What follows belongs to an exercise in optimizing a design on an open flow for small area; a production flow would make more cautious choices.
Where RTL was checked, it was by simulation tests only, not by an equivalence proof against the original.
Some runs may be left out. An edit can pass the tests and still lose a function that they never use.
Only the layout flow was run in runs 2 to 5; the RTL was not checked for function there.
Power figures rest on the tool's default switching activity, not on a simulated workload.

## flow/config.mk

```make
export PLATFORM = sky130hd
export DESIGN_NAME = All_Combined
export DESIGN_NICKNAME = All_Combined
export VERILOG_FILES = /design/flow/design.v
export SDC_FILE = /design/flow/constraint.sdc
export NUM_CORES = 4
export LEC_CHECK = 0
export CAP_MARGIN = 20
export CORE_MARGIN = 2
export CORE_UTILIZATION = 40
export PLACE_DENSITY = 0.6
export SLEW_MARGIN = 20
```

## flow/design.v

```verilog
`timescale 1ns / 1ps
module VGA_Sync(
    input clock, reset,
    output hSync, vSync, videoON, pTick,
    output [9:0] pixelX, pixelY  
    );
    localparam HORIZONTAL_DISPLAY = 640;
    localparam HORIZONTAL_LEFT = 16;
    localparam HORIZONTAL_RIGHT = 48;
    localparam HORIZONTAL_RETRACE = 96;
    localparam VERTICAL_DISPLAY = 480;
    localparam VERTICAL_TOP = 11;
    localparam VERTICAL_BOTTOM = 31;
    localparam VERTICAL_RETRACE = 2;
    reg[9:0] horizontalCount, verticalCount;
    reg[9:0] horizontalCountNext, verticalCountNext;
    reg verticalSync, horizontalSync;
    wire verticalSyncNext, horizontalSyncNext;
    wire verticalEnd, horizontalEnd;
    always@(posedge clock or posedge reset)
    begin
        if(reset)
        begin
            verticalSync <= 0;
            horizontalSync <= 0;
            horizontalCount <= 0;
            verticalCount <= 0;
        end
        else
        begin
            verticalSync <= verticalSyncNext;
            horizontalSync <= horizontalSyncNext;
            verticalCount <= verticalCountNext;
            horizontalCount <= horizontalCountNext;
        end
    end
    assign verticalEnd = (verticalCount==(VERTICAL_DISPLAY + VERTICAL_TOP + VERTICAL_BOTTOM + VERTICAL_RETRACE-1));
    assign horizontalEnd = (horizontalCount==(HORIZONTAL_DISPLAY + HORIZONTAL_LEFT + HORIZONTAL_RIGHT + HORIZONTAL_RETRACE-1));
    always@(*)
    begin
        begin
            if(horizontalEnd)
            horizontalCountNext = 0;
            else
            horizontalCountNext = horizontalCount + 1;
        end
    end
    always@(*)     
    begin
        if(horizontalEnd)   
        begin
            if(verticalEnd)
            verticalCountNext = 0;
            else
            verticalCountNext = verticalCount + 1;
        end
        else
        verticalCountNext = verticalCount;
    end
    assign horizontalSyncNext = (horizontalCount>=(HORIZONTAL_DISPLAY+HORIZONTAL_RIGHT) && horizontalCount<=(HORIZONTAL_DISPLAY+HORIZONTAL_RIGHT+HORIZONTAL_RETRACE-1));
    assign verticalSyncNext = (verticalCount>=(VERTICAL_DISPLAY+VERTICAL_BOTTOM) && verticalCount<=(VERTICAL_DISPLAY+VERTICAL_BOTTOM+VERTICAL_RETRACE-1));
    assign videoON = (verticalCount <= VERTICAL_DISPLAY && horizontalCount <= HORIZONTAL_DISPLAY);
    assign hSync = horizontalSync;
    assign vSync = verticalSync;
    assign pixelX = horizontalCount;
    assign pixelY = verticalCount;
    assign pTick = 1'b1;     
endmodule
`timescale 1ns / 1ps
module PaddleBallBricks(
    input clock, reset,
    input[9:0] pixelX, pixelY,    
    output [3:0] objRed,
    output [3:0] objGreen,
    output [3:0] objBlue,
    input btnL,
    input btnR,
    input serve,
    input[9:0] serveX, serveY,
    input serveDirX, serveDirY
    );
    wire brick1, brick2, brick3, brick4, brick5;
    reg brick1_ON, brick2_ON, brick3_ON, brick4_ON, brick5_ON;
    wire borderL, borderT, borderR, borderD;
    reg[3:0] redWire, greenWire, blueWire;
    parameter brickBottom = 62;
    parameter brick1_L=60, brick1_R=130;
    parameter brick2_L=180, brick2_R=250;
    parameter brick3_L=300, brick3_R=370;
    parameter brick4_L=420, brick4_R=490;
    parameter brick5_L=540, brick5_R=610;
    assign brick1 = (pixelX>=60 && pixelX<=130 && pixelY>=52 && pixelY<=62);
    assign brick2 = (pixelX>=180 && pixelX<=250 && pixelY>=52 && pixelY<=62);
    assign brick3 = (pixelX>=300 && pixelX<=370 && pixelY>=52 && pixelY<=62);
    assign brick4 = (pixelX>=420 && pixelX<=490 && pixelY>=52 && pixelY<=62);
    assign brick5 = (pixelX>=540 && pixelX<=610 && pixelY>=52 && pixelY<=62);
    assign borderL = (pixelX>=42 && pixelX<=51 && pixelY>=42 && pixelY<=471);
    assign borderT = (pixelX>=42 && pixelX<=631 && pixelY>=32 && pixelY<=42);
    assign borderR = (pixelX>=631 && pixelX<=640 && pixelY>=32 && pixelY<=480);
    assign borderD = (pixelX>=42 && pixelX<=631 && pixelY>=471 && pixelY<=480);
    reg gameOver;
    wire ballWire, barWire;
    always@(posedge clock)
    begin
        if(borderL | borderT | borderR | borderD) 
        begin
            redWire <= 4'b0000;
            greenWire <= 4'b1111;
            blueWire <= 4'b0000;
        end
        else if(brick1 & brick1_ON & !gameOver) 
        begin
            redWire <= 4'b1101;
            greenWire <= 4'b1111;
            blueWire <= 4'b0100;
        end
        else if(brick2 & brick2_ON & !gameOver)
        begin
            redWire <= 4'b1101;
            greenWire <= 4'b0101;
            blueWire <= 4'b1100;
        end
        else if(brick3 & brick3_ON & !gameOver)
        begin
            redWire <= 4'b0101;
            greenWire <= 4'b1001;
            blueWire <= 4'b0001;
        end
        else if(brick4 & brick4_ON & !gameOver)
        begin
            redWire <= 4'b0110;
            greenWire <= 4'b1101;
            blueWire <= 4'b1001;
        end
        else if(brick5 & brick5_ON & !gameOver)
        begin
            redWire <= 4'b1110;
            greenWire <= 4'b1001;
            blueWire <= 4'b1001;
        end
        else if(ballWire & !gameOver)
        begin
            redWire <= 4'b1111;
            greenWire <= 4'b1111;
            blueWire <= 4'b0000;
        end
        else if(barWire & !gameOver)
        begin
            redWire <= 4'b1111;
            greenWire <= 4'b1100;
            blueWire <= 4'b0100;
        end
        else 
        begin
            redWire <= 4'b0000;
            greenWire <= 4'b0000;
            blueWire <= 4'b0000;
        end
    end
    assign objRed = redWire;
    assign objGreen = greenWire;
    assign objBlue = blueWire;
    wire sixtyHzTick;    
    localparam SPEED_POS = 1;
    localparam SPEED_NEG = -1;
    reg [9:0] ballRegX, ballRegY;
    wire [9:0] ballWireX, ballWireY;
    wire[9:0] left, right, top, bottom; 
    reg[9:0] incrementRegX, incrementRegY;
    reg[9:0] incrementWireX, incrementWireY;
    always@(posedge clock or posedge reset)
    begin
        if(reset)    
        begin
            ballRegX <= 0;
            ballRegY <= 0;
            gameOver <= 0;
            incrementRegX <= 0;
            incrementRegY <= 0;
        end
        else if(serve)
        begin
            ballRegX <= serveX;
            ballRegY <= serveY;
            incrementRegX <= serveDirX ? SPEED_POS : SPEED_NEG;
            incrementRegY <= serveDirY ? SPEED_POS : SPEED_NEG;
            gameOver <= 0;
        end
        else
        begin
            ballRegX <= ballWireX;
            ballRegY <= ballWireY;
            incrementRegX <= incrementWireX;
            incrementRegY <= incrementWireY;
            if(gameOverWire)
            gameOver <= 1;
        end
    end 
    assign sixtyHzTick = (pixelY==481) && (pixelX==0);
    assign left = ballRegX;
    assign right = left + 10 - 1;    
    assign top = ballRegY;
    assign bottom = top + 10 - 1;
    wire ball;    
    assign ball = ( (pixelX >= left) && (pixelX <=right) && (pixelY >= top) && (pixelY <= bottom) );
    assign ballWireX = (sixtyHzTick)? (ballRegX + incrementRegX) : (ballRegX);
    assign ballWireY = (sixtyHzTick)? (ballRegY + incrementRegY) : (ballRegY);
    wire brick1_Hit, brick2_Hit, brick3_Hit, brick4_Hit, brick5_Hit; 
    assign brick1_Hit = (top<brickBottom && (left>brick1_L && right<brick1_R));
    assign brick2_Hit = (top<brickBottom && (left>brick2_L && right<brick2_R));
    assign brick3_Hit = (top<brickBottom && (left>brick3_L && right<brick3_R));
    assign brick4_Hit = (top<brickBottom && (left>brick4_L && right<brick4_R));
    assign brick5_Hit = (top<brickBottom && (left>brick5_L && right<brick5_R));
    wire value;
    assign value = (brick1_Hit|brick2_Hit|brick3_Hit|brick4_Hit|brick5_Hit)?(0):(1);
    always@(posedge clock or posedge reset)
    begin
        if(reset)
        begin
            brick1_ON <= 1;
            brick2_ON <= 1;
            brick3_ON <= 1;
            brick4_ON <= 1;
            brick5_ON <= 1;
        end
        else if(brick1_Hit)
        begin
            brick1_ON <= value;
        end
        else if(brick2_Hit)
        begin
            brick2_ON <= value;
        end 
        else if(brick3_Hit)
        begin
            brick3_ON <= value;
        end
        else if(brick4_Hit)
        begin
            brick4_ON <= value;
        end
        else if(brick5_Hit)
        begin
            brick5_ON <= value;
        end
    end
    wire[9:0] leftWireBar, rightWireBar; 
    reg gameOverWire;
    always@(*)
    begin
        incrementWireX = incrementRegX;
        incrementWireY = incrementRegY;
        gameOverWire = 0;
        if(left<=52)
        incrementWireX = SPEED_POS;
        else if(right>=630)
        incrementWireX = SPEED_NEG;
        else if(top<=42)
        incrementWireY = SPEED_POS;
        else if(bottom>=460 && left>=leftWireBar && right<=rightWireBar)
        incrementWireY = SPEED_NEG;
        else if(bottom>=470)
        gameOverWire = 1;
    end
    assign ballWire = ball;
    localparam BAR_TOP = 460;  
    localparam BAR_BOTTOM = 465;  
    localparam BAR_SIZE = 64;  
    localparam BAR_STEP = 8;  
    localparam MAX_X = 640;
    localparam MAX_Y = 480;
    wire [9:0] LeftBar, rightBar;
    reg[9:0] barRegX;
    reg[9:0] barWireX;
    always@(posedge clock or posedge reset)
    begin
        if(reset)
        begin
            barRegX <= 10'b0000000000;
        end
        else
        begin
            barRegX <= barWireX;
        end
    end
    assign leftWireBar = barRegX;
    assign rightWireBar = barRegX + BAR_SIZE;
    assign barWire = (pixelX>=leftWireBar && pixelX<=rightWireBar && pixelY>=BAR_TOP && pixelY<=BAR_BOTTOM);
    always@(*)
    begin
        barWireX = barRegX;
        if(sixtyHzTick)
        begin
            if(btnL & (leftWireBar > (0)))
            begin
                barWireX = barRegX - BAR_STEP; 
            end
            else if(btnR & (rightWireBar < (MAX_X - BAR_STEP)))
            begin
                barWireX = barRegX + BAR_STEP;
            end
            else barWireX = barRegX; 
        end
    end 
endmodule
`timescale 1ns / 1ps
module All_Combined(
    input clock, reset,
    output hSync, vSync,
    output[3:0] vgaRed,
    output[3:0] vgaGreen,
    output[3:0] vgaBlue,
    input btnL,  
    input btnR,  
    input serve,             
    input[9:0] serveX,
    input[9:0] serveY,
    input serveDirX,         
    input serveDirY          
    );
    wire videoON;
    wire [9:0] pixelX, pixelY;
    wire clock25;    
    reg[3:0] red, green, blue;
    reg[3:0] redWire, greenWire, blueWire;
    VGA_Sync syncGate(.clock(clock), .reset(reset), .hSync(hSync), .vSync(vSync),
    .videoON(videoON), .pTick(clock25), .pixelX(pixelX), .pixelY(pixelY));
    PaddleBallBricks mygate(.clock(clock), .reset(reset), .pixelX(pixelX), .pixelY(pixelY), 
        .objRed(vgaRed), .objGreen(vgaGreen), .objBlue(vgaBlue), .btnL(btnL), .btnR(btnR),
        .serve(serve), .serveX(serveX), .serveY(serveY), .serveDirX(serveDirX), .serveDirY(serveDirY));
endmodule
```

## flow/constraint.sdc

```tcl
create_clock -name core_clock -period 10.0 [get_ports {clock}]
set_input_delay 2.0000 -clock core_clock [delete_from_list [all_inputs] [get_ports {clock}]]
set_output_delay 2.0000 -clock core_clock [all_outputs]
set_load 0.01 [all_outputs]
```

## flow/run.sh

```bash
#!/bin/bash
# synth_recipe.tcl (not shown) runs the flow's synth.tcl, then flattens the netlist and writes it again
# the make line also repeats each setting of config.mk as NAME=value (left out here)
make -C /OpenROAD-flow-scripts/flow DESIGN_CONFIG=/design/flow/config.mk WORK_HOME=/design/flow/orfs CLKGATE_MAP_FILE= SYNTH_SCRIPT=/design/flow/synth_recipe.tcl finish
```

### M1 wires, run 1

(4 px per um) Supply wires on this layer in gray. Cells faint in the background.
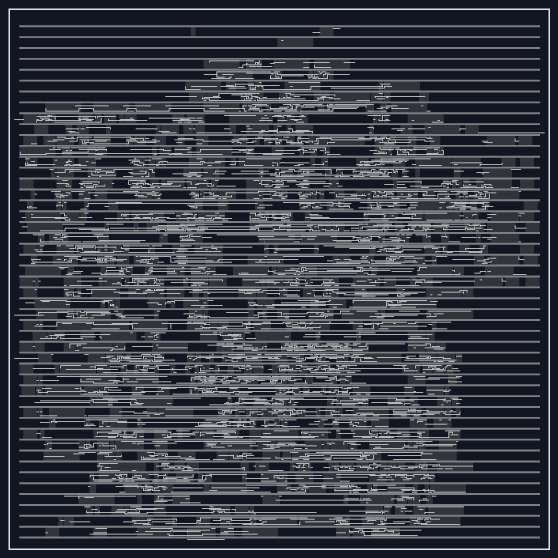
share of all routed wire: 48%
wire length on this layer: 8,520 um
longest straight run: 45.5 um
main direction: horizontal
vias: 6,129
Detailed Route WL: 17.8 mm

### Signal wires on met2, run 1

(4 px per um)
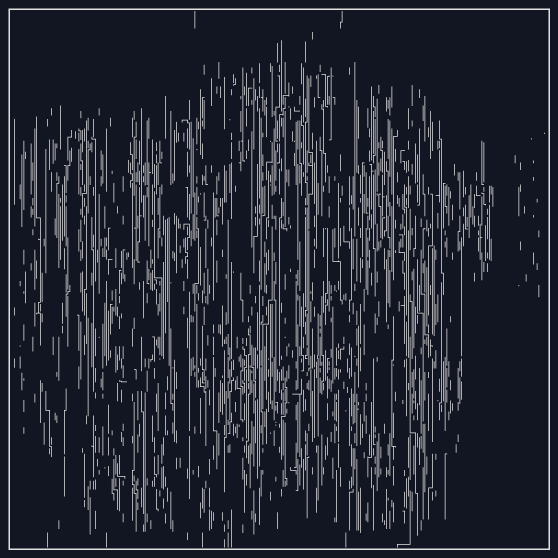
share of all routed wire: 45%
nets with wire on the layer: 779
wire length on this layer: 8,070 um
met2 usage: 33.7%

==> flow_summary_export.csv, run 1 <==
group,metric,value,unit
run_status,status,"no timing/DRC/antenna violations",
synthesis,yosysTopAreaCellShare,19.8,%
critical_path,cp.required,10220,ps
final_layout,multi_input_area,0.00471,sq mm
final_layout,nFillCells,1685,
pwr,seq_power_share,37.0,%
route,wl_met3,901,um
final_layout,design_area,0.00768,sq mm
final_layout,nFlopsAndLatches,70,
sta,hold_viol,0,
critical_path,startpoint_type,"input pin",
floorplan,core_area,0.0166,sq mm
route,top_layer_used,"met4",
pwr,p_clk_share,37.6,%
critical_path,path_max_fanout,5,
final_layout,nClkBuffers,11,
route,remaining_drc_errors,0,
final_layout,final_util,46.1,%
route,wire_per_inst,16.2,um
sta,rsz0062_at_grt,"false",
sta,slew-limit-headroom,40.0,%
synthesis,synth.yosys.seq_area_share,25.0,%
sta,fin_crit,3930,ps
final_layout,buffers,45,
synthesis,synth-xor-area-share,6.67,%
place,port_buffers,39,
cts,cts_tree,"done",
final_layout,diodes,0,
sta,setup_viol,0,
global_routing,antenna_found_initial,0,
pwr,top_power_group,"clock",
place,dp.final_hpwl,13.3,mm
final_layout,n_all_inverters,68,
synthesis,yosysWarnings,2,
place,numPlacedInstances,1080,
floorplan,start_util,41.0,%
place,gp_congestion,0.907,
place,post_dp_cell_area,0.00738,sq mm
floorplan,die_h,135,um
cts,numCtsBuffers,9,
synthesis,synthFlopType,"dfrtp_1",
route,ant_nets,0,
sta,fin_crit_sh,39.3,%
synthesis,netlist_area,0.00682,sq mm
synthesis,synthAdderAreaFrac,18.7,%
synthesis,synthTopCellsByArea,"dfrtp_1 20%, ha_1 18%, o21ai_0 5.1%, xnor2_1 4.5%, nand2_1 4.2%",
critical_path,slowest_stage,"clkdlybuf4s50_1",
cts,cts_setup_buffers,0,
critical_path,critPathCaptureType,"flop",
final_layout,syn_to_final_growth,12.5,%
run,cap_violations,0,
global_routing,grt-ovfl-total,0,
cts,h-tree-depth,3,
global_routing,grt_util_all_layers,20.7,%
pwr,power.total,0.000855,W
pwr,p_int,0.000572,W
pwr,p_sw_share,33.1,%
global_routing,grt_pass1_wl,29.8,mm
route,drt-pass1-iter-count,5,
final_layout,seq-cell-share,22.2,%
synthesis,synth_top_cell_by_area,"dfrtp_1",
critical_path,crit_type,"in2reg",
sta,timing.hold.ws,457,ps
final_layout,fin_cells,1096,
synthesis,synth-edff-count,0,
final_layout,clock_area_share,3.83,%
route,dr_wl_met2,8.07,mm
critical_path,critical_path.cell_chain,"clkdlybuf4s50_1 -> o41ai_1 -> inv_1 -> ha_1 -> a21oi_1 -> o21bai_1 -> a21o_1 -> a21oi_1 -> xnor2_1 -> nor2_1 -> xnor2_1",
critical_path,r2r_slack,6240,ps
route,m1WireLength,8.52,mm
floorplan,dieArea,0.0181,sq mm
cts,clockRootBuffer,"clkbuf_16",
cts,ctsResizeCount,0,
final_layout,top_area_cell_class,"multi-input combinational cells",
pwr,comb_power_share,25.4,%
cts,clk_path_buf_depth,2,
pwr,p_clk,0.000322,W
final_layout,multi_input_area_share,61.4,%
floorplan,die_x,135,um
cts,clk_pin_slew_worst_paths,60,ps
floorplan,rows,47,
route,via_per_inst,5.59,
floorplan,num_tap_cells,220,
cts,insertion_delay,350,ps
cts,cts.sinks,70,
pwr,power.leakage,3.44,nW
critical_path,slowest_delay,390,ps
critical_path,arrival,4160,ps
synthesis,synth_mux_area_share,1.32,%
final_layout,final-seq-area,0.00170,sq mm
sta,skew,8.13,ps
sta,slew_viol_final,0,
sta,tns,0,ps
pwr,p_per_area,111,mW/mm^2
global_routing,busiest_layer,"met2",
final_layout,nonClkBufAreaFrac,5.67,%
### Metal 3, run 1

(3 px per um)
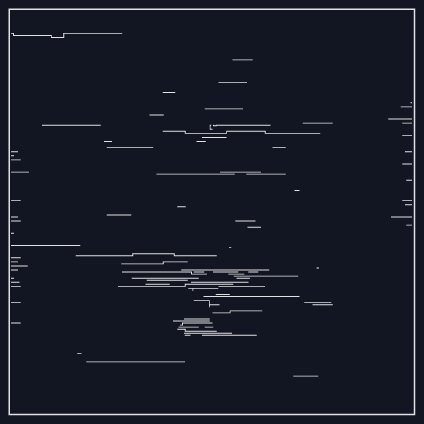
wire length on this layer: 901 um
main direction: horizontal
share of all routed wire: 5.1%
nets with wire on the layer: 74
met3 GRT Util: 3.12%

-- run 1: cell usage in the layout (no fill, tap or decap), drive strengths merged, types with 11 or more instances in the layout --
cell type / n
a21oi: 56
dfxtp: 11
nand4: 14
clkdlybuf4s50: 39
a21o: 20
o21ai: 71
inv: 68
o31ai: 12
dfrtp: 54
nand2: 76
clkbuf: 11
nor2: 62
nor3: 26
ha: 97
nand3: 29
xor2: 17
xnor2: 35
a31oi: 14
-- run 1: Yosys cell counts, types with 3 or more instances --
library cell,instances
and2_1,5
buf_2,3
dfstp_2,5
nor4_1,6
or3_1,10
ha_1,97
a31oi_1,14
inv_1,67
o22ai_1,4
xor2_1,17
and3_1,9
o21bai_1,6
clkbuf_1,23
nor3_1,26
buf_6,4
a21o_1,20
o31a_1,3
xnor2_1,35
a21oi_1,56
fa_1,3
nor2b_1,10
o211ai_1,4
dfrtp_1,54
nand4_1,14
or4_1,3
o21a_1,10
o21ai_0,70
a211oi_1,9
nand4b_1,3
dfxtp_1,11
nand2_1,76
mux2i_1,9
nand3_1,29
nand2b_1,10
nor2_1,62
and4_1,6
o31ai_1,12
-- run 1: worst max-delay path: cells and delay by family --
| family | cells | cell delay (ps) |
|---|---|---|
| and+or+nand+nor | 1 | 60 |
| AOI/OAI and AO/OA | 5 | 780 |
| xor gates and xnor gates | 2 | 260 |
| buffers and inverters | 2 | 650 |
| adders and majority gates | 1 | 390 |
-- run 1: flip-flops by register name, indices dropped and copies added (netlist names) --
name	count
syncGate.horizontalSync	1
mygate.ballRegY	10
syncGate.verticalCount	10
mygate.greenWire	4
mygate.brick4_ON	1
mygate.incrementRegX	2
mygate.redWire	4
mygate.brick2_ON	1
syncGate.horizontalCount	10
mygate.brick3_ON	1
mygate.incrementRegY	2
mygate.barRegX	7
mygate.brick1_ON	1
syncGate.verticalSync	1
mygate.ballRegX	10
mygate.gameOver	1
mygate.brick5_ON	1
mygate.blueWire	3
-- run 1: path summary, 6_finish.rpt --
kind | cells past startpoint | endpoint | startpoint
max | 11 | mygate.barRegX[9] | btnL
min | 1 | mygate.brick2_ON | mygate.brick2_ON
max reg2reg | 13 | mygate.redWire[3] | mygate.ballRegY[0]
min reg2reg | 1 | mygate.brick2_ON | mygate.brick2_ON
max in group asynchronous | 3 | syncGate.verticalCount[3] | reset
min in group asynchronous | 3 | mygate.ballRegX[6] | reset
## Run 2: files that changed since run 1, shown whole
==> flow/design.v <==
module All_Combined(
    input clock, reset,
    output hSync, vSync,
    output [3:0] vgaRed,
    output [3:0] vgaGreen,
    output [3:0] vgaBlue,
    input btnL,
    input btnR,
    input serve,
    input [9:0] serveX,
    input [9:0] serveY,
    input serveDirX,
    input serveDirY
    );
    function automatic ge10(input [9:0] a, input [9:0] c);
        integer i;
        reg r;
        begin
            r = 1'b1;
            for (i = 0; i < 10; i = i + 1)
                r = c[i] ? (a[i] & r) : (a[i] | r);
            ge10 = r;
        end
    endfunction
    function automatic le10(input [9:0] a, input [9:0] c);
        integer i;
        reg r;
        begin
            r = 1'b1;
            for (i = 0; i < 10; i = i + 1)
                r = c[i] ? (~a[i] | r) : (~a[i] & r);
            le10 = r;
        end
    endfunction
    function automatic near10(input [9:0] a, input [9:0] b);
        integer i;
        reg br;
        reg [9:0] d;
        begin
            br = 1'b0;
            for (i = 0; i < 10; i = i + 1) begin
                d[i] = a[i] ^ b[i] ^ br;
                br = (~a[i] & b[i]) | (~(a[i] ^ b[i]) & br);
            end
            near10 = ~br & ~|d[9:4] & ~(d[3] & (d[2] | d[1]));
        end
    endfunction
    reg [9:0] x, y;           
    wire xEnd = x[9] & x[8] & (&x[4:0]);           
    wire yEnd = y[9] & y[3] & y[1] & y[0];         
    wire [9:0] xInc, yInc;
    wire [10:0] xc, yc;
    assign xc[0] = 1'b1;
    assign yc[0] = 1'b1;
    genvar gi;
    generate for (gi = 0; gi < 10; gi = gi + 1) begin : inc
        assign xInc[gi] = x[gi] ^ xc[gi];
        assign yInc[gi] = y[gi] ^ yc[gi];
        assign xc[gi+1] = xc[gi] & x[gi];
        assign yc[gi+1] = yc[gi] & y[gi];
    end endgenerate
    always @(posedge clock or posedge reset)
        if (reset) begin
            x <= 0; y <= 0;
        end else begin
            x <= xEnd ? 10'd0 : xInc;
            if (xEnd) y <= yEnd ? 10'd0 : yInc;
        end
    wire x0 = ~|x;
    assign hSync = ge10(x, 689) & le10(x, 784);
    assign vSync = x0 ? (y == 512 || y == 513) : (y == 511 || y == 512);
    reg [9:0] ballX, ballY;
    reg vx, vy;               
    reg vyZero;               
    reg gameOver;
    reg [4:0] brickOff;       
    reg [6:0] bar;            
    wire tick = x0 && (y == 481);
    wire [6:0] ph;
    wire [7:0] pb;
    assign pb[0] = 1'b0;
    generate for (gi = 0; gi < 7; gi = gi + 1) begin : padsub
        assign ph[gi] = ballX[gi+3] ^ bar[gi] ^ pb[gi];
        assign pb[gi+1] = (~ballX[gi+3] & bar[gi]) | (~(ballX[gi+3] ^ bar[gi]) & pb[gi]);
    end endgenerate
    wire ballFar = ge10(ballX, 1015);              
    wire pad = (~pb[7] & ~|ph[6:3] & ~&ph[2:0]) | ballFar;
    wire r1 = le10(ballX, 52);
    wire r2 = ge10(ballX, 621) & ~ballFar;
    wire r3 = le10(ballY, 42);
    wire yFar = ge10(ballY, 1015);
    wire r4 = ge10(ballY, 451) & ~yFar & pad;
    wire r5 = ge10(ballY, 461) & ~yFar;
    wire [10:0] cx, cy;
    assign cx[0] = tick;
    assign cy[0] = tick & ~vyZero;
    generate for (gi = 0; gi < 10; gi = gi + 1) begin : mv
        assign cx[gi+1] = cx[gi] & ~(ballX[gi] ^ vx);
        assign cy[gi+1] = cy[gi] & ~(ballY[gi] ^ vy);
    end endgenerate
    always @(posedge clock or posedge reset)
        if (reset) begin
            ballX <= 0; ballY <= 0; vyZero <= 1; gameOver <= 0;
        end else if (serve) begin
            ballX <= serveX; ballY <= serveY; vyZero <= 0; gameOver <= 0;
        end else begin
            ballX <= ballX ^ cx[9:0];
            ballY <= ballY ^ cy[9:0];
            if (!r1 && !r2 && (r3 || r4)) vyZero <= 0;
            if (!r1 && !r2 && !r3 && !r4 && r5) gameOver <= 1;
        end
    always @(posedge clock)
        if (serve) begin
            vx <= serveDirX; vy <= serveDirY;
        end else begin
            if (r1) vx <= 1;
            else if (r2) vx <= 0;
            else if (r3) vy <= 1;
            else if (r4) vy <= 0;
        end
    wire hitRow = le10(ballY, 61);
    wire [4:0] hit;
    assign hit[0] = hitRow & ((ge10(ballX, 61) & le10(ballX, 120)) | ballFar);
    assign hit[1] = hitRow & ge10(ballX, 181) & le10(ballX, 240);
    assign hit[2] = hitRow & ge10(ballX, 301) & le10(ballX, 360);
    assign hit[3] = hitRow & ge10(ballX, 421) & le10(ballX, 480);
    assign hit[4] = hitRow & ge10(ballX, 541) & le10(ballX, 600);
    always @(posedge clock or posedge reset)
        if (reset) brickOff <= 0;
        else brickOff <= brickOff | hit;
    wire barMax = bar[6] & bar[2] & bar[1] & bar[0];     
    wire barDn = btnL & |bar;
    wire barEn = tick & (barDn | (btnR & ~barMax));
    wire [7:0] cb;
    assign cb[0] = barEn;
    generate for (gi = 0; gi < 7; gi = gi + 1) begin : bmv
        assign cb[gi+1] = cb[gi] & (bar[gi] ^ barDn);
    end endgenerate
    always @(posedge clock or posedge reset)
        if (reset) bar <= 0;
        else bar <= bar ^ cb[6:0];
    wire border = (ge10(x, 42) & le10(x, 51) & ge10(y, 42) & le10(y, 471)) |
                  (ge10(x, 42) & le10(x, 631) & ((ge10(y, 32) & le10(y, 42)) | (ge10(y, 471) & le10(y, 480)))) |
                  (ge10(x, 631) & le10(x, 640) & ge10(y, 32) & le10(y, 480));
    wire brickRow = ge10(y, 52) & le10(y, 62);
    wire ng = ~gameOver;
    wire b1 = brickRow & ge10(x, 60) & le10(x, 130) & ~brickOff[0];
    wire b2 = brickRow & ge10(x, 180) & le10(x, 250) & ~brickOff[1];
    wire b3 = brickRow & ge10(x, 300) & le10(x, 370) & ~brickOff[2];
    wire b4 = brickRow & ge10(x, 420) & le10(x, 490) & ~brickOff[3];
    wire b5 = brickRow & ge10(x, 540) & le10(x, 610) & ~brickOff[4];
    wire ball = near10(x, ballX) & near10(y, ballY);
    wire [6:0] bd;
    wire [7:0] bbr;
    assign bbr[0] = 1'b0;
    generate for (gi = 0; gi < 7; gi = gi + 1) begin : barsub
        assign bd[gi] = x[gi+3] ^ bar[gi] ^ bbr[gi];
        assign bbr[gi+1] = (~x[gi+3] & bar[gi]) | (~(x[gi+3] ^ bar[gi]) & bbr[gi]);
    end endgenerate
    wire padl = ~bbr[7] & (~|bd[6:3] | (bd == 7'd8 & ~|x[2:0])) & ge10(y, 460) & le10(y, 465);
    localparam [3:0] C_BLACK = 4'd0, C_BORDER = 4'd1, C_B1 = 4'd2, C_B2 = 4'd3, C_B3 = 4'd4,
                     C_B4 = 4'd5, C_B5 = 4'd6, C_BALL = 4'd7, C_BAR = 4'd8;
    reg [3:0] code;
    always @(posedge clock)
        if (border)          code <= C_BORDER;
        else if (b1 & ng)    code <= C_B1;
        else if (b2 & ng)    code <= C_B2;
        else if (b3 & ng)    code <= C_B3;
        else if (b4 & ng)    code <= C_B4;
        else if (b5 & ng)    code <= C_B5;
        else if (ball & ng)  code <= C_BALL;
        else if (padl & ng)  code <= C_BAR;
        else                 code <= C_BLACK;
    reg [11:0] rgb;
    always @(*)
        case (code)
            C_BORDER: rgb = 12'h0F0;
            C_B1:     rgb = 12'hDF4;
            C_B2:     rgb = 12'hD5C;
            C_B3:     rgb = 12'h591;
            C_B4:     rgb = 12'h6D9;
            C_B5:     rgb = 12'hE99;
            C_BALL:   rgb = 12'hFF0;
            C_BAR:    rgb = 12'hFC4;
            default:  rgb = 12'h000;
        endcase
    assign vgaRed = rgb[11:8];
    assign vgaGreen = rgb[7:4];
    assign vgaBlue = rgb[3:0];
endmodule
### The worst timing path, run 2

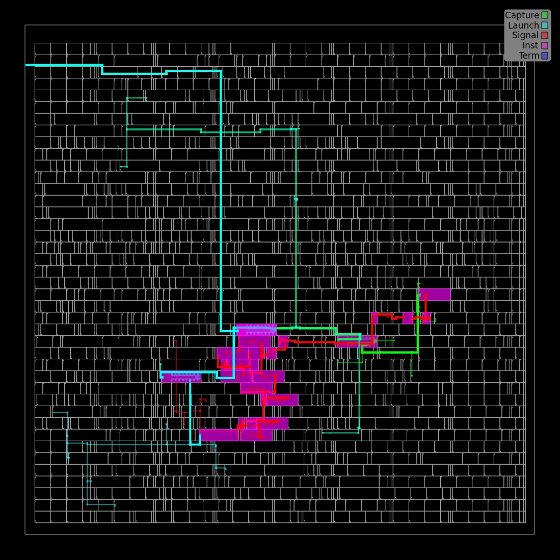
Tmin final: 5440 ps
setup ws final: 4560 ps
Setup TNS: 0 ps
Finished Layout Cells: 775
Final Core Density: 46.9%

### Signal wires on met2, run 2

(4 px per um)
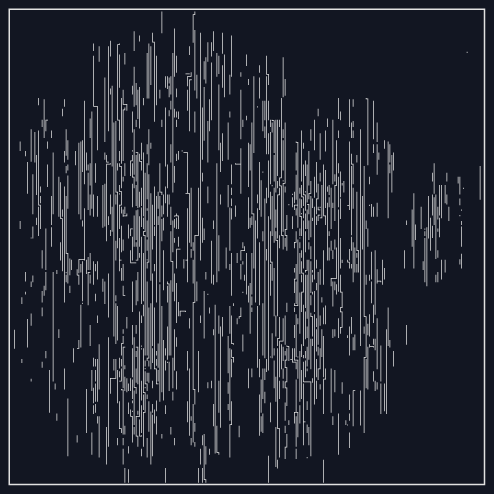
share of all routed wire: 48%
longest straight run: 56.8 um
nets with wire on the layer: 546
wire length on this layer: 5,920 um
main direction: vertical
met2 usage: 30.3%
Detailed Route WL: 12.4 mm
vias: 4,220

### M1 wires, run 2

(4 px per um) Supply wires on this layer in gray. Cells faint in the background.
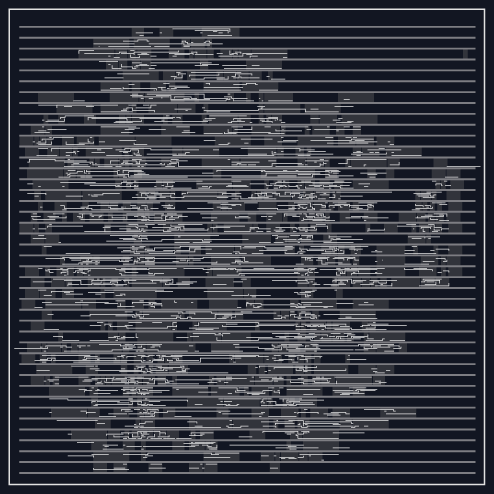
main direction: horizontal
wire length on this layer: 5,670 um
longest straight run: 33.9 um
GR Layer Usage met1: 25.5%

### Metal 4, run 2

(4 px per um) Supply wires on this layer in gray.
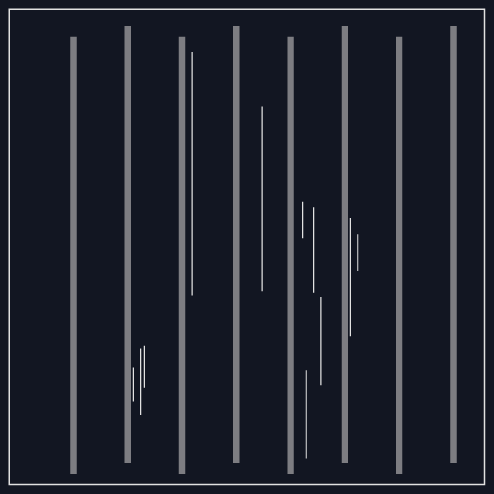
wire length on this layer: 253 um
nets with wire on the layer: 10
main direction: vertical
share of all routed wire: 2.0%
longest straight run: 60.5 um

==> run 2 against run 1 <==
Compared with the run above:
- still clean on timing, DRC and antenna
- wire length fell by 30%
- first-iteration DRC count fell by 53%
- synthesized cell count fell by 31%
- clock-buffer cell count rose by 2
- critical path depth rose by 8
- non-clock buffer count fell by 3
- register-to-register slack got worse by 1700 ps
- total power fell by 23%
- critical path type is now reg2reg
- critical endpoint is now code[1]
- highest routed layer unchanged
==> flow_summary_export.csv, run 2 <==
group,metric,value,unit
floorplan,dieArea,0.0140,sq mm
place,gp_congestion,0.926,
critical_path,cp.required,10260,ps
critical_path,r2r_slack,4560,ps
synthesis,yosysWarnings,1,
synthesis,synth.yosys.seq_area_share,28.5,%
critical_path,rr_endpoint,"code[1]",
route,wl_met3,587,um
synthesis,yosysTopAreaCellShare,25.3,%
route,drt-pass1-iter-count,5,
sta,setup_viol,0,
route,remaining_drc_errors,0,
cts,clk_pin_slew_worst_paths,50,ps
critical_path,reg2reg_depth,19,
synthesis,yosysMostFrequentCell,"inv_1",
run_status,status,"no timing/DRC/antenna violations",
route,ant_nets,0,
global_routing,grt_pass1_wl,21.1,mm
pwr,p_per_area,111,mW/mm^2
cts,insertion_delay,330,ps
final_layout,syn_to_final_growth,13.9,%
floorplan,core_area,0.0127,sq mm
global_routing,antenna_found_initial,0,
cts,ctsResizeCount,0,
critical_path,arrival,5700,ps
floorplan,die_x,118,um
global_routing,grt_util_all_layers,18.9,%
route,via_per_inst,5.45,
sta,slew-limit-headroom,52.4,%
cts,cts.sinks,60,
floorplan,rows,41,
synthesis,synth-edff-count,2,
cts,numCtsBuffers,9,
sta,fin_crit_sh,54.4,%
synthesis,synth_top_cell_by_area,"dfrtp_1",
place,dp.final_hpwl,9.24,mm
route,top_layer_used,"met4",
floorplan,die_h,118,um
cts,cts_setup_buffers,0,
global_routing,grt-ovfl-total,0,
worst_hold_path,hold_end,"vyZero",
route,wire_per_inst,16.0,um
run,cap_violations,0,
final_layout,mostFrequentLayoutCells,"57 x inv_1, 53 x dfrtp_1, 50 x nand2_1, 39 x clkdlybuf4s50_1, 31 x nor2_1",
worst_hold_path,min_from,"vyZero",
place,port_buffers,39,
critical_path,critPathCaptureType,"flop",
sta,rsz0062_at_grt,"false",
pwr,power.leakage,2.53,nW
cts,cts_tree,"done",
synthesis,netlist_area,0.00524,sq mm
route,m1WireLength,5.67,mm
synthesis,synthFlopType,"dfrtp_1",
cts,h-tree-depth,3,
critical_path,timing.rr.start,"ballY[0]",
worst_hold_path,whs_path_depth,2,
sta,hold_viol,0,
sta,skew,11.7,ps
critical_path,crit_type,"reg2reg",
critical_path,path_max_fanout,7,
[run 2: worst max path at each step]
stage                         from  endpoint  slack [ps]  depth (start not counted)
final                     ballY[0]   code[1]        4560                         19
after global routing      ballY[0]   code[1]        4260                         19
after CTS                 ballY[0]   code[1]        4560                         19
after detailed placement  ballY[0]   code[1]        4590                         19
after global placement    ballY[0]   code[1]        4670                         19
after floorplan           ballY[0]   code[1]        4910                         20
[run 2: worst max-delay path, stage by stage (launching register included)]
cell	delay, ps
dfrtp_1	460
nor2b_1	180
fa_1	360
inv_1	80
fa_1	160
inv_1	50
fa_1	370
fa_1	390
fa_1	390
fa_1	380
fa_1	390
fa_1	360
inv_1	70
fa_1	400
and4b_1	240
nand4_1	90
nor4_1	460
nor2_1	100
or2_2	290
a21oi_1	140
[run 2: metrics by stage]
step | cell area, sq um | power (W) | hold slack [ps] | worst slack, ps | std cells
2_1_floorplan | 5240 | 0.000356 | 431 | 4910 | 581
3_3_place_gp | 5720 | 0.000388 | 476 | 4670 | 759
3_5_place_dp | 5720 | 0.000391 | 473 | 4590 | 759
4_1_cts | 5970 | 0.000665 | 487 | 4560 | 775
5_1_grt | 5970 | 0.000692 | 507 | 4260 | 775
6_report | 5970 | 0.000661 | 483 | 4560 | 775
[run 2: layer usage]
layer	up-vias	GRT usage [%]
li1	2047	-
met1	2022	25.5
met2	128	30.3
met3	23	3.52
met4	0	6.85
met5	-	0
[run 2: final cells by class]
| class | count | area (sq um) |
|---|---|---|
| multi-input combinational | 427 | 3380 |
| fill | 1264 | 6750 |
| clock inverter | 3 | 13.8 |
| sequential | 60 | 1490 |
| clock buffer | 13 | 240 |
| inverter | 58 | 218 |
| tap | 172 | 215 |
| timing repair buffer | 42 | 413 |
[run 2: power by group]
group	switching (W)	leakage [nW]	internal [W]	total, W
clock	0.000108	0.125	0.000166	0.000274
sequential	0.0000331	0.739	0.000260	0.000293
combinational	0.0000461	1.66	0.0000482	0.0000943
[run 2: logic make-up (layout without fill, tap and decap cells)]
group,after synthesis,in the layout,synth area share [%]
compound gates,120,120,16.5
xor+xnor,36,36,6.02
fa+ha+maj,60,60,18.6
buf+inv,94,116,7.07
flops,60,60,28.5
mux,10,10,2.05
other cells,1,1,0.0716
simple gates,200,200,21.2
==> run 2 -> run 3 <==
--- a/flow/config.mk
+++ b/flow/config.mk
@@ -10,2 +10,4 @@
 export CORE_UTILIZATION = 40
+export CTS_BUF_LIST = sky130_fd_sc_hd__clkbuf_4
+export CTS_CLUSTER_SIZE = 30
 export PLACE_DENSITY = 0.6
### Signal wires on met2, run 3

(4 px per um)
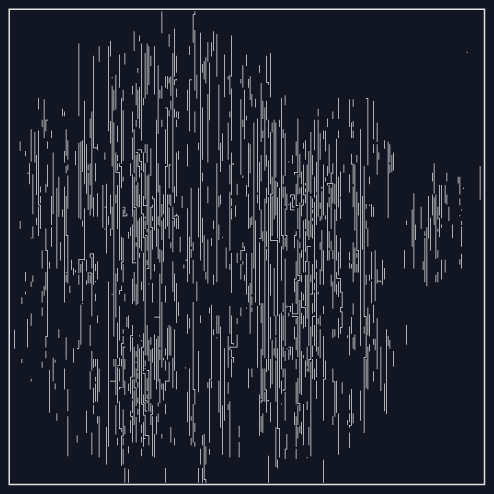
share of all routed wire: 47%
longest straight run: 56.8 um
vias: 4,210
Detailed Route WL: 12.4 mm
met2 usage: 29.9%

### Metal 3, run 3

(3 px per um)
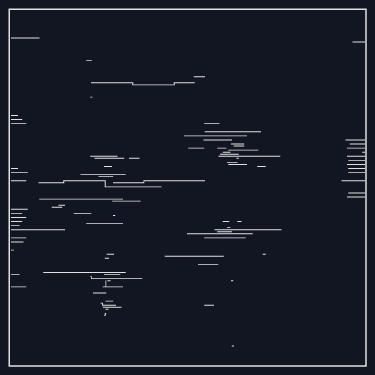
nets with wire on the layer: 71
longest straight run: 27.6 um
wire length on this layer: 667 um
main direction: horizontal
share of all routed wire: 5.4%
met3 GRT Util: 3.33%

### The worst timing path, run 3

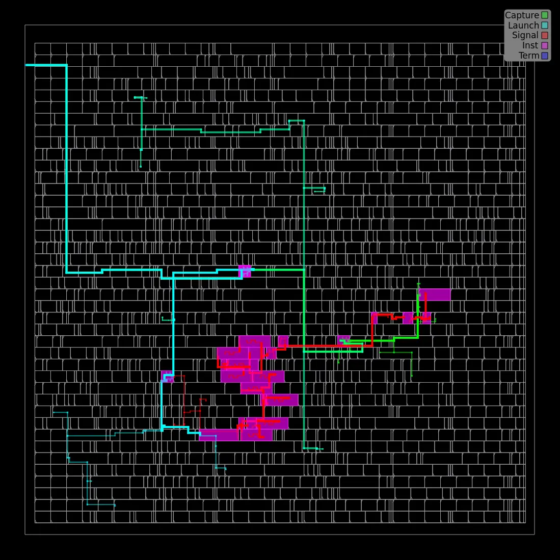
Tmin final: 5480 ps
setup ws final: 4520 ps
Final Core Density: 45.8%

### Metal 4, run 3

(4 px per um) Supply wires on this layer in gray.
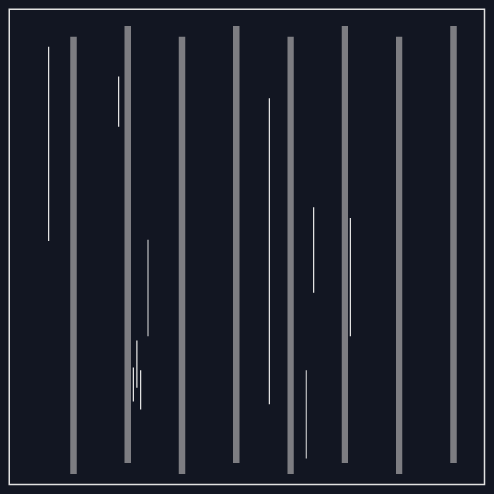
wire length on this layer: 262 um
nets with wire on the layer: 8
main direction: vertical

==> run 3 against run 2 <==
Compared with the run above:
- still clean
- total power decreased by 18%
- sequential cell count unchanged
- critical path type unchanged
- global-route usage decreased by 0.072 points
- clock power decreased by 44%
- worst hold slack improved by 4.5 ps
- setup slack got worse by 38 ps
- area after synthesis unchanged
==> flow_summary_export.csv, run 3 <==
group,metric,value,unit
run_status,status,"no timing/DRC/antenna violations",
floorplan,die_x,118,um
critical_path,reg2reg_depth,19,
critical_path,path_buf_inv,3,
route,ant_nets,0,
final_layout,nFillCells,1274,
sta,hold_viol,0,
cts,clk_pin_slew_worst_paths,110,ps
cts,cts_setup_buffers,0,
final_layout,drive_gt1_share,7.79,%
critical_path,slowest_delay,480,ps
synthesis,netlist_area,0.00524,sq mm
critical_path,cpMostUsedCell,"fa_1",
synthesis,synth_top_cell_by_area,"dfrtp_1",
sta,max_freq,183,MHz
critical_path,slowest_stage,"dfrtp_1",
global_routing,grt_pass1_wl,21.1,mm
cts,numCtsBuffers,9,
run,cap_violations,0,
critical_path,path_max_fanout,7,
sta,skew,16.4,ps
critical_path,critical_path.cell_chain,"nor2b_1 -> fa_1 -> inv_1 -> fa_1 -> inv_1 -> fa_1 -> fa_1 -> fa_1 -> fa_1 -> fa_1 -> fa_1 -> inv_1 -> fa_1 -> and4b_1 -> nand4_1 -> nor4_1 -> nor2_1 -> or2_2 -> a21oi_1",
synthesis,synth_mux_area_share,2.05,%
worst_hold_path,whs_path_depth,2,
cts,insertion_delay,440,ps
pwr,p_per_area,92.7,mW/mm^2
synthesis,synth-edff-count,2,
floorplan,core_area,0.0127,sq mm
floorplan,die_h,118,um
synthesis,netlist_instances,581,
synthesis,synth_compound_area_share,16.5,%
global_routing,antenna_found_initial,0,
global_routing,grt-ovfl-total,0,
critical_path,cp.required,10370,ps
synthesis,yosysWarnings,1,
global_routing,grt_util_all_layers,18.8,%
critical_path,r2r_slack,4520,ps
place,gp_congestion,0.926,
sta,tns,0,ps
floorplan,rows,41,
synthesis,synthAdderAreaFrac,18.6,%
critical_path,critPathCaptureType,"flop",
place,port_buffers,39,
sta,slew-limit-headroom,52.0,%
route,wire_per_inst,16.0,um
synthesis,synth_simple_gate_area_share,21.2,%
synthesis,synth_top_family_by_area,"simple AND/OR/NAND/NOR gates",
synthesis,yosysTopAreaCellShare,25.3,%
cts,cts.sinks,60,
synthesis,synthFlopType,"dfrtp_1",
sta,setup_viol,0,
route,via_per_inst,5.43,
final_layout,syn_to_final_growth,11.2,%
critical_path,arrival,5840,ps
floorplan,dieArea,0.0140,sq mm
place,numPlacedInstances,759,
cts,ctsResizeCount,0,
final_layout,fin_cells,775,
synthesis,synth-xor-area-share,6.02,%
final_layout,mostFrequentLayoutCells,"57 x inv_1, 53 x dfrtp_1, 50 x nand2_1, 39 x clkdlybuf4s50_1, 31 x nor2_1",
sta,rsz0062_at_grt,"false",
cts,cts_tree,"done",
place,dp.final_hpwl,9.24,mm
synthesis,yosysMostFrequentCell,"inv_1",
synthesis,synth.yosys.seq_area_share,28.5,%
critical_path,crit_family,"adder cells",
route,drt-pass1-iter-count,7,
worst_hold_path,min_from,"vyZero",
cts,h-tree-depth,3,
sta,timing.hold.ws,488,ps
pwr,power.leakage,2.47,nW
route,remaining_drc_errors,0,
run 3: cell counts after synthesis:
No cell type changed its count.
run 3: metrics by stage:
step / instance area (sq um) / total power [W] / util [%]
CTS: 5830 / 0.000545 / 45.8
floorplan: 5240 / 0.000356 / -
global placement: 5720 / 0.000388 / 44.9
global route: 5830 / 0.000571 / 45.8
finish: 5830 / 0.000540 / 45.8
detailed placement: 5720 / 0.000391 / 44.9
run 3: routing by layer:
layer  vias up  share of wire [%]  GRT usage, %
li1       2046                  -             -
met1      2004                 45          25.6
met2       135                 47          29.9
met3        25                5.4          3.33
met4         0                2.1          7.07
met5         -                  0             0
run 3: cell families after synthesis:
group | Yosys count
AO/OA/AOI/OAI | 120
XOR/XNOR | 36
adder cells (fa/ha/maj) | 60
buffers and inverters | 94
flip-flops | 60
multiplexers | 10
other | 1
AND/OR/NAND/NOR | 200
run 3: worst max path at each step:
stage	start	to	cells after the start	slack [ps]
global placement	ballY[0]	code[1]	19	4670
global route	ballY[0]	code[1]	19	4230
floorplan	ballY[0]	code[1]	20	4910
detailed placement	ballY[0]	code[1]	19	4590
CTS	ballY[0]	code[1]	19	4540
finish	ballY[0]	code[1]	19	4520
run 3: area by class of cell:
class | instances | area, sq um | share of cell area (%)
clock buffer | 13 | 97.6 | 1.67
clock inverter | 3 | 13.8 | 0.236
inverter | 58 | 218 | 3.74
multi-input combinational | 427 | 3380 | 58.0
sequential | 60 | 1490 | 25.6
tap | 172 | 215 | 3.69
timing repair buffer | 42 | 413 | 7.09
run 3: power by group:
group / internal (W) / leakage, nW / switching, W
clock network: 0.0000608 / 0.0692 / 0.0000936
registers: 0.000259 / 0.739 / 0.0000330
logic: 0.0000482 / 1.66 / 0.0000459
run 3: worst reg2reg max path, delay by kind of cell, from the launching register on:
family / cells / cell delay [ps]
AND/OR/NAND/NOR: 6 / 1380
buffers and inverters: 3 / 210
flip-flops: 1 / 480
AO/OA/AOI/OAI: 1 / 140
adder cells (fa/ha/maj): 9 / 3200
==> run 3 -> run 4 <==
--- a/flow/config.mk
+++ b/flow/config.mk
@@ -11,3 +11,4 @@
 export CTS_BUF_LIST = sky130_fd_sc_hd__clkbuf_4
-export CTS_CLUSTER_SIZE = 30
+export CTS_CLUSTER_DIAMETER = 100
+export CTS_CLUSTER_SIZE = 20
 export PLACE_DENSITY = 0.6
### M1 wires, run 4

(4 px per um) Supply wires on this layer in gray. Cells faint in the background.
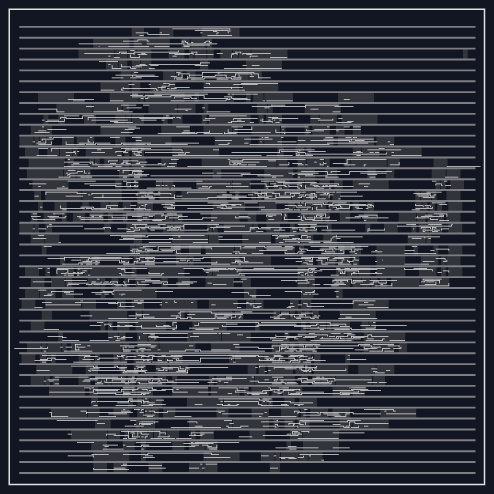
wire length on this layer: 5,630 um
share of all routed wire: 45%
nets with wire on the layer: 609
main direction: horizontal
longest straight run: 23.0 um
GR Layer Usage met1: 25.6%

==> run 4 against run 3 <==
Compared with the run above:
- core utilization stayed put
- clock skew stayed put
- non-clock buffer count stayed put
- clock power hardly changed
- first-iteration DRC count stayed put
- area after synthesis stayed put
==> flow_summary_export.csv, run 4 <==
group,metric,value,unit
run_status,status,"no timing/DRC/antenna violations",
critical_path,slowest_delay,480,ps
final_layout,nFillCells,1274,
synthesis,synth_top_cell_by_area,"dfrtp_1",
floorplan,core_area,0.0127,sq mm
final_layout,drive_gt1_share,7.79,%
critical_path,cp.required,10370,ps
route,num_vias,4210,
cts,cts_setup_buffers,0,
route,via_per_inst,5.43,
cts,h-tree-depth,3,
cts,holdBufCountCts,0,
synthesis,netlist_area,0.00524,sq mm
critical_path,cpMostUsedCell,"fa_1",
synthesis,synth.yosys.seq_area_share,28.5,%
pwr,seq_power_share,54.0,%
cts,ctsResizeCount,0,
route,wire_per_inst,16.0,um
run,cap_violations,0,
synthesis,yosysMostFrequentCell,"inv_1",
pwr,p_int,0.000368,W
final_layout,multi_input_area,0.00338,sq mm
final_layout,diodes,0,
synthesis,synthFlopType,"dfrtp_1",
cts,cts.sinks,60,
critical_path,crit_type,"reg2reg",
final_layout,final-seq-area,0.00149,sq mm
sta,tns,0,ps
cts,clockRootBuffer,"clkbuf_4",
global_routing,grt-ovfl-total,0,
pwr,power.leakage,2.47,nW
floorplan,io_pins,41,
sta,fin_crit_sh,54.8,%
pwr,netSwitchingPower,0.000173,W
synthesis,ys_seq_elements,60,
synthesis,netlist_instances,581,
synthesis,yosysTopAreaCellShare,25.3,%
route,drtIter0Drc,188,
final_layout,syn_to_final_growth,11.2,%
sta,rsz0062_at_grt,"false",
cts,clk_path_buf_depth,2,
route,drt-pass1-iter-count,7,
route,ant_nets,0,
sta,setup_viol,0,
sta,layout_setup_ws,4520,ps
critical_path,critPathCaptureType,"flop",
synthesis,synth-edff-count,2,
cts,cts_tree,"done",
floorplan,dieArea,0.0140,sq mm
pwr,p_per_area,92.7,mW/mm^2
route,remaining_drc_errors,0,
critical_path,path_max_fanout,7,
sta,skew,16.4,ps
sta,fin_crit,5480,ps
place,dp.final_hpwl,9.24,mm
cts,clk_pin_slew_worst_paths,110,ps
global_routing,grt_util_all_layers,18.8,%
floorplan,die_h,118,um
sta,hold_viol,0,
global_routing,grt_pass1_vias,4210,
cts,numCtsBuffers,9,
sta,max_freq,183,MHz
critical_path,arrival,5840,ps
route,drt_wl_total,12.4,mm
floorplan,die_x,118,um
global_routing,grt_pass1_wl,21.1,mm
synthesis,syn-num-nets,668,
critical_path,critical_path.cell_chain,"nor2b_1 -> fa_1 -> inv_1 -> fa_1 -> inv_1 -> fa_1 -> fa_1 -> fa_1 -> fa_1 -> fa_1 -> fa_1 -> inv_1 -> fa_1 -> and4b_1 -> nand4_1 -> nor4_1 -> nor2_1 -> or2_2 -> a21oi_1",
pwr,p_clk_share,28.6,%
place,port_buffers,39,
global_routing,antenna_found_initial,0,
pwr,comb_power_share,17.4,%
global_routing,grt_max_degree,55,
synthesis,yosysWarnings,1,
sta,slew_viol_final,0,
final_layout,mostFrequentLayoutCells,"57 x inv_1, 53 x dfrtp_1, 50 x nand2_1, 39 x clkdlybuf4s50_1, 31 x nor2_1",
floorplan,rows,41,
pwr,p_sw_share,31.9,%
synthesis,synthTopCellsByArea,"dfrtp_1 25%, fa_1 11%, ha_1 7.2%, xnor2_1 4.5%, inv_1 4.2%",
worst_hold_path,min_path_type,"reg2reg",
sta,slew-limit-headroom,52.0,%
place,gp_congestion,0.926,
cts,insertion_delay,440,ps
critical_path,slowest_stage,"dfrtp_1",
## run 4: cell counts after synthesis
No cell type changed its count.
## run 4: cell type report
class | count | share of cell area (%)
clock buffers | 13 | 1.67
flip-flops and latches | 60 | 25.6
inverters | 58 | 3.74
clock inverters | 3 | 0.236
multi-input cells | 427 | 58.0
repair buffers | 42 | 7.09
well taps | 172 | 3.69
## run 4: per-stage QoR
stage	hold WS (ps)	std cells	utilization [%]	total power, W	instance area, sq um
final	488	775	45.8	0.000540	5830
after global routing	513	775	45.8	0.000571	5830
after CTS	489	775	45.8	0.000545	5830
after detailed placement	473	759	44.9	0.000391	5720
after global placement	476	759	44.9	0.000388	5720
after floorplan	431	581	-	0.000356	5240
## run 4: critical path, delay by kind of cell (launching register included)
| kind | cells | cell delay [ps] |
|---|---|---|
| AND/OR/NAND/NOR | 6 | 1380 |
| AO/OA/AOI/OAI | 1 | 140 |
| flip-flops | 1 | 480 |
| buffers and inverters | 3 | 210 |
| adder cells (fa/ha/maj) | 9 | 3200 |
## run 4: logic make-up (layout without fill, tap and decap cells)
group	after synthesis	after routing	synth area share (%)
multiplexers	10	10	2.05
AND/OR/NAND/NOR	200	200	21.2
other	1	1	0.0716
AO/OA/AOI/OAI	120	120	16.5
flip-flops	60	60	28.5
buffers and inverters	94	116	7.07
adder cells (fa/ha/maj)	60	60	18.6
XOR/XNOR	36	36	6.02
## run 4: path summary, 6_finish.rpt
check	startpoint	to	slack, ps	cells past startpoint
max reg2reg	ballY[0]	code[1]	4520	19
min reg2reg	vyZero	vyZero	490	2
min in group asynchronous	reset	ballY[4]	2070	3
max in group asynchronous	reset	bar[5]	7450	3
min	vyZero	vyZero	490	2
max	ballY[0]	code[1]	4520	19
## run 4: metal layers
metal,vias up,wire length (um),GRT usage [%]
met2,135,5840,29.9
met5,-,0,0
met4,0,261,7.07
li1,2046,-,-
met1,2004,5630,25.6
met3,25,667,3.33
## run 4: power by group through the flow
stage	Sequential [W]	Clock (W)	Combinational [W]
CTS	0.000291	0.000158	0.0000956
global placement	0.000295	0	0.0000926
global route	0.000295	0.000169	0.000107
finish	0.000292	0.000154	0.0000941
detailed placement	0.000296	0	0.0000950
floorplan	0.000274	0	0.0000824
==> run 4 -> run 5 <==
--- a/flow/config.mk
+++ b/flow/config.mk
@@ -10,5 +10,5 @@
 export CORE_UTILIZATION = 40
-export CTS_BUF_LIST = sky130_fd_sc_hd__clkbuf_4
-export CTS_CLUSTER_DIAMETER = 100
-export CTS_CLUSTER_SIZE = 20
+export CTS_BUF_LIST = sky130_fd_sc_hd__clkbuf_8
+export CTS_CLUSTER_DIAMETER = 300
+export CTS_CLUSTER_SIZE = 60
 export PLACE_DENSITY = 0.6
### Metal 3, run 5

(3 px per um)
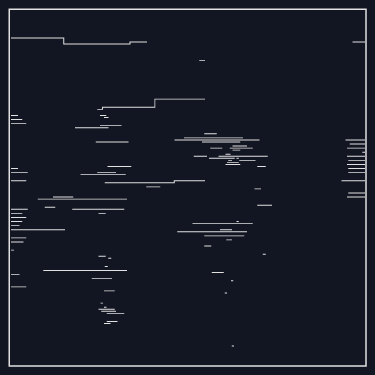
main direction: horizontal
share of all routed wire: 5.3%
nets with wire on the layer: 70
longest straight run: 29.4 um
wire length on this layer: 653 um
Detailed Route WL: 12.3 mm
vias: 4,236
met3 GRT Util: 3.09%

### M1 wires, run 5

(4 px per um) Supply wires on this layer in gray. Cells faint in the background.
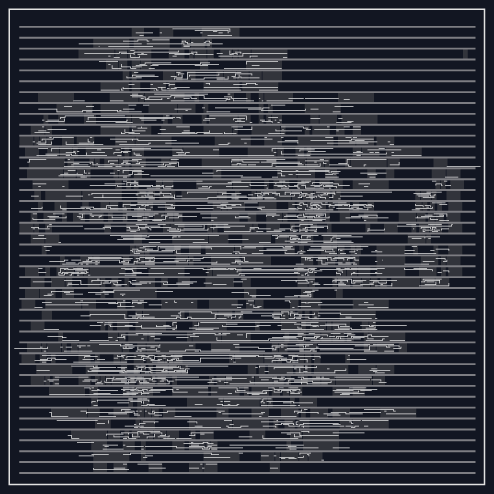
longest straight run: 26.2 um
wire length on this layer: 5,680 um
main direction: horizontal
share of all routed wire: 46%
GR Layer Usage met1: 25.6%

### Signal wires on met2, run 5

(4 px per um)
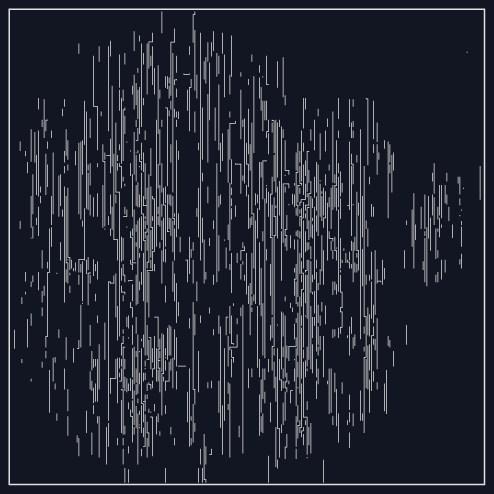
longest straight run: 56.8 um
nets with wire on the layer: 543
share of all routed wire: 46%
wire length on this layer: 5,720 um
main direction: vertical
met2 usage: 29.6%

### Metal 4, run 5

(4 px per um) Supply wires on this layer in gray.
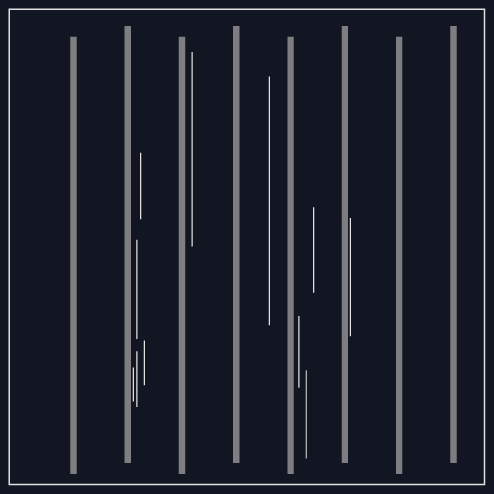
wire length on this layer: 273 um
nets with wire on the layer: 10
share of all routed wire: 2.2%

==> run 5 against run 4 <==
Compared with the run above:
- final cell count unchanged
- synthesized cell count is the same
- global-route usage is 0.21 points lower
- non-clock buffer count unchanged
- largest cell class unchanged
- highest routed layer unchanged
==> flow_summary_export.csv, run 5 <==
group,metric,value,unit
critical_path,path_max_fanout,7,
critical_path,critPathCaptureType,"flop",
synthesis,netlist_area,0.00524,sq mm
final_layout,final-seq-area,0.00149,sq mm
final_layout,mostFrequentLayoutCells,"61 x inv_1, 53 x dfrtp_1, 50 x nand2_1, 39 x clkdlybuf4s50_1, 31 x nor2_1",
synthesis,syn-num-nets,668,
critical_path,cpMostUsedCell,"fa_1",
synthesis,synth_mux_area_share,2.05,%
synthesis,ys_seq_elements,60,
place,port_buffers,39,
sta,setup_viol,0,
cts,h-tree-depth,3,
cts,cts.sinks,60,
cts,insertion_delay,360,ps
cts,numCtsBuffers,9,
floorplan,start_util,41.2,%
cts,clk_path_buf_depth,2,
critical_path,path_buf_inv,3,
synthesis,netlist_instances,581,
sta,layout_setup_ws,4570,ps
critical_path,crit_family,"adder cells",
pwr,power.leakage,2.50,nW
global_routing,grt_pass1_vias,4212,
worst_hold_path,whs_path_depth,2,
route,drtIter0Drc,240,
global_routing,antenna_found_initial,0,
final_layout,syn_to_final_growth,12.0,%
sta,rsz0062_at_grt,"false",
synthesis,synthAdderAreaFrac,18.6,%
final_layout,nFillCells,1277,
place,dp.final_hpwl,9.24,mm
sta,skew,14.0,ps
sta,hold_viol,0,
run,cap_violations,0,
floorplan,die_h,118,um
global_routing,grt_util_all_layers,18.6,%
route,drt-pass1-iter-count,5,
synthesis,synth_simple_gate_area_share,21.2,%
worst_hold_path,min_path_type,"reg2reg",
sta,tns,0,ps
synthesis,yosysTopAreaCellShare,25.3,%
cts,cts_setup_buffers,0,
place,gp_congestion,0.926,
critical_path,path_depth,19,
synthesis,synth_compound_area_share,16.5,%
route,via_per_inst,5.47,
sta,max_freq,184,MHz
floorplan,rows,41,
sta,fin_crit_sh,54.3,%
global_routing,grt_max_degree,55,
sta,slew-limit-headroom,52.5,%
synthesis,synth.yosys.seq_area_share,28.5,%
sta,fin_crit,5430,ps
floorplan,io_pins,41,
floorplan,die_x,118,um
critical_path,slowest_stage,"dfrtp_1",
sta,slew_viol_final,0,
route,ant_nets,0,
critical_path,arrival,5710,ps
floorplan,core_area,0.0127,sq mm
critical_path,cp.required,10280,ps
final_layout,drive_gt1_share,7.13,%
route,remaining_drc_errors,0,
pwr,p_per_area,97.1,mW/mm^2
critical_path,reg2reg_depth,19,
final_layout,multi_input_area,0.00338,sq mm
critical_path,slowest_delay,460,ps
critical_path,crit_type,"reg2reg",
synthesis,yosysWarnings,1,
synthesis,yosysMostFrequentCell,"inv_1",
run_status,status,"no timing/DRC/antenna violations",
global_routing,grt-ovfl-total,0,
synthesis,synthTopCellsByArea,"dfrtp_1 25%, fa_1 11%, ha_1 7.2%, xnor2_1 4.5%, inv_1 4.2%",
==> run 5: cell count changes in the layout (fill, tap and decap cells not counted), sizes merged <==
cell    delta
clkbuf     -4
inv        +4
==> run 5: layout make-up <==
class                      instances  area share, %
clock buffer                       9           2.11
multi-input combinational        427           57.5
timing repair buffer              42           7.04
sequential                        60           25.4
inverter                          58           3.71
tap                              172           3.67
clock inverter                     7          0.490
==> run 5: cells by family after synthesis <==
family	after synthesis
and+or+nand+nor	200
AOI/OAI and AO/OA	120
buffers and inverters	94
adders and majority gates	60
DFF	60
xor gates and xnor gates	36
muxes	10
other	1
==> run 5: per-stage QoR <==
stage               instances  util, %  instance area, sq um  total power (W)  hold slack (ps)
global route              775     46.1                  5870         0.000599              507
global placement          759     44.9                  5720         0.000388              476
floorplan                 581        -                  5240         0.000356              431
CTS                       775     46.1                  5870         0.000573              484
finish                    775     46.1                  5870         0.000570              483
detailed placement        759     44.9                  5720         0.000391              473
==> run 5: worst register-to-register path, stage by stage, from the launching register on <==
cell	delay (ps)
dfrtp_1	460
nor2b_1	180
fa_1	360
inv_1	80
fa_1	160
inv_1	50
fa_1	370
fa_1	390
fa_1	390
fa_1	380
fa_1	390
fa_1	360
inv_1	70
fa_1	400
and4b_1	240
nand4_1	90
nor4_1	450
nor2_1	100
or2_2	290
a21oi_1	140
==> run 5: per-layer routing <==
layer  GRT usage (%)  routed length, um  part of all wire [%]  vias up
li1                -                  -                     -     2044
met1            25.6               5680                    46     2023
met2            29.6               5720                    46      141
met3            3.09                653                   5.3       28
met4            6.62                273                   2.2        0
met5               0                  0                     0        -
==> run 5: report_power, final <==
| group | switching, W | internal [W] | total (W) |
|---|---|---|---|
| Clock | 0.0000990 | 0.0000845 | 0.000184 |
| Combinational | 0.0000458 | 0.0000482 | 0.0000941 |
| Sequential | 0.0000329 | 0.000259 | 0.000292 |
==> run 5: final timing paths <==
| check | from | endpoint | slack, ps |
|---|---|---|---|
| hold / removal | vyZero | vyZero | 480 |
| hold reg to reg | vyZero | vyZero | 480 |
| setup / recovery | ballY[0] | code[1] | 4570 |
| min in group asynchronous | reset | y[3] | 2160 |
| setup reg to reg | ballY[0] | code[1] | 4570 |
| max in group asynchronous | reset | bar[5] | 7360 |
==> run 5 -> run 6 <==
--- a/flow/design.v
+++ b/flow/design.v
@@ -73,3 +73,3 @@
     reg vx, vy;               
-    reg vyZero;               
+    reg vyOn;                 
     reg gameOver;
@@ -95,3 +95,3 @@
     assign cx[0] = tick;
-    assign cy[0] = tick & ~vyZero;
+    assign cy[0] = tick & vyOn;
     generate for (gi = 0; gi < 10; gi = gi + 1) begin : mv
@@ -102,5 +102,5 @@
         if (reset) begin
-            ballX <= 0; ballY <= 0; vyZero <= 1; gameOver <= 0;
+            ballX <= 0; ballY <= 0; vyOn <= 0; gameOver <= 0;
         end else if (serve) begin
-            ballX <= serveX; ballY <= serveY; vyZero <= 0; gameOver <= 0;
+            ballX <= serveX; ballY <= serveY; vyOn <= 1; gameOver <= 0;
         end else begin
@@ -108,3 +108,3 @@
             ballY <= ballY ^ cy[9:0];
-            if (!r1 && !r2 && (r3 || r4)) vyZero <= 0;
+            if (!r1 && !r2 && (r3 || r4)) vyOn <= 1;
             if (!r1 && !r2 && !r3 && !r4 && r5) gameOver <= 1;
@@ -160,31 +160,33 @@
     wire padl = ~bbr[7] & (~|bd[6:3] | (bd == 7'd8 & ~|x[2:0])) & ge10(y, 460) & le10(y, 465);
-    localparam [3:0] C_BLACK = 4'd0, C_BORDER = 4'd1, C_B1 = 4'd2, C_B2 = 4'd3, C_B3 = 4'd4,
-                     C_B4 = 4'd5, C_B5 = 4'd6, C_BALL = 4'd7, C_BAR = 4'd8;
-    reg [3:0] code;
-    always @(posedge clock)
-        if (border)          code <= C_BORDER;
-        else if (b1 & ng)    code <= C_B1;
-        else if (b2 & ng)    code <= C_B2;
-        else if (b3 & ng)    code <= C_B3;
-        else if (b4 & ng)    code <= C_B4;
-        else if (b5 & ng)    code <= C_B5;
-        else if (ball & ng)  code <= C_BALL;
-        else if (padl & ng)  code <= C_BAR;
-        else                 code <= C_BLACK;
-    reg [11:0] rgb;
-    always @(*)
-        case (code)
-            C_BORDER: rgb = 12'h0F0;
-            C_B1:     rgb = 12'hDF4;
-            C_B2:     rgb = 12'hD5C;
-            C_B3:     rgb = 12'h591;
-            C_B4:     rgb = 12'h6D9;
-            C_B5:     rgb = 12'hE99;
-            C_BALL:   rgb = 12'hFF0;
-            C_BAR:    rgb = 12'hFC4;
-            default:  rgb = 12'h000;
-        endcase
-    assign vgaRed = rgb[11:8];
-    assign vgaGreen = rgb[7:4];
-    assign vgaBlue = rgb[3:0];
+    wire cBorder = border;
+    wire cObj = ~border & ng;
+    wire cb1 = cObj & b1;
+    wire cb2 = cObj & ~b1 & b2;
+    wire cb3 = cObj & ~b1 & ~b2 & b3;
+    wire cb4 = cObj & ~b1 & ~b2 & ~b3 & b4;
+    wire cb5 = cObj & ~b1 & ~b2 & ~b3 & ~b4 & b5;
+    wire cBall = cObj & ~b1 & ~b2 & ~b3 & ~b4 & ~b5 & ball;
+    wire cBar = cObj & ~b1 & ~b2 & ~b3 & ~b4 & ~b5 & ~ball & padl;
+    reg qR3;
+    always @(posedge clock) qR3 <= cb1 | cb2 | cb5 | cBall | cBar;
+    reg qR1;
+    always @(posedge clock) qR1 <= cb4 | cb5 | cBall | cBar;
+    reg qG1;
+    always @(posedge clock) qG1 <= cBorder | cb1 | cBall;
+    reg qG0;
+    always @(posedge clock) qG0 <= cBorder | cb1 | cb2 | cb3 | cb4 | cb5 | cBall;
+    wire R3 = qR3;
+    wire R1 = qR1;
+    wire G1 = qG1;
+    wire G0 = qG0;
+    wire R2 = (R3) | (~G1 & G0);
+    wire R0 = (R3 & G1) | (R3 & ~G0) | (~R1 & ~G1 & G0);
+    wire G3 = (~R3 & G0) | (R1) | (G1);
+    wire G2 = ~((~R3 & ~R1 & ~G1) | (R3 & R1 & ~G1 & G0));
+    wire B3 = (~R3 & R1) | (R3 & ~G1 & G0);
+    wire B2 = (R3 & ~R1) | (R3 & ~G0);
+    wire B0 = (~R3 & ~G1 & G0) | (R1 & ~G1 & G0);
+    assign vgaRed = {R3, R2, R1, R0};
+    assign vgaGreen = {G3, G2, G1, G0};
+    assign vgaBlue = {B3, B2, 1'b0, B0};
 endmodule
--- a/flow/config.mk
+++ b/flow/config.mk
@@ -10,5 +10,3 @@
 export CORE_UTILIZATION = 40
-export CTS_BUF_LIST = sky130_fd_sc_hd__clkbuf_8
-export CTS_CLUSTER_DIAMETER = 300
-export CTS_CLUSTER_SIZE = 60
+export CTS_BUF_LIST = sky130_fd_sc_hd__clkbuf_4
 export PLACE_DENSITY = 0.6
### M1 wires, run 6

(4 px per um) Supply wires on this layer in gray. Cells faint in the background.
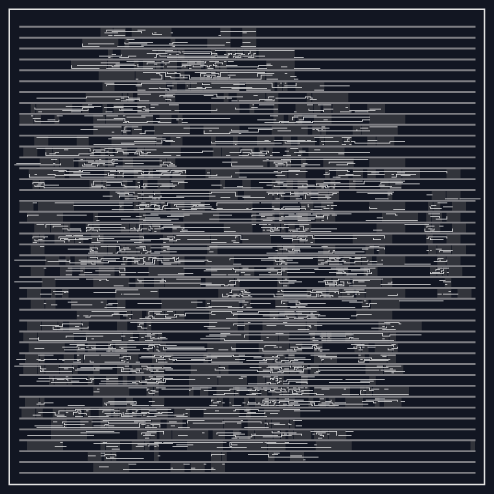
share of all routed wire: 48%
main direction: horizontal
nets with wire on the layer: 616
vias: 4,222
GR Layer Usage met1: 26.8%
Detailed Route WL: 12.8 mm

### Metal 4, run 6

(4 px per um) Supply wires on this layer in gray.
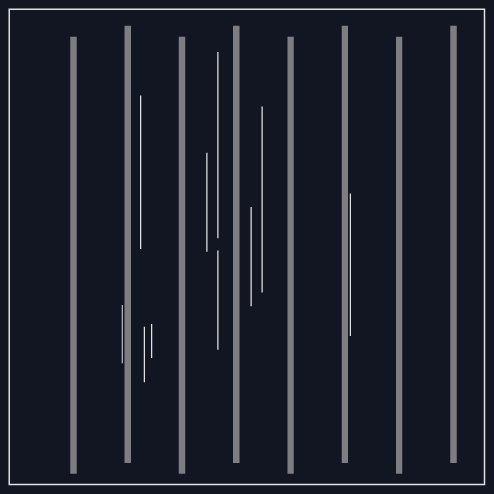
wire length on this layer: 275 um
nets with wire on the layer: 9

### Metal 3, run 6

(3 px per um)
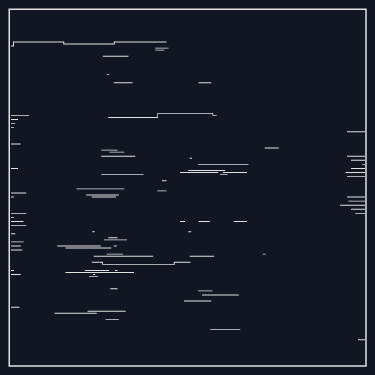
longest straight run: 23.9 um
nets with wire on the layer: 71
met3 GRT Util: 2.80%

### Signal wires on met2, run 6

(4 px per um)
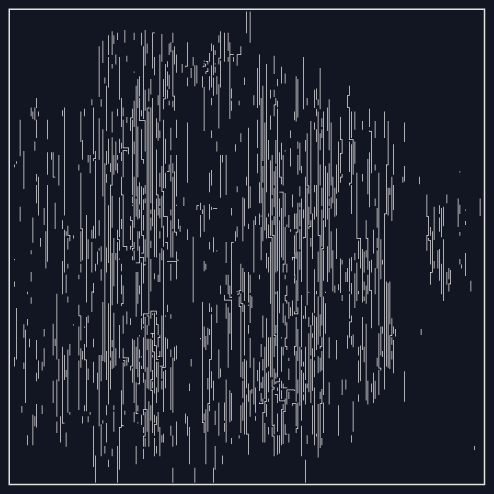
nets with wire on the layer: 549
share of all routed wire: 46%
longest straight run: 50.5 um
met2 usage: 30.2%

==> run 6 against run 5 <==
Compared with the run above:
- fmax shrank 12%
- synthesized cell count is the same
- critical path depth shrank 2
- sequential power is essentially flat
- via count shrank 0.33%
- core utilization shrank 0.78 points
- largest cell class unchanged
==> flow_summary_export.csv, run 6 <==
group,metric,value,unit
run_status,status,"no timing/DRC/antenna violations",
synthesis,synth.yosys.seq_area_share,28.5,%
synthesis,ys_types,68,
critical_path,path_max_fanout,8,
synthesis,netlist_area,0.00524,sq mm
worst_hold_path,min_path_type,"reg2reg",
critical_path,rr_endpoint,"qR1",
final_layout,final-seq-area,0.00149,sq mm
floorplan,core_area,0.0127,sq mm
global_routing,grt_util_all_layers,19.1,%
critical_path,critPathCaptureType,"flop",
final_layout,syn_to_final_growth,10.1,%
final_layout,multi_input_area,0.00330,sq mm
floorplan,start_util,41.2,%
synthesis,synth-edff-count,2,
synthesis,yosysMostFrequentCell,"inv_1",
cts,clk_pin_slew_worst_paths,110,ps
sta,fin_crit,6160,ps
final_layout,final_common_cell,"inv_1",
sta,skew,12.5,ps
sta,fin_crit_sh,61.6,%
cts,insertion_delay,410,ps
critical_path,startpoint_type,"flop",
sta,slew-limit-headroom,43.8,%
synthesis,yosysTopAreaCellShare,25.8,%
critical_path,reg2reg_depth,17,
cts,cts_tree,"done",
pwr,p_per_area,100,mW/mm^2
synthesis,synth_mux_area_share,1.48,%
cts,numCtsBuffers,9,
cts,cts.sinks,60,
route,m1WireLength,6.10,mm
global_routing,grt_pass1_wl,21.6,mm
final_layout,drive_gt1_share,7.05,%
global_routing,grt_max_degree,55,
sta,tns,0,ps
pwr,power.leakage,2.32,nW
critical_path,timing.rr.start,"ballX[0]",
final_layout,final_util,45.3,%
synthesis,netlist_instances,581,
synthesis,synth_compound_area_share,17.5,%
floorplan,io_pins,41,
global_routing,grt_pass1_vias,4211,
route,drtIter0Drc,246,
route,ant_nets,0,
route,dr_wl_met2,5.82,mm
sta,hold_viol,0,
place,gp_congestion,0.905,
route,drt-pass1-iter-count,4,
synthesis,synth_simple_gate_area_share,20.2,%
critical_path,slowest_delay,640,ps
critical_path,arrival,6430,ps
final_layout,fin_nets,674,
critical_path,slowest_stage,"or4b_2",
floorplan,dieArea,0.0140,sq mm
place,dp.final_hpwl,9.69,mm
floorplan,rows,41,
route,wire_per_inst,16.6,um
cts,cts_setup_buffers,0,
cts,clk_path_buf_depth,2,
place,port_buffers,39,
critical_path,r2r_slack,3840,ps
floorplan,die_x,118,um
route,top_layer_used,"met4",
synthesis,syn_avg_cell_area,9.02,sq um
worst_hold_path,whs_path_depth,1,
worst_hold_path,min_from,"x[0]",
synthesis,yosysWarnings,1,
final_layout,mostFrequentLayoutCells,"55 x inv_1, 54 x dfrtp_1, 49 x o21ai_0, 44 x nand2_1, 39 x clkdlybuf4s50_1",
sta,rsz0062_at_grt,"false",
synthesis,syn-num-nets,664,
final_layout,diodes,0,
critical_path,cp.required,10280,ps
route,via_per_inst,5.50,
final_layout,nFillCells,1278,
synthesis,synth_common_cells,"56 x inv_1, 54 x dfrtp_1, 49 x o21ai_0, 44 x nand2_1, 32 x nor2_1",
sta,slew_viol_final,0,
synthesis,synthAdderAreaFrac,17.7,%
worst_hold_path,hold_end,"x[0]",
global_routing,grt-ovfl-total,0,
global_routing,antenna_found_initial,0,
floorplan,die_h,118,um
route,wl_met3,577,um
critical_path,crit_type,"reg2reg",
route,remaining_drc_errors,0,
synthesis,synthTopCellsByArea,"dfrtp_1 26%, fa_1 11%, ha_1 6.2%, o21ai_0 4.7%, inv_1 4.0%",
run,cap_violations,0,
sta,max_freq,162,MHz
critical_path,cpMostUsedCell,"fa_1",
cts,h-tree-depth,3,
sta,setup_viol,0,
synthesis,ys_seq_elements,60,
run 6: changes by cell type in the layout (fill, tap and decap cells not counted), sizes merged, moves of 6 or more:
cell    change
nor3        -6
nand2       -9
nand3       +8
inv         -6
o211ai      +6
nor4        +6
a22o        -8
nand4       -6
o21ai      +12
run 6: cell type report:
cell class	instances	area share, %
repair buffers	41	7.03
well taps	172	3.73
inverters	56	3.64
multi-input cells	423	57.2
clock inverters	7	1.41
clock buffers	9	1.17
flip-flops and latches	60	25.9
run 6: kinds of logic after synthesis:
kind of cell,after synthesis
XOR/XNOR,36
multiplexers,7
adder cells (fa/ha/maj),56
AO/OA/AOI/OAI,130
other,1
AND/OR/NAND/NOR,193
flip-flops,60
buffers and inverters,98
run 6: worst max-delay path: cells and delay by family (launching register included):
family          cells  cell delay (ps)
compound gates      2              540
simple gates        4             1540
buf+inv             2              140
fa+ha+maj           9             3350
flops               1              480
run 6: power by group:
part	leakage, nW	internal [W]	switching, W
sequential	0.727	0.000259	0.0000312
clock	0.0822	0.0000982	0.0000965
combinational	1.51	0.0000469	0.0000460
total	2.32	0.000404	0.000174
run 6: per-stage QoR:
| step | cells | power [W] | worst slack [ps] | hold slack (ps) | area (sq um) |
|---|---|---|---|---|---|
| 2_1_floorplan | 581 | 0.000352 | 4380 | 429 | 5240 |
| 3_3_place_gp | 752 | 0.000384 | 4080 | 473 | 5620 |
| 3_5_place_dp | 752 | 0.000387 | 3960 | 473 | 5620 |
| 4_1_cts | 768 | 0.000583 | 3910 | 501 | 5770 |
| 5_1_grt | 768 | 0.000612 | 3560 | 516 | 5770 |
| 6_report | 768 | 0.000578 | 3840 | 499 | 5770 |
run 6: worst max path at each step:
stage	from	to	cells past startpoint	slack [ps]
floorplan	ballX[0]	qR1	18	4380
global placement	ballX[0]	qR1	17	4080
detailed placement	ballX[0]	qR1	17	3960
CTS	ballX[0]	qR1	17	3910
global route	ballX[0]	qR1	17	3560
finish	ballX[0]	qR1	17	3840
run 6: per-layer routing:
metal	up-vias	global-route usage, %
met5	-	0
met4	0	6.47
met3	21	2.80
met2	124	30.2
met1	2034	26.8
li1	2043	-
==> run 6 -> run 7 <==
==> flow/flow/run.sh (new file) <==
#!/bin/bash
# Own layout flow: the standard ORFS flow (standard.sh) with three changes.
#  1. Synthesis: the standard flow's synthesis script, whose ORFS synth.tcl is swapped for a copy that
#     skips the full-adder extraction and maps with the area-oriented ABC script flow/area.abc.
#     Everything up to and including flip-flop mapping is unchanged, so the registers (names,
#     count, cell types) are those of the standard synthesis.
#  2. Port buffers: buf_1 instead of the default buffer cell (every port still gets one).
#  3. Clock tree: no dummy loads.
# Each tool's output goes to the ORFS logs under orfs/logs; make's own output to make.log.
set -euo pipefail
W=$(pwd)
F=$W/flow

sed "s#^source \$::env(SCRIPTS_DIR)/synth.tcl\$#source $W/synth_own.tcl#" synth_recipe.tcl > own_synth.tcl
grep -q "source $W/synth_own.tcl" own_synth.tcl

sed "s#^  log_cmd abc {\*}\$abc_args\$#  log_cmd abc -script $F/area.abc {*}\$lib_args {*}\$lib_dont_use_args#" \
  "$FLOW_HOME/scripts/synth.tcl" > synth_own.tcl
grep -q "area.abc" synth_own.tcl

sed "s#SYNTH_SCRIPT=[^ ]*#SYNTH_SCRIPT=$W/own_synth.tcl#" standard.sh > own_standard.sh
grep -q "SYNTH_SCRIPT=$W/own_synth.tcl" own_standard.sh

export ADDER_MAP_FILE=
export BUFFER_PORTS_ARGS="-buffer_cell sky130_fd_sc_hd__buf_1"
export CTS_ARGS="-sink_clustering_enable -repair_clock_nets -dont_use_dummy_load"

bash own_standard.sh > make.log 2>&1
==> flow/flow/area.abc (new file) <==
strash
&get -n
&fraig -x
&put
scorr
dc2
strash
balance; rewrite; refactor; balance; rewrite; rewrite -z; balance; refactor -z; rewrite -z; balance
dc2
balance; rewrite; refactor; balance; rewrite; rewrite -z; balance; refactor -z; rewrite -z; balance
&get -n
&dch -f
&nf -R 1000
&put
==> flow/standard.sh (new file) <==
#!/bin/bash
# synth_recipe.tcl (not shown) runs the flow's synth.tcl, then flattens the netlist and writes it again
# the make line also repeats each setting of config.mk as NAME=value (left out here)
make -C /OpenROAD-flow-scripts/flow DESIGN_CONFIG=/design/flow/config.mk WORK_HOME=/design/flow/orfs CLKGATE_MAP_FILE= SYNTH_SCRIPT=/design/flow/synth_recipe.tcl "${@:-finish}"
--- a/flow/config.mk
+++ b/flow/config.mk
@@ -10,3 +10,2 @@
 export CORE_UTILIZATION = 40
-export CTS_BUF_LIST = sky130_fd_sc_hd__clkbuf_4
 export PLACE_DENSITY = 0.6
removed: flow/run.sh
### The worst timing path, run 7

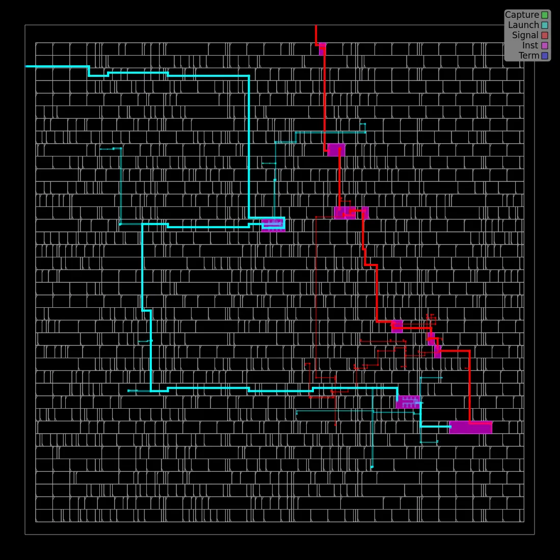
Finished Layout Cells: 761
Tmin final: 4750 ps

### Metal 3, run 7

(3 px per um)
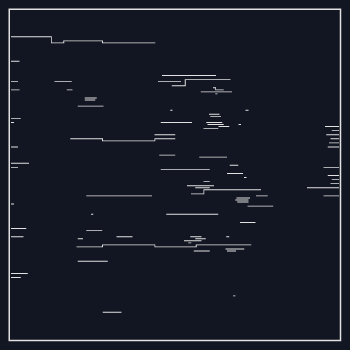
main direction: horizontal
share of all routed wire: 4.6%
wire length on this layer: 558 um
nets with wire on the layer: 65
vias: 4,408
met3 GRT Util: 4.45%

### M1 wires, run 7

(4 px per um) Supply wires on this layer in gray. Cells faint in the background.
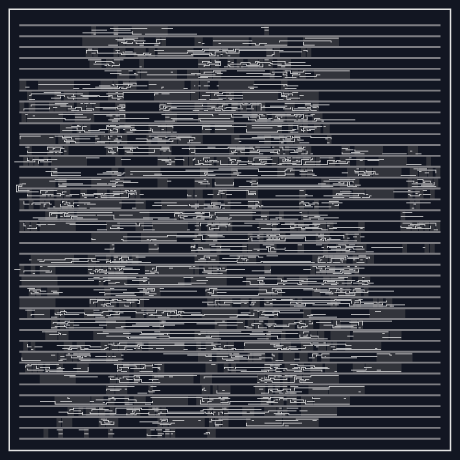
main direction: horizontal
wire length on this layer: 5,600 um
nets with wire on the layer: 598
share of all routed wire: 47%
GR Layer Usage met1: 29.8%
Detailed Route WL: 12.0 mm

### Metal 4, run 7

(4 px per um) Supply wires on this layer in gray.
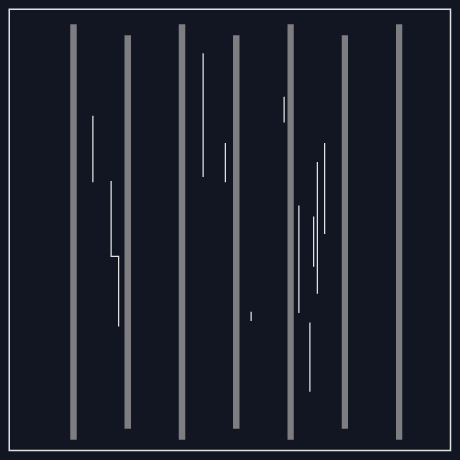
wire length on this layer: 213 um
share of all routed wire: 1.8%
nets with wire on the layer: 8
longest straight run: 32.6 um

==> run 7 against run 6 <==
Compared with the run above:
- still clean on timing, DRC and antenna
- clock power is 13% lower
- first-iteration DRC count is 10% lower
- sequential share of layout area rose by 4.9 points
- global-route usage grew 2.7 points
- setup slack better by 1400 ps
- wire length fell by 5.9%
- die area decreased by 14%
- final area shrank 16%
- combinational power decreased by 0.8%
- register-to-register slack improved by 2200 ps
- area after synthesis decreased by 14%
- largest cell class unchanged
- largest power group unchanged
==> flow_summary_export.csv, run 7 <==
group,metric,value,unit
place,gp_congestion,0.894,
critical_path,path_buf_inv,1,
synthesis,yosysTopAreaCellShare,30.1,%
pwr,p_int,0.000384,W
place,dp_slack,5110,ps
route,drt-pass1-iter-count,5,
synthesis,netlist_area,0.00449,sq mm
global_routing,grt_pass1_vias,4072,
global_routing,grt_pass1_wl,20.2,mm
critical_path,slowest_stage,"dfrtp_1",
place,numPlacedInstances,752,
synthesis,yosysMostFrequentCell,"nor2_1",
critical_path,arrival,2750,ps
run,cap_violations,0,
worst_hold_path,min_from,"brickOff[2]",
worst_hold_path,min_path_type,"reg2reg",
global_routing,antenna_found_initial,0,
route,wire_per_inst,15.8,um
synthesis,synth.yosys.seq_area_share,33.2,%
route,remaining_drc_errors,0,
pwr,power.leakage,1.84,nW
cts,cts.sinks,60,
sta,setup_viol,0,
place,port_buffers,39,
synthesis,netlist_instances,584,
sta,timing.hold.ws,468,ps
pwr,p_per_area,115,mW/mm^2
cts,cts_setup_buffers,0,
cts,h-tree-depth,3,
floorplan,start_util,41.2,%
critical_path,r2r_slack,6000,ps
critical_path,crit_family,"simple AND/OR/NAND/NOR gates",
final_layout,syn_to_final_growth,8.11,%
critical_path,reg2reg_depth,13,
synthesis,syn-num-nets,611,
final_layout,mostFrequentLayoutCells,"68 x nor2_1, 63 x nand2_1, 59 x a21oi_1, 54 x dfrtp_1, 47 x o21ai_0",
floorplan,die_x,110,um
synthesis,synthTopCellsByArea,"dfrtp_1 30%, xnor2_1 7.2%, a21oi_1 6.6%, nor2_1 5.7%, nand2_1 5.3%",
critical_path,crit_type,"reg2out",
pwr,comb_power_share,16.5,%
synthesis,yosysWarnings,1,
sta,rsz0062_at_grt,"false",
worst_hold_path,hold_end,"brickOff[2]",
floorplan,dieArea,0.0121,sq mm
global_routing,met2_usage,34.7,%
pwr,seq_power_share,53.2,%
cts,cts_tree,"done",
run_status,status,"no timing/DRC/antenna violations",
critical_path,timing.rr.start,"x[3]",
synthesis,syn_avg_cell_area,7.68,sq um
floorplan,rows,38,
route,drtIter0Drc,221,
pwr,power.total,0.000558,W
global_routing,busiest_layer,"met2",
final_layout,fin_nets,650,
critical_path,cp.required,8000,ps
critical_path,critPathCaptureType,"primary output",
synthesis,synth_compound_area_share,23.9,%
cts,insertion_delay,360,ps
route,via_per_inst,5.79,
critical_path,rr_endpoint,"bar[6]",
global_routing,grt-ovfl-total,0,
pwr,p_sw_share,31.2,%
final_layout,diodes,0,
place,dp.final_hpwl,8.78,mm
global_routing,grt_max_degree,55,
pwr,p_clk_share,30.3,%
sta,max_freq,211,MHz
sta,tns,0,ps
critical_path,slowest_delay,570,ps
floorplan,core_area,0.0109,sq mm
synthesis,ys_seq_elements,60,
critical_path,startpoint_type,"flop",
sta,slew-limit-headroom,48.1,%
sta,skew,21.6,ps
final_layout,final_common_cell,"nor2_1",
critical_path,path_max_fanout,17,
synthesis,synth-edff-count,2,
sta,layout_setup_ws,5250,ps
floorplan,die_h,110,um
cts,clk_path_buf_depth,2,
sta,fin_crit_sh,47.5,%
synthesis,synth_mux_area_share,0.502,%
sta,hold_viol,0,
sta,slew_viol_final,0,
-- run 7: cell count changes in the layout (fill, tap and decap cells not counted), sizes merged, moves of 9 or more --
cell,delta
fa,-30
nor3,+11
inv,-55
a21oi,+43
clkdlybuf4s50,-39
nor4,-9
nor2,+36
buf,+37
nand2,+19
ha,-26
xnor2,+13
clkinv,+14
-- run 7: worst register-to-register path: stages, from the launching register on --
cell	delay, ps
dfrtp_1	570
nor2_1	320
nand2_1	120
nor4_1	390
nand2_1	130
or2_0	330
nor3_1	330
o211ai_1	200
a211oi_1	370
nand2_1	150
a211oi_1	370
o211ai_1	190
a211oi_1	310
xnor2_1	150
-- run 7: power groups by stage --
stage          combinational, W  clock (W)  sequential [W]
3_3_place_gp          0.0000897          0        0.000300
4_1_cts               0.0000930   0.000175        0.000296
3_5_place_dp          0.0000924          0        0.000301
6_report              0.0000922   0.000169        0.000297
5_1_grt                0.000106   0.000184        0.000300
2_1_floorplan         0.0000720          0        0.000288
-- run 7: worst max-delay path by stage --
stage	startpoint	endpoint	slack, ps	cells after the start
CTS	x[3]	vSync	5280	8
finish	x[3]	vSync	5250	8
floorplan	btnL	bar[6]	5690	10
global placement	btnL	bar[6]	5270	11
global route	x[3]	vSync	5010	8
detailed placement	btnL	bar[6]	5110	11
-- run 7: cells by family (layout without fill, tap and decap cells) --
kind of cell    Yosys count  after routing
fa+ha+maj                 1              1
buf+inv                  32             69
other cells               1              1
mux                       2              2
compound gates          175            175
xor+xnor                 57             57
flops                    60             60
simple gates            256            256
-- run 7: per-layer routing --
metal / share of wire [%] / wire [um] / vias to the layer above
met3: 4.6 / 558 / 23
met2: 47 / 5650 / 125
met4: 1.8 / 213 / 0
met1: 47 / 5600 / 2078
met5: 0 / 0 / -
li1: - / - / 2182
-- run 7: area by class of cell --
| class | instances | area, sq um |
|---|---|---|
| inverters | 20 | 75.1 |
| multi-input cells | 492 | 2830 |
| repair buffers | 40 | 155 |
| flip-flops and latches | 60 | 1490 |
| clock buffers | 9 | 124 |
| well taps | 140 | 175 |
| fillers | 1129 | 6040 |
-- run 7: stage by stage --
stage          util [%]  area, sq um
2_1_floorplan         -         4490
3_3_place_gp       43.4         4730
3_5_place_dp       43.4         4730
4_1_cts            44.6         4850
5_1_grt            44.6         4850
6_report           44.6         4850
==> run 7 -> run 8 <==
--- a/flow/flow/run.sh
+++ b/flow/flow/run.sh
@@ -25,3 +25,3 @@
 export BUFFER_PORTS_ARGS="-buffer_cell sky130_fd_sc_hd__buf_1"
-export CTS_ARGS="-sink_clustering_enable -repair_clock_nets -dont_use_dummy_load"
+export CTS_ARGS="-repair_clock_nets -dont_use_dummy_load -buf_list sky130_fd_sc_hd__clkbuf_4"
 
### Metal 3, run 8

(3 px per um)
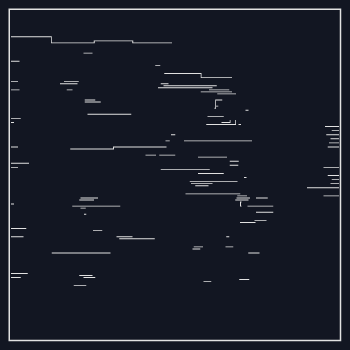
share of all routed wire: 4.8%
longest straight run: 22.3 um
Detailed Route WL: 12.0 mm
met3 GRT Util: 5.16%

### The worst timing path, run 8

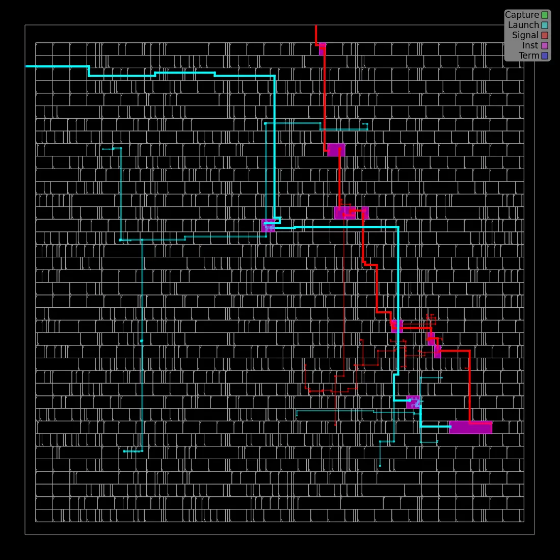
Tmin final: 4820 ps
setup ws final: 5180 ps
Final Core Density: 44.1%
Finished Layout Cells: 762

### Metal 4, run 8

(4 px per um) Supply wires on this layer in gray.
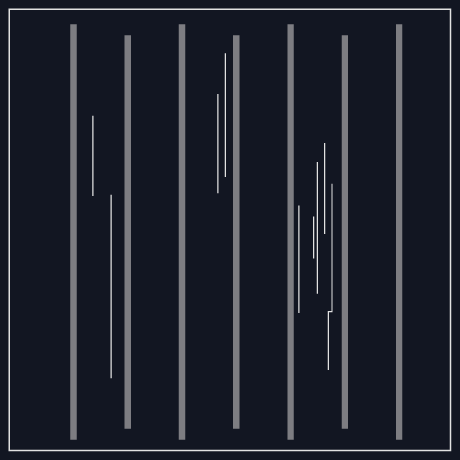
main direction: vertical
nets with wire on the layer: 6
longest straight run: 45.6 um
wire length on this layer: 259 um
share of all routed wire: 2.2%
vias: 4,392

### Signal wires on met2, run 8

(4 px per um)
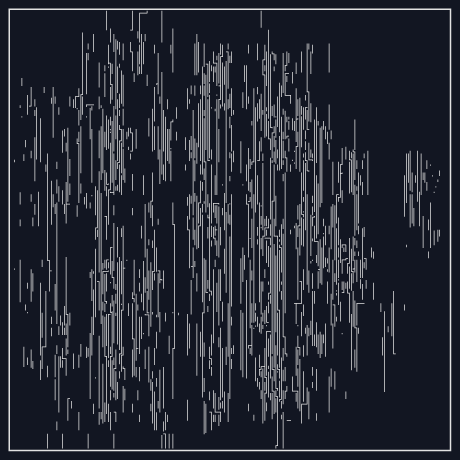
main direction: vertical
share of all routed wire: 46%
nets with wire on the layer: 528
longest straight run: 40.5 um
met2 usage: 34.4%

==> run 8 against run 7 <==
Compared with the run above:
- still clean
- fmax fell by 1.5%
- setup slack got worse by 72 ps
- sequential power is essentially flat
- clock-buffer cell count did not move
- sequential cell count unchanged
- worst hold slack improved by 10 ps
- core utilization shrank 0.49 points
- die area did not move
- first-iteration DRC count up 6.8%
==> flow_summary_export.csv, run 8 <==
group,metric,value,unit
run_status,status,"no timing/DRC/antenna violations",
place,dp.final_hpwl,8.78,mm
global_routing,grt_pass1_wl,20.2,mm
cts,cts_setup_buffers,0,
place,gp_congestion,0.894,
synthesis,synth-edff-count,2,
floorplan,rows,38,
synthesis,syn-num-nets,611,
final_layout,fin_nets,650,
final_layout,final-seq-area,0.00149,sq mm
cts,insertion_delay,450,ps
critical_path,slowest_delay,570,ps
floorplan,dieArea,0.0121,sq mm
pwr,comb_power_share,17.9,%
pwr,p_per_area,107,mW/mm^2
critical_path,cp.required,8000,ps
run,cap_violations,0,
pwr,p_int,0.000345,W
critical_path,arrival,2820,ps
global_routing,grt-ovfl-total,0,
critical_path,path_buf_inv,1,
critical_path,rr_endpoint,"bar[6]",
final_layout,syn_to_final_growth,6.92,%
worst_hold_path,min_from,"brickOff[2]",
sta,skew,34.8,ps
place,dp_slack,5110,ps
critical_path,slowest_stage,"dfrtp_1",
final_layout,multi_input_area,0.00283,sq mm
critical_path,path_max_fanout,17,
pwr,p_clk_share,24.5,%
synthesis,netlist_instances,584,
sta,fin_crit_sh,48.2,%
synthesis,yosysTopAreaCellShare,30.1,%
sta,rsz0062_at_grt,"false",
global_routing,antenna_found_initial,0,
sta,tns,0,ps
critical_path,timing.rr.start,"x[3]",
critical_path,r2r_slack,6000,ps
sta,setup_viol,0,
final_layout,design_area,0.00480,sq mm
synthesis,syn_avg_cell_area,7.68,sq um
route,drtIter0Drc,236,
sta,hold_viol,0,
synthesis,ys_seq_elements,60,
cts,cts.sinks,60,
route,drt-pass1-iter-count,5,
global_routing,grt_pass1_vias,4059,
cts,clk_path_buf_depth,2,
route,remaining_drc_errors,0,
sta,max_freq,208,MHz
final_layout,mostFrequentLayoutCells,"68 x nor2_1, 63 x nand2_1, 59 x a21oi_1, 54 x dfrtp_1, 47 x o21ai_0",
floorplan,die_h,110,um
worst_hold_path,hold_end,"brickOff[2]",
final_layout,nFillCells,1130,
synthesis,yosysMostFrequentCell,"nor2_1",
final_layout,final_common_cell,"nor2_1",
critical_path,critPathCaptureType,"primary output",
route,wire_per_inst,15.7,um
global_routing,grt_max_degree,55,
synthesis,synth.yosys.seq_area_share,33.2,%
synthesis,yosysWarnings,1,
synthesis,netlist_area,0.00449,sq mm
critical_path,crit_family,"simple AND/OR/NAND/NOR gates",
sta,slew_viol_final,0,
==> run 8: changes by cell type in the layout (fill, tap and decap cells not counted), sizes merged <==
cell | previous run | this run
diode | 0 | 1
==> run 8: worst max path at each step <==
stage,slack [ps],startpoint,cells after the start,to
after floorplan,5690,btnL,10,bar[6]
after global placement,5270,btnL,11,bar[6]
after detailed placement,5110,btnL,11,bar[6]
after CTS,5180,x[3],8,vSync
after global routing,4900,x[3],8,vSync
final,5180,x[3],8,vSync
==> run 8: stage by stage <==
stage / hold WS [ps] / total power (W) / util, % / cells
after CTS: 480 / 0.000520 / 44.0 / 761
after global routing: 507 / 0.000547 / 44.0 / 761
after floorplan: 421 / 0.000360 / - / 584
final: 478 / 0.000515 / 44.1 / 762
after detailed placement: 457 / 0.000393 / 43.4 / 752
after global placement: 450 / 0.000390 / 43.4 / 752
==> run 8: power groups by stage <==
stage	logic (W)	registers [W]	clock network (W)
3_5_place_dp	0.0000924	0.000301	0
2_1_floorplan	0.0000720	0.000288	0
6_report	0.0000922	0.000296	0.000126
4_1_cts	0.0000930	0.000296	0.000132
5_1_grt	0.000106	0.000300	0.000142
3_3_place_gp	0.0000897	0.000300	0
==> run 8: cells by family after synthesis <==
family / after synthesis / share of synthesized area, %
and+or+nand+nor: 256 / 27.3
AOI/OAI and AO/OA: 175 / 23.9
DFF: 60 / 33.2
xor gates and xnor gates: 57 / 11.1
buffers and inverters: 32 / 3.68
muxes: 2 / 0.502
adders and majority gates: 1 / 0.223
other: 1 / 0.0836
==> run 8: worst reg2reg max path: stages (launching register included) <==
cell and delay [ps]:
dfrtp_1 570, nor2_1 320, nand2_1 120, nor4_1 390, nand2_1 130, or2_0 320
nor3_1 330, o211ai_1 200, a211oi_1 370, nand2_1 150, a211oi_1 370, o211ai_1 200
a211oi_1 310, xnor2_1 150
==> run 8: cell type report <==
type | instances | area share (%)
tap | 140 | 3.65
clock buffer | 9 | 1.41
antenna | 1 | 0.0522
sequential | 60 | 31.1
multi-input combinational | 492 | 59.0
timing repair buffer | 40 | 3.23
inverter | 20 | 1.56
==> run 8: layer usage <==
layer | part of all wire (%) | wire [um] | track usage (%) | vias to the layer above
met1 | 47 | 5580 | 29.9 | 2036
met2 | 46 | 5570 | 34.4 | 147
li1 | - | - | - | 2188
met4 | 2.2 | 259 | 6.24 | 0
met3 | 4.8 | 573 | 5.16 | 21
met5 | 0 | 0 | 0 | -
==> run 8 -> run 9 <==
--- a/flow/flow/area.abc
+++ b/flow/flow/area.abc
@@ -11,4 +11,6 @@
 &get -n
-&dch -f
-&nf -R 1000
+&deepsyn -T 60
 &put
+strash
+dch -f
+amap
### Metal 3, run 9

(4 px per um)
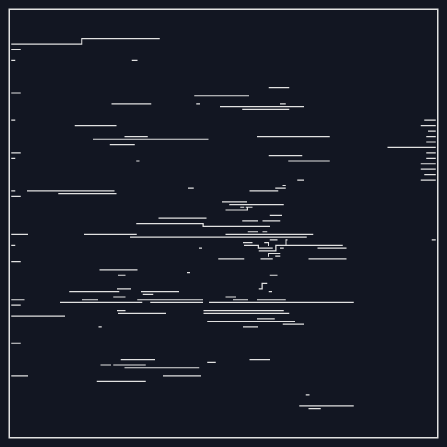
main direction: horizontal
wire length on this layer: 868 um
nets with wire on the layer: 91
longest straight run: 43.9 um
Detailed Route WL: 12.1 mm
vias: 4,488
met3 GRT Util: 3.40%

### Metal 4, run 9

(6 px per um) Supply wires on this layer in gray.
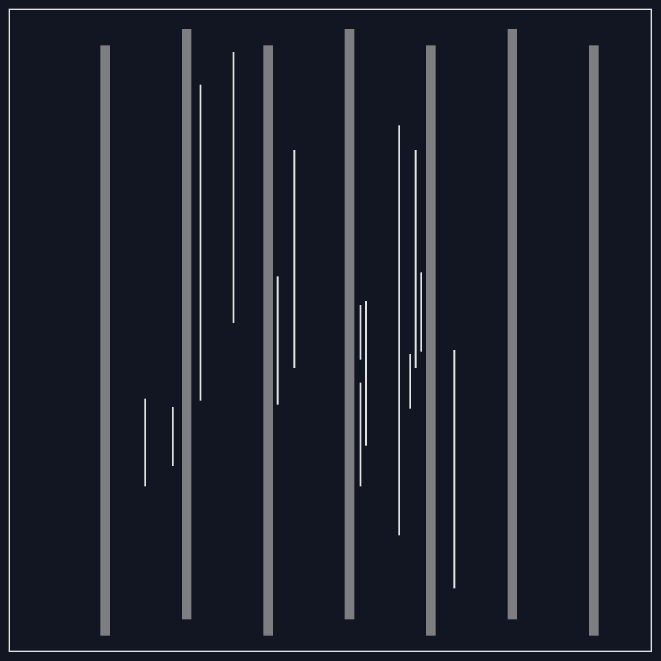
longest straight run: 68.0 um
main direction: vertical

### The worst timing path, run 9

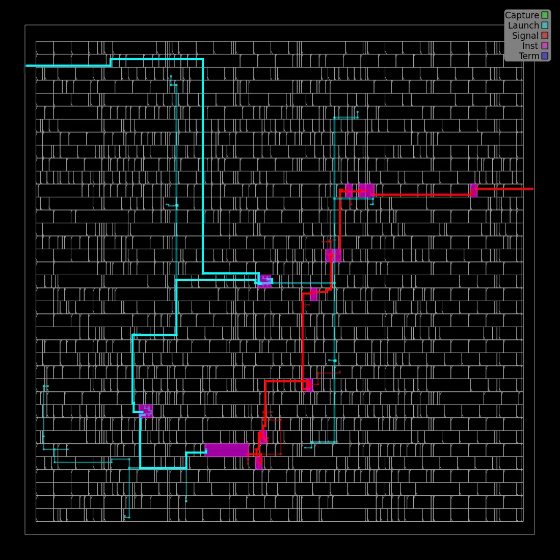
Final Core Density: 44.2%
Tmin final: 4310 ps
setup ws final: 5690 ps
Finished Layout Cells: 794

### Signal wires on met2, run 9

(4 px per um)
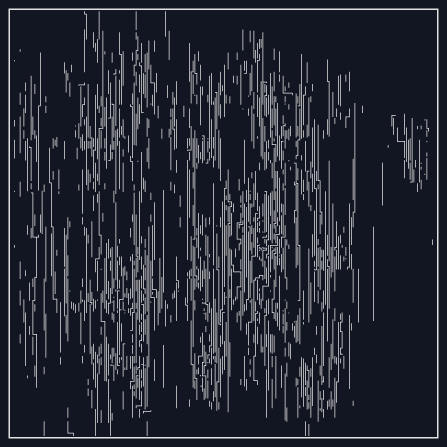
wire length on this layer: 5,280 um
main direction: vertical
met2 usage: 34.1%

==> run 9 against run 8 <==
Compared with the run above:
- clock power about the same
- fmax is 12% higher
- critical endpoint unchanged
- highest routed layer unchanged
- worst hold slack better by 8.8 ps
- still clean
==> flow_summary_export.csv, run 9 <==
group,metric,value,unit
pwr,seq_power_share,55.8,%
cts,cts_tree,"done",
critical_path,slowest_stage,"dfrtp_1",
final_layout,diodes,0,
sta,max_freq,232,MHz
synthesis,synthFlopType,"dfrtp_1",
cts,clk_pin_slew_worst_paths,100,ps
critical_path,crit_family,"simple AND/OR/NAND/NOR gates",
final_layout,mostFrequentLayoutCells,"141 x nor2_1, 86 x clkinv_1, 62 x nand2_1, 60 x o21ai_0, 54 x dfrtp_1",
sta,slew-limit-headroom,42.9,%
synthesis,yosysTopAreaCellShare,32.0,%
sta,rsz0062_at_grt,"false",
global_routing,grt_pass1_vias,4200,
synthesis,netlist_instances,619,
cts,h-tree-depth,3,
pwr,power.total,0.000504,W
cts,ctsResizeCount,0,
route,ant_nets,0,
critical_path,critPathCaptureType,"primary output",
cts,clk_path_buf_depth,2,
cts,cts.sinks,60,
sta,tightest_slew,835,ps
floorplan,core_area,0.0103,sq mm
pwr,max-vdd-ir-drop,0.0692,mV
synthesis,ys_seq_elements,60,
synthesis,synth-edff-count,2,
critical_path,crit_type,"reg2out",
final_layout,design_area,0.00454,sq mm
critical_path,r2r_slack,6510,ps
critical_path,critical_path.cell_chain,"nor2_1 -> nand2_1 -> nor2_1 -> clkinv_1 -> nor2_1 -> nand3_1 -> nor2_1 -> nor2_1 -> o21ai_0 -> buf_1",
critical_path,path_max_fanout,4,
final_layout,final_common_cell,"nor2_1",
route,remaining_drc_errors,0,
synthesis,syn-num-nets,646,
synthesis,synth_common_cells,"141 x nor2_1, 87 x clkinv_1, 62 x nand2_1, 60 x o21ai_0, 54 x dfrtp_1",
worst_hold_path,min_path_type,"reg2reg",
pwr,p_clk_share,25.1,%
pwr,comb_power_share,19.1,%
critical_path,cp.required,8000,ps
cts,insertion_delay,440,ps
sta,hold_viol,0,
pwr,netSwitchingPower,0.000169,W
route,wire_per_inst,15.3,um
sta,tns,0,ps
route,drtIter0Drc,423,
synthesis,netlist_area,0.00423,sq mm
floorplan,io_pins,41,
synthesis,synth_top_cell_by_area,"dfrtp_1",
synthesis,ys_async_sr_fraction,90.0,%
critical_path,slowest_delay,430,ps
place,dp.final_hpwl,9.27,mm
global_routing,grt_max_degree,55,
place,gp_congestion,0.961,
sta,fin_crit_sh,43.1,%
floorplan,dieArea,0.0114,sq mm
place,post_dp_cell_area,0.00447,sq mm
sta,slew_viol_final,0,
pwr,p_per_area,111,mW/mm^2
floorplan,die_h,107,um
synthesis,yosysMostFrequentCell,"nor2_1",
critical_path,arrival,2310,ps
synthesis,yosysWarnings,1,
synthesis,synth.yosys.seq_area_share,35.3,%
sta,setup_viol,0,
global_routing,grt_pass1_wl,20.3,mm
global_routing,antenna_found_initial,0,
synthesis,syn_avg_cell_area,6.83,sq um
place,dp_slack,6200,ps
critical_path,startpoint_type,"flop",
synthesis,synthTopCellsByArea,"dfrtp_1 32%, nor2_1 13%, clkinv_1 7.7%, o21ai_0 7.1%, nand2_1 5.5%",
final_layout,fin_nets,687,
critical_path,path_buf_inv,2,
run,cap_violations,0,
global_routing,grt-ovfl-total,0,
route,via_per_inst,5.65,
cts,cts_setup_buffers,0,
run_status,status,"no timing/DRC/antenna violations",
cts,numCtsBuffers,9,
floorplan,rows,37,
sta,timing.hold.ws,487,ps
pwr,power.leakage,1.67,nW
sta,skew,25.2,ps
route,drt-pass1-iter-count,5,
pwr,p_int,0.000336,W
final_layout,syn_to_final_growth,7.49,%
-- run 9: worst register-to-register path, stage by stage, from the launching register on --
cell,delay (ps)
dfrtp_1,430
nor2_1,160
nand2_1,120
nor2_1,190
clkinv_1,150
nor2_1,120
nand3_1,110
nor2_1,150
nand2_1,270
clkinv_1,210
nand2_1,90
clkinv_1,60
o211ai_1,130
nor2_1,270
o21ai_0,200
clkinv_1,90
o221ai_1,170
clkinv_1,100
o21ai_0,90
o21ai_0,160
a21oi_1,90
-- run 9: final timing paths --
path | start | end | depth (start not counted)
max | x[1] | vSync | 10
min | vyOn | vyOn | 1
max reg2reg | x[1] | ballY[8] | 20
min reg2reg | vyOn | vyOn | 1
max in group asynchronous | reset | x[5] | 3
min in group asynchronous | reset | ballX[8] | 3
-- run 9: cell type report --
class,count,area [sq um]
clock buffer,9,67.6
fill,1075,5740
inverter,87,327
multi-input combinational,460,2320
sequential,60,1490
tap,136,170
timing repair buffer,42,169
-- run 9: kinds of logic (layout without fill, tap and decap cells) --
kind of cell / Yosys count / in the layout / synth area share [%]
buf+inv: 99 / 138 / 9.86
simple gates: 271 / 271 / 27.2
other cells: 1 / 1 / 0.0888
compound gates: 188 / 188 / 27.6
flops: 60 / 60 / 35.3
-- run 9: power by group through the flow --
stage                     Sequential (W)  Combinational [W]  Clock (W)
final                           0.000281          0.0000962   0.000127
after global routing            0.000284           0.000111   0.000138
after CTS                       0.000281          0.0000964   0.000131
after detailed placement        0.000286          0.0000960          0
after global placement          0.000285          0.0000951          0
after floorplan                 0.000277          0.0000789          0
-- run 9: metrics by stage --
step / cells / utilization [%]
6_report: 794 / 44.2
5_1_grt: 794 / 44.2
4_1_cts: 794 / 44.2
3_5_place_dp: 785 / 43.5
3_3_place_gp: 785 / 43.5
2_1_floorplan: 619 / -
-- run 9: per-layer routing --
layer / vias up / track usage (%) / routed length (um)
li1: 2249 / - / -
met1: 2011 / 32.2 / 5600
met2: 194 / 34.1 / 5280
met3: 34 / 3.40 / 867
met4: 0 / 10.9 / 393
met5: - / 0 / 0
==> run 9 -> run 10 <==
--- a/flow/config.mk
+++ b/flow/config.mk
@@ -9,4 +9,4 @@
 export CORE_MARGIN = 2
-export CORE_UTILIZATION = 40
-export PLACE_DENSITY = 0.6
+export CORE_UTILIZATION = 65
+export PLACE_DENSITY = 0.75
 export SLEW_MARGIN = 20
### Metal 3, run 10

(4 px per um)
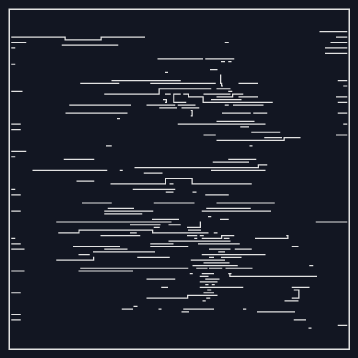
nets with wire on the layer: 127
wire length on this layer: 1,120 um
longest straight run: 30.8 um
main direction: horizontal
vias: 4,685
met3 GRT Util: 6.78%
Detailed Route WL: 11.4 mm

### Signal wires on met2, run 10

(6 px per um)
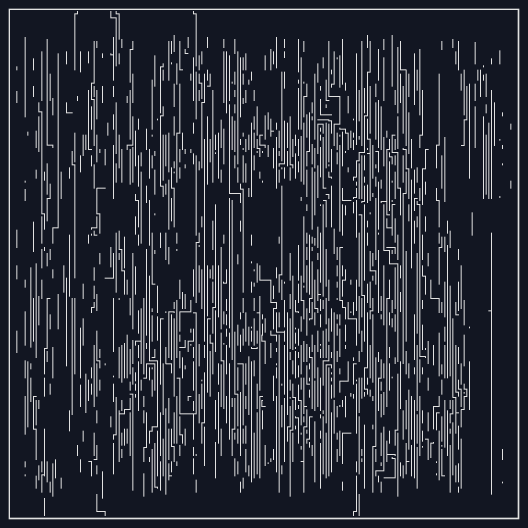
share of all routed wire: 43%
main direction: vertical
met2 usage: 50.3%

### The worst timing path, run 10

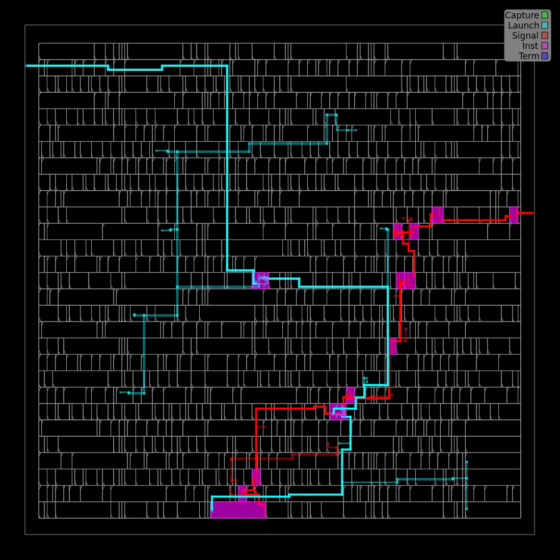
setup ws final: 5790 ps
Finished Layout Cells: 735
Tmin final: 4210 ps
Final Core Density: 70.8%

### Metal 4, run 10

(6 px per um) Supply wires on this layer in gray.
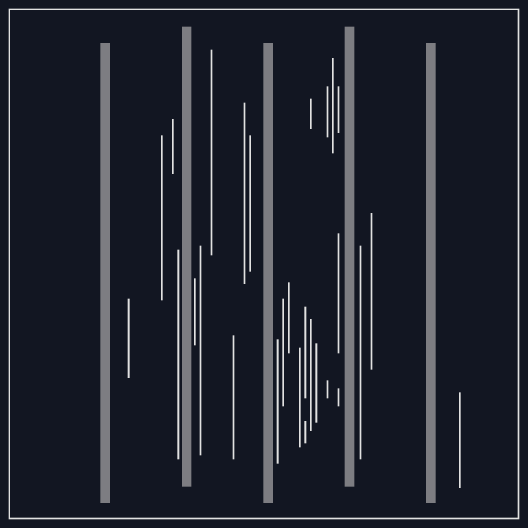
nets with wire on the layer: 23
wire length on this layer: 490 um
longest straight run: 35.4 um
main direction: vertical

==> run 10 against run 9 <==
Compared with the run above:
- final area fell by 1.5%
- worst hold slack got worse by 5.5 ps
- die area fell by 37%
- largest power group unchanged
==> flow_summary_export.csv, run 10 <==
group,metric,value,unit
critical_path,crit_type,"reg2out",
route,ant_nets,0,
final_layout,syn_to_final_growth,5.83,%
synthesis,synthFlopType,"dfrtp_1",
synthesis,yosysMostFrequentCell,"nor2_1",
cts,insertion_delay,420,ps
critical_path,slowest_delay,430,ps
global_routing,grt_max_degree,55,
critical_path,path_max_fanout,4,
sta,timing.hold.ws,482,ps
critical_path,critPathCaptureType,"primary output",
cts,ctsResizeCount,0,
synthesis,synth_common_cells,"141 x nor2_1, 87 x clkinv_1, 62 x nand2_1, 60 x o21ai_0, 54 x dfrtp_1",
floorplan,dieArea,0.00716,sq mm
floorplan,die_h,84.6,um
cts,numCtsBuffers,9,
global_routing,grt-ovfl-total,0,
synthesis,netlist_instances,619,
critical_path,arrival,2210,ps
cts,clk_path_buf_depth,2,
final_layout,fin_nets,687,
sta,skew,24.1,ps
synthesis,syn_avg_cell_area,6.83,sq um
critical_path,critical_path.cell_chain,"nor2_1 -> nand2_1 -> nor2_1 -> clkinv_1 -> nor2_1 -> nand3_1 -> nor2_1 -> nor2_1 -> o21ai_0 -> buf_1",
pwr,netSwitchingPower,0.000165,W
place,dp.final_hpwl,8.62,mm
global_routing,grt_pass1_wl,19.4,mm
cts,holdBufCountCts,0,
critical_path,cpMostUsedCell,"nor2_1",
cts,cts.sinks,60,
global_routing,antenna_found_initial,0,
sta,max_freq,237,MHz
final_layout,diodes,0,
route,drt-pass1-iter-count,5,
pwr,seq_power_share,55.9,%
route,drtIter0Drc,590,
sta,tns,0,ps
sta,slew-limit-headroom,53.0,%
synthesis,synth_top_cell_by_area,"dfrtp_1",
route,via_per_inst,6.37,
pwr,p_per_area,112,mW/mm^2
pwr,max-vdd-ir-drop,0.0828,mV
pwr,p_clk_share,25.0,%
sta,slew_viol_final,0,
critical_path,startpoint_type,"flop",
critical_path,cp.required,8000,ps
synthesis,synth-edff-count,2,
sta,fin_crit_sh,42.1,%
route,remaining_drc_errors,0,
synthesis,ys_types,45,
synthesis,yosysTopAreaCellShare,32.0,%
pwr,comb_power_share,19.2,%
cts,cts_setup_buffers,0,
final_layout,drive_gt1_share,1.98,%
pwr,power.leakage,1.68,nW
synthesis,ys_async_sr_fraction,90.0,%
run_status,status,"no timing/DRC/antenna violations",
synthesis,netlist_area,0.00423,sq mm
critical_path,slowest_stage,"dfrtp_1",
place,port_buffers,39,
place,gp_congestion,0.898,
cts,h-tree-depth,3,
place,post_dp_cell_area,0.00439,sq mm
final_layout,mostFrequentLayoutCells,"141 x nor2_1, 86 x clkinv_1, 62 x nand2_1, 60 x o21ai_0, 54 x dfrtp_1",
pwr,p_int,0.000336,W
place,dp_slack,5690,ps
sta,hold_viol,0,
route,wire_per_inst,15.5,um
sta,setup_viol,0,
sta,rsz0062_at_grt,"false",
pwr,p_sw_share,33.0,%
cts,cts_tree,"done",
cts,clockRootBuffer,"clkbuf_4",
sta,tightest_slew,687,ps
final_layout,final_common_cell,"nor2_1",
global_routing,grt_pass1_vias,4246,
synthesis,yosysWarnings,1,
synthesis,synthTopCellsByArea,"dfrtp_1 32%, nor2_1 13%, clkinv_1 7.7%, o21ai_0 7.1%, nand2_1 5.5%",
global_routing,grt_util_all_layers,33.5,%
synthesis,ys_seq_elements,60,
final_layout,design_area,0.00447,sq mm
floorplan,rows,29,
run,cap_violations,0,
synthesis,syn-num-nets,646,
synthesis,synth.yosys.seq_area_share,35.3,%
floorplan,io_pins,41,
floorplan,die_x,84.6,um
cts,clk_pin_slew_worst_paths,80,ps
floorplan,start_util,66.9,%
critical_path,r2r_slack,6600,ps
worst_hold_path,min_path_type,"reg2reg",
floorplan,core_area,0.00631,sq mm
[run 10: path summary, 6_finish.rpt]
path	cells after the start	from	to
setup reg to reg	20	x[1]	ballY[8]
hold reg to reg	1	brickOff[0]	brickOff[0]
min in group asynchronous	3	reset	ballX[1]
max in group asynchronous	3	reset	ballY[8]
setup / recovery	10	x[1]	vSync
hold / removal	1	brickOff[0]	brickOff[0]
[run 10: metrics by stage]
stage                     cells  power [W]
after global routing        735   0.000525
final                       735   0.000501
after floorplan             619   0.000356
after global placement      725   0.000376
after detailed placement    725   0.000379
after CTS                   734   0.000497
[run 10: power by group through the flow]
| stage | registers (W) | clock network (W) | logic [W] |
|---|---|---|---|
| after floorplan | 0.000277 | 0 | 0.0000789 |
| after global placement | 0.000284 | 0 | 0.0000920 |
| after detailed placement | 0.000284 | 0 | 0.0000949 |
| after CTS | 0.000279 | 0.000123 | 0.0000953 |
| after global routing | 0.000282 | 0.000132 | 0.000110 |
| final | 0.000280 | 0.000125 | 0.0000961 |
[run 10: kinds of logic (layout without fill, tap and decap cells)]
kind of cell,after synthesis,after routing,synth area share (%)
AND/OR/NAND/NOR,271,271,27.2
AO/OA/AOI/OAI,188,188,27.6
flip-flops,60,60,35.3
other,1,1,0.0888
buffers and inverters,99,138,9.86
[run 10: layout make-up]
| class | instances | area [sq um] |
|---|---|---|
| multi-input combinational | 460 | 2320 |
| fill | 565 | 1840 |
| sequential | 60 | 1490 |
| inverter | 87 | 327 |
| timing repair buffer | 42 | 173 |
| tap | 77 | 96.3 |
| clock buffer | 9 | 67.6 |
[run 10: routing by layer]
metal  routed length [um]  global-route usage [%]  vias up
li1                     -                       -     2253
met1                 4860                    46.7     2082
met2                 4910                    50.3      290
met3                 1120                    6.78       60
met4                  489                    15.3        0
met5                    0                       0        -
[run 10: critical path, delay by kind of cell, from the launching register on]
kind	cells	cell delay, ps
buf+inv	2	310
compound gates	1	180
simple gates	7	880
flops	1	430
==> run 10 -> run 11 <==
--- a/flow/flow/run.sh
+++ b/flow/flow/run.sh
@@ -25,3 +25,3 @@
 export BUFFER_PORTS_ARGS="-buffer_cell sky130_fd_sc_hd__buf_1"
-export CTS_ARGS="-repair_clock_nets -dont_use_dummy_load -buf_list sky130_fd_sc_hd__clkbuf_4"
+export CTS_ARGS="-sink_clustering_enable -repair_clock_nets -dont_use_dummy_load -buf_list sky130_fd_sc_hd__clkbuf_16 -sink_clustering_size 100 -sink_clustering_max_diameter 1000"
 
--- a/flow/flow/area.abc
+++ b/flow/flow/area.abc
@@ -11,6 +11,4 @@
 &get -n
-&deepsyn -T 60
+&dch -f
+&nf -R 1000
 &put
-strash
-dch -f
-amap
--- a/flow/config.mk
+++ b/flow/config.mk
@@ -9,4 +9,4 @@
 export CORE_MARGIN = 2
-export CORE_UTILIZATION = 65
-export PLACE_DENSITY = 0.75
+export CORE_UTILIZATION = 40
+export PLACE_DENSITY = 0.6
 export SLEW_MARGIN = 20
### M1 wires, run 11

(4 px per um) Supply wires on this layer in gray. Cells faint in the background.
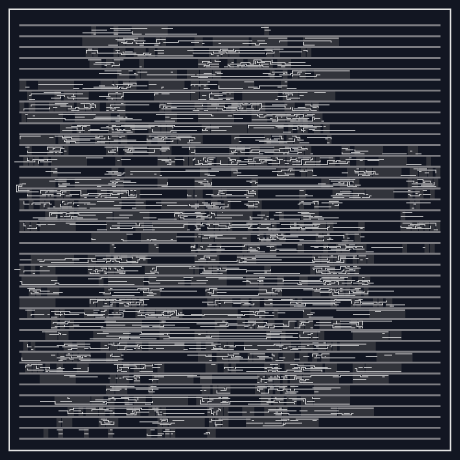
share of all routed wire: 46%
nets with wire on the layer: 596
wire length on this layer: 5,580 um
vias: 4,404
Detailed Route WL: 12.1 mm

### Metal 4, run 11

(4 px per um) Supply wires on this layer in gray.
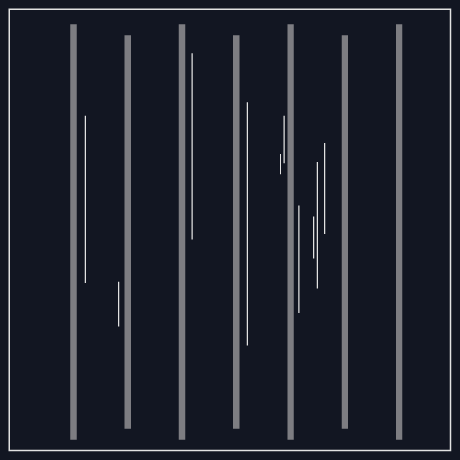
wire length on this layer: 266 um
nets with wire on the layer: 8
share of all routed wire: 2.2%
longest straight run: 60.5 um
main direction: vertical

### Metal 3, run 11

(3 px per um)
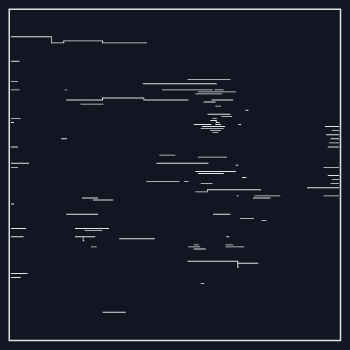
nets with wire on the layer: 64
longest straight run: 24.4 um
share of all routed wire: 4.5%
wire length on this layer: 548 um
met3 GRT Util: 3.56%

### The worst timing path, run 11

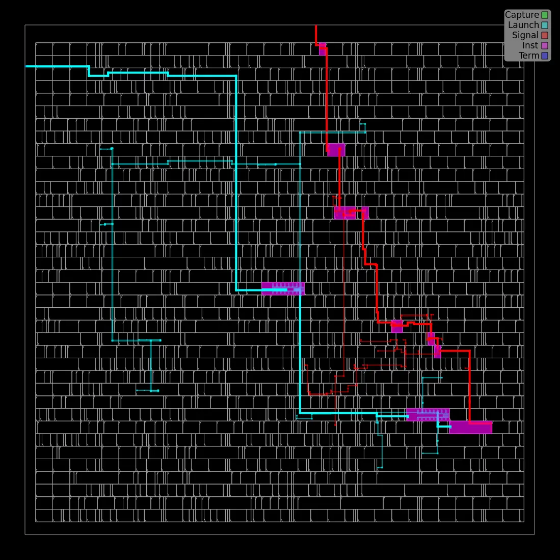
setup ws final: 5280 ps
Finished Layout Cells: 761
Final Core Density: 45.5%
Tmin final: 4720 ps

==> run 11 against run 10 <==
Compared with the run above:
- setup slack got worse by 500 ps
- register-to-register slack worse by 600 ps
- synthesized cell count shrank 5.7%
- clock power up 110%
- critical path depth decreased by 2
- critical path type unchanged
- highest routed layer unchanged
==> flow_summary_export.csv, run 11 <==
group,metric,value,unit
run_status,status,"no timing/DRC/antenna violations",
critical_path,startpoint_type,"flop",
final_layout,syn_to_final_growth,10.4,%
final_layout,design_area,0.00495,sq mm
sta,slew_viol_final,0,
sta,setup_viol,0,
critical_path,critPathCaptureType,"primary output",
cts,cts_tree,"done",
place,gp_congestion,0.894,
critical_path,slowest_stage,"dfrtp_1",
cts,insertion_delay,340,ps
pwr,comb_power_share,14.2,%
pwr,seq_power_share,46.0,%
cts,cts_setup_buffers,0,
floorplan,core_area,0.0109,sq mm
worst_hold_path,whs_path_depth,1,
pwr,power.total,0.000646,W
synthesis,ys_async_sr_fraction,90.0,%
critical_path,reg2reg_depth,13,
sta,rsz0062_at_grt,"false",
worst_hold_path,min_path_type,"reg2reg",
cts,h-tree-depth,3,
synthesis,yosysMostFrequentCell,"nor2_1",
sta,hold_viol,0,
final_layout,final_common_cell,"nor2_1",
synthesis,syn_avg_cell_area,7.68,sq um
pwr,netSwitchingPower,0.000185,W
sta,tightest_slew,777,ps
critical_path,arrival,2720,ps
final_layout,fin_nets,650,
sta,skew,13.8,ps
pwr,p_clk_share,39.8,%
floorplan,dieArea,0.0121,sq mm
critical_path,crit_start,"x[3]",
critical_path,rr_endpoint,"bar[6]",
synthesis,netlist_area,0.00449,sq mm
cts,clockRootBuffer,"clkbuf_16",
pwr,p_int,0.000461,W
synthesis,yosysWarnings,1,
synthesis,syn-num-nets,611,
place,post_dp_cell_area,0.00473,sq mm
sta,tns,0,ps
synthesis,synth_top_cell_by_area,"dfrtp_1",
critical_path,r2r_slack,6000,ps
place,dp.final_hpwl,8.78,mm
floorplan,die_x,110,um
critical_path,crit_family,"simple AND/OR/NAND/NOR gates",
cts,ctsResizeCount,0,
run 11: cell count changes in the layout (fill, tap and decap cells not counted), moves of 10 or more:
cell	previous run	this run
o22ai_1	17	4
nand2b_1	0	11
o21ai_0	60	47
nor2b_1	3	13
xor2_1	0	20
nor2_1	141	68
nand3_1	10	24
a21oi_1	43	59
xnor2_1	0	37
clkinv_1	86	19
run 11: per-layer routing:
| metal | global-route usage, % | share of wire (%) |
|---|---|---|
| met5 | 0 | 0 |
| met1 | 30.2 | 46 |
| met4 | 8.41 | 2.2 |
| met3 | 3.56 | 4.5 |
| met2 | 34.8 | 47 |
run 11: worst max-delay path by stage:
stage | end | cells after the start
3_3_place_gp | bar[6] | 11
2_1_floorplan | bar[6] | 10
5_1_grt | vSync | 8
6_report | vSync | 8
3_5_place_dp | bar[6] | 11
4_1_cts | vSync | 8
run 11: layout make-up:
type / count / area, sq um / share of cell area (%)
clock buffers: 9 / 225 / 4.55
repair buffers: 40 / 155 / 3.13
flip-flops and latches: 60 / 1490 / 30.1
well taps: 140 / 175 / 3.54
multi-input cells: 492 / 2830 / 57.1
inverters: 20 / 75.1 / 1.52
run 11: cells by family after synthesis:
| logic type | count (synthesis) | synth area share [%] |
|---|---|---|
| AO/OA/AOI/OAI | 175 | 23.9 |
| other | 1 | 0.0836 |
| XOR/XNOR | 57 | 11.1 |
| adder cells (fa/ha/maj) | 1 | 0.223 |
| flip-flops | 60 | 33.2 |
| buffers and inverters | 32 | 3.68 |
| AND/OR/NAND/NOR | 256 | 27.3 |
| multiplexers | 2 | 0.502 |
run 11: power by group through the flow:
stage	Combinational [W]	Sequential, W	Clock (W)
2_1_floorplan	0.0000720	0.000288	0
3_3_place_gp	0.0000897	0.000300	0
3_5_place_dp	0.0000924	0.000301	0
4_1_cts	0.0000931	0.000297	0.000263
5_1_grt	0.000106	0.000301	0.000272
6_report	0.0000920	0.000297	0.000257
run 11: per-stage QoR:
stage	setup WS (ps)	utilization [%]	instances
floorplan	5690	-	584
global placement	5270	43.4	752
detailed placement	5110	43.4	752
CTS	5300	45.5	761
global route	5040	45.5	761
finish	5280	45.5	761

==> screenshots <==
The worst timing path.
(a)
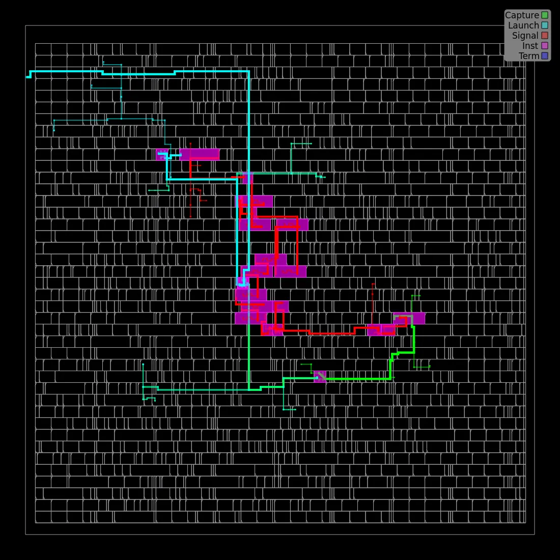
(b)
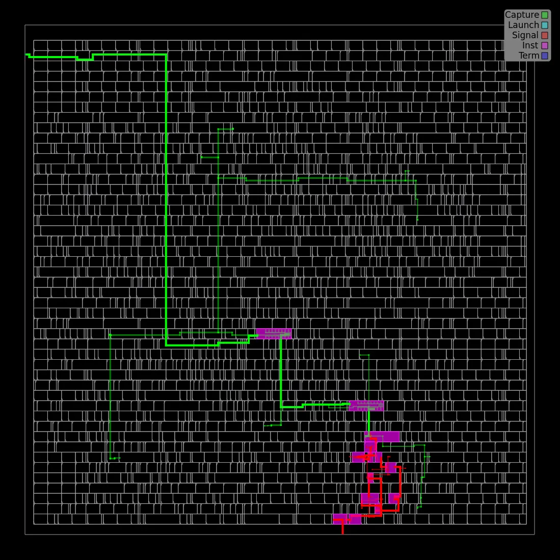
(a) -> run 6
(b) -> run 1
Of these, most cells: (b)


==> screenshots <==
M1 wires.
Plate I
(4 px per um) Supply wires on this layer in gray. Cells faint in the background.
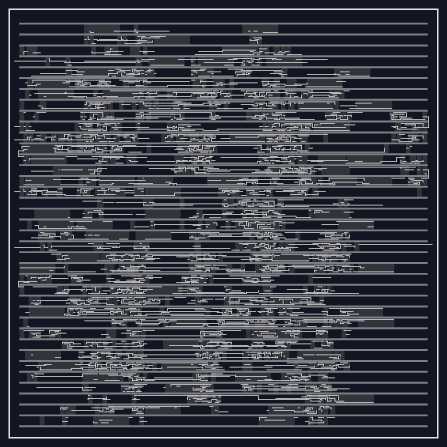
Plate II
(4 px per um) Supply wires on this layer in gray. Cells faint in the background.
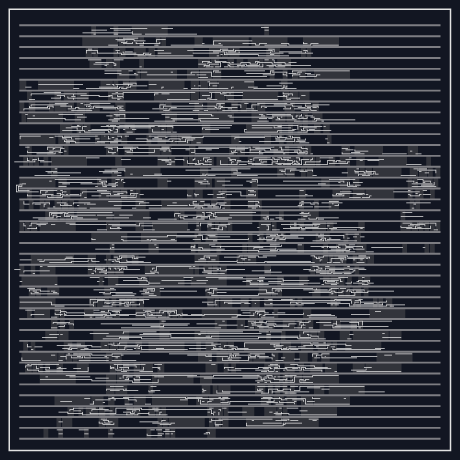
Plate III
(6 px per um) Supply wires on this layer in gray. Cells faint in the background.
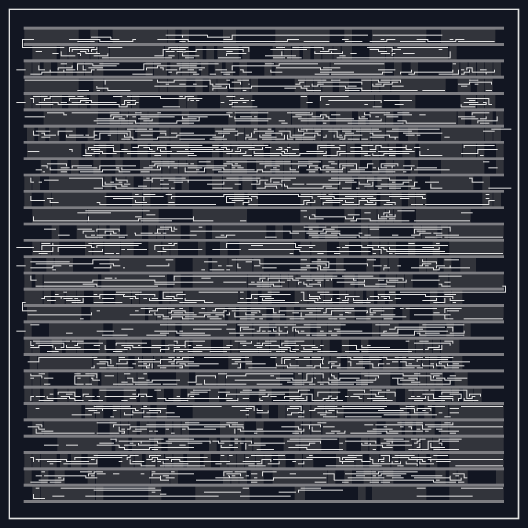
| picture | from |
|---|---|
| Plate I | run 9 |
| Plate III | run 10 |
| Plate II | run 8 |
The one with the smallest die is Plate III.

Key to Plate I:
share of all routed wire: 46%
wire length on this layer: 5,600 um

re-timing with driven ports:
The results above use ideal ports. As a check the final layouts listed here were re-extracted and re-timed, cells and wires unchanged.
Step 1 sets driving cells, clkbuf_16 on the clock port and buf_2 on the other inputs (assumed; they add their load-dependent delay and slew).
Step 2 times the ports against the registers' clock, not the clock port: input delays grow and output delays shrink by t, the midpoint of the rising clock arrivals with the driver on.
a / b / c = no drivers / after step 1 / after step 2; a / b = the first two.
run	t (ns)	slack for setup (ns)	worst data-port slew with drivers (ns)
run 1	0.392	6.067 / 6.092 / 5.700	0.05
run 2	0.371	4.560 / 4.560 / 4.560	0.03
run 3	0.469	4.522 / 4.522 / 4.522	0.03
run 4	0.469	4.522 / 4.522 / 4.522	0.03
run 5	0.386	4.571 / 4.571 / 4.571	0.03
run 6	0.436	3.843 / 3.843 / 3.843	0.03
run 7	0.384	5.255 / 5.219 / 5.058	0.03
run 8	0.465	5.183 / 5.152 / 5.025	0.03
run 9	0.458	5.694 / 5.663 / 6.121	0.04
run 10	0.438	5.787 / 5.758 / 6.196	0.04
run 11	0.376	5.282 / 5.239 / 5.042	0.03
After both steps every run listed still meets setup and hold. For run 1, which loses most, drivers alone change the setup slack by +0.025 ns; drivers and shift together by -0.367 ns.
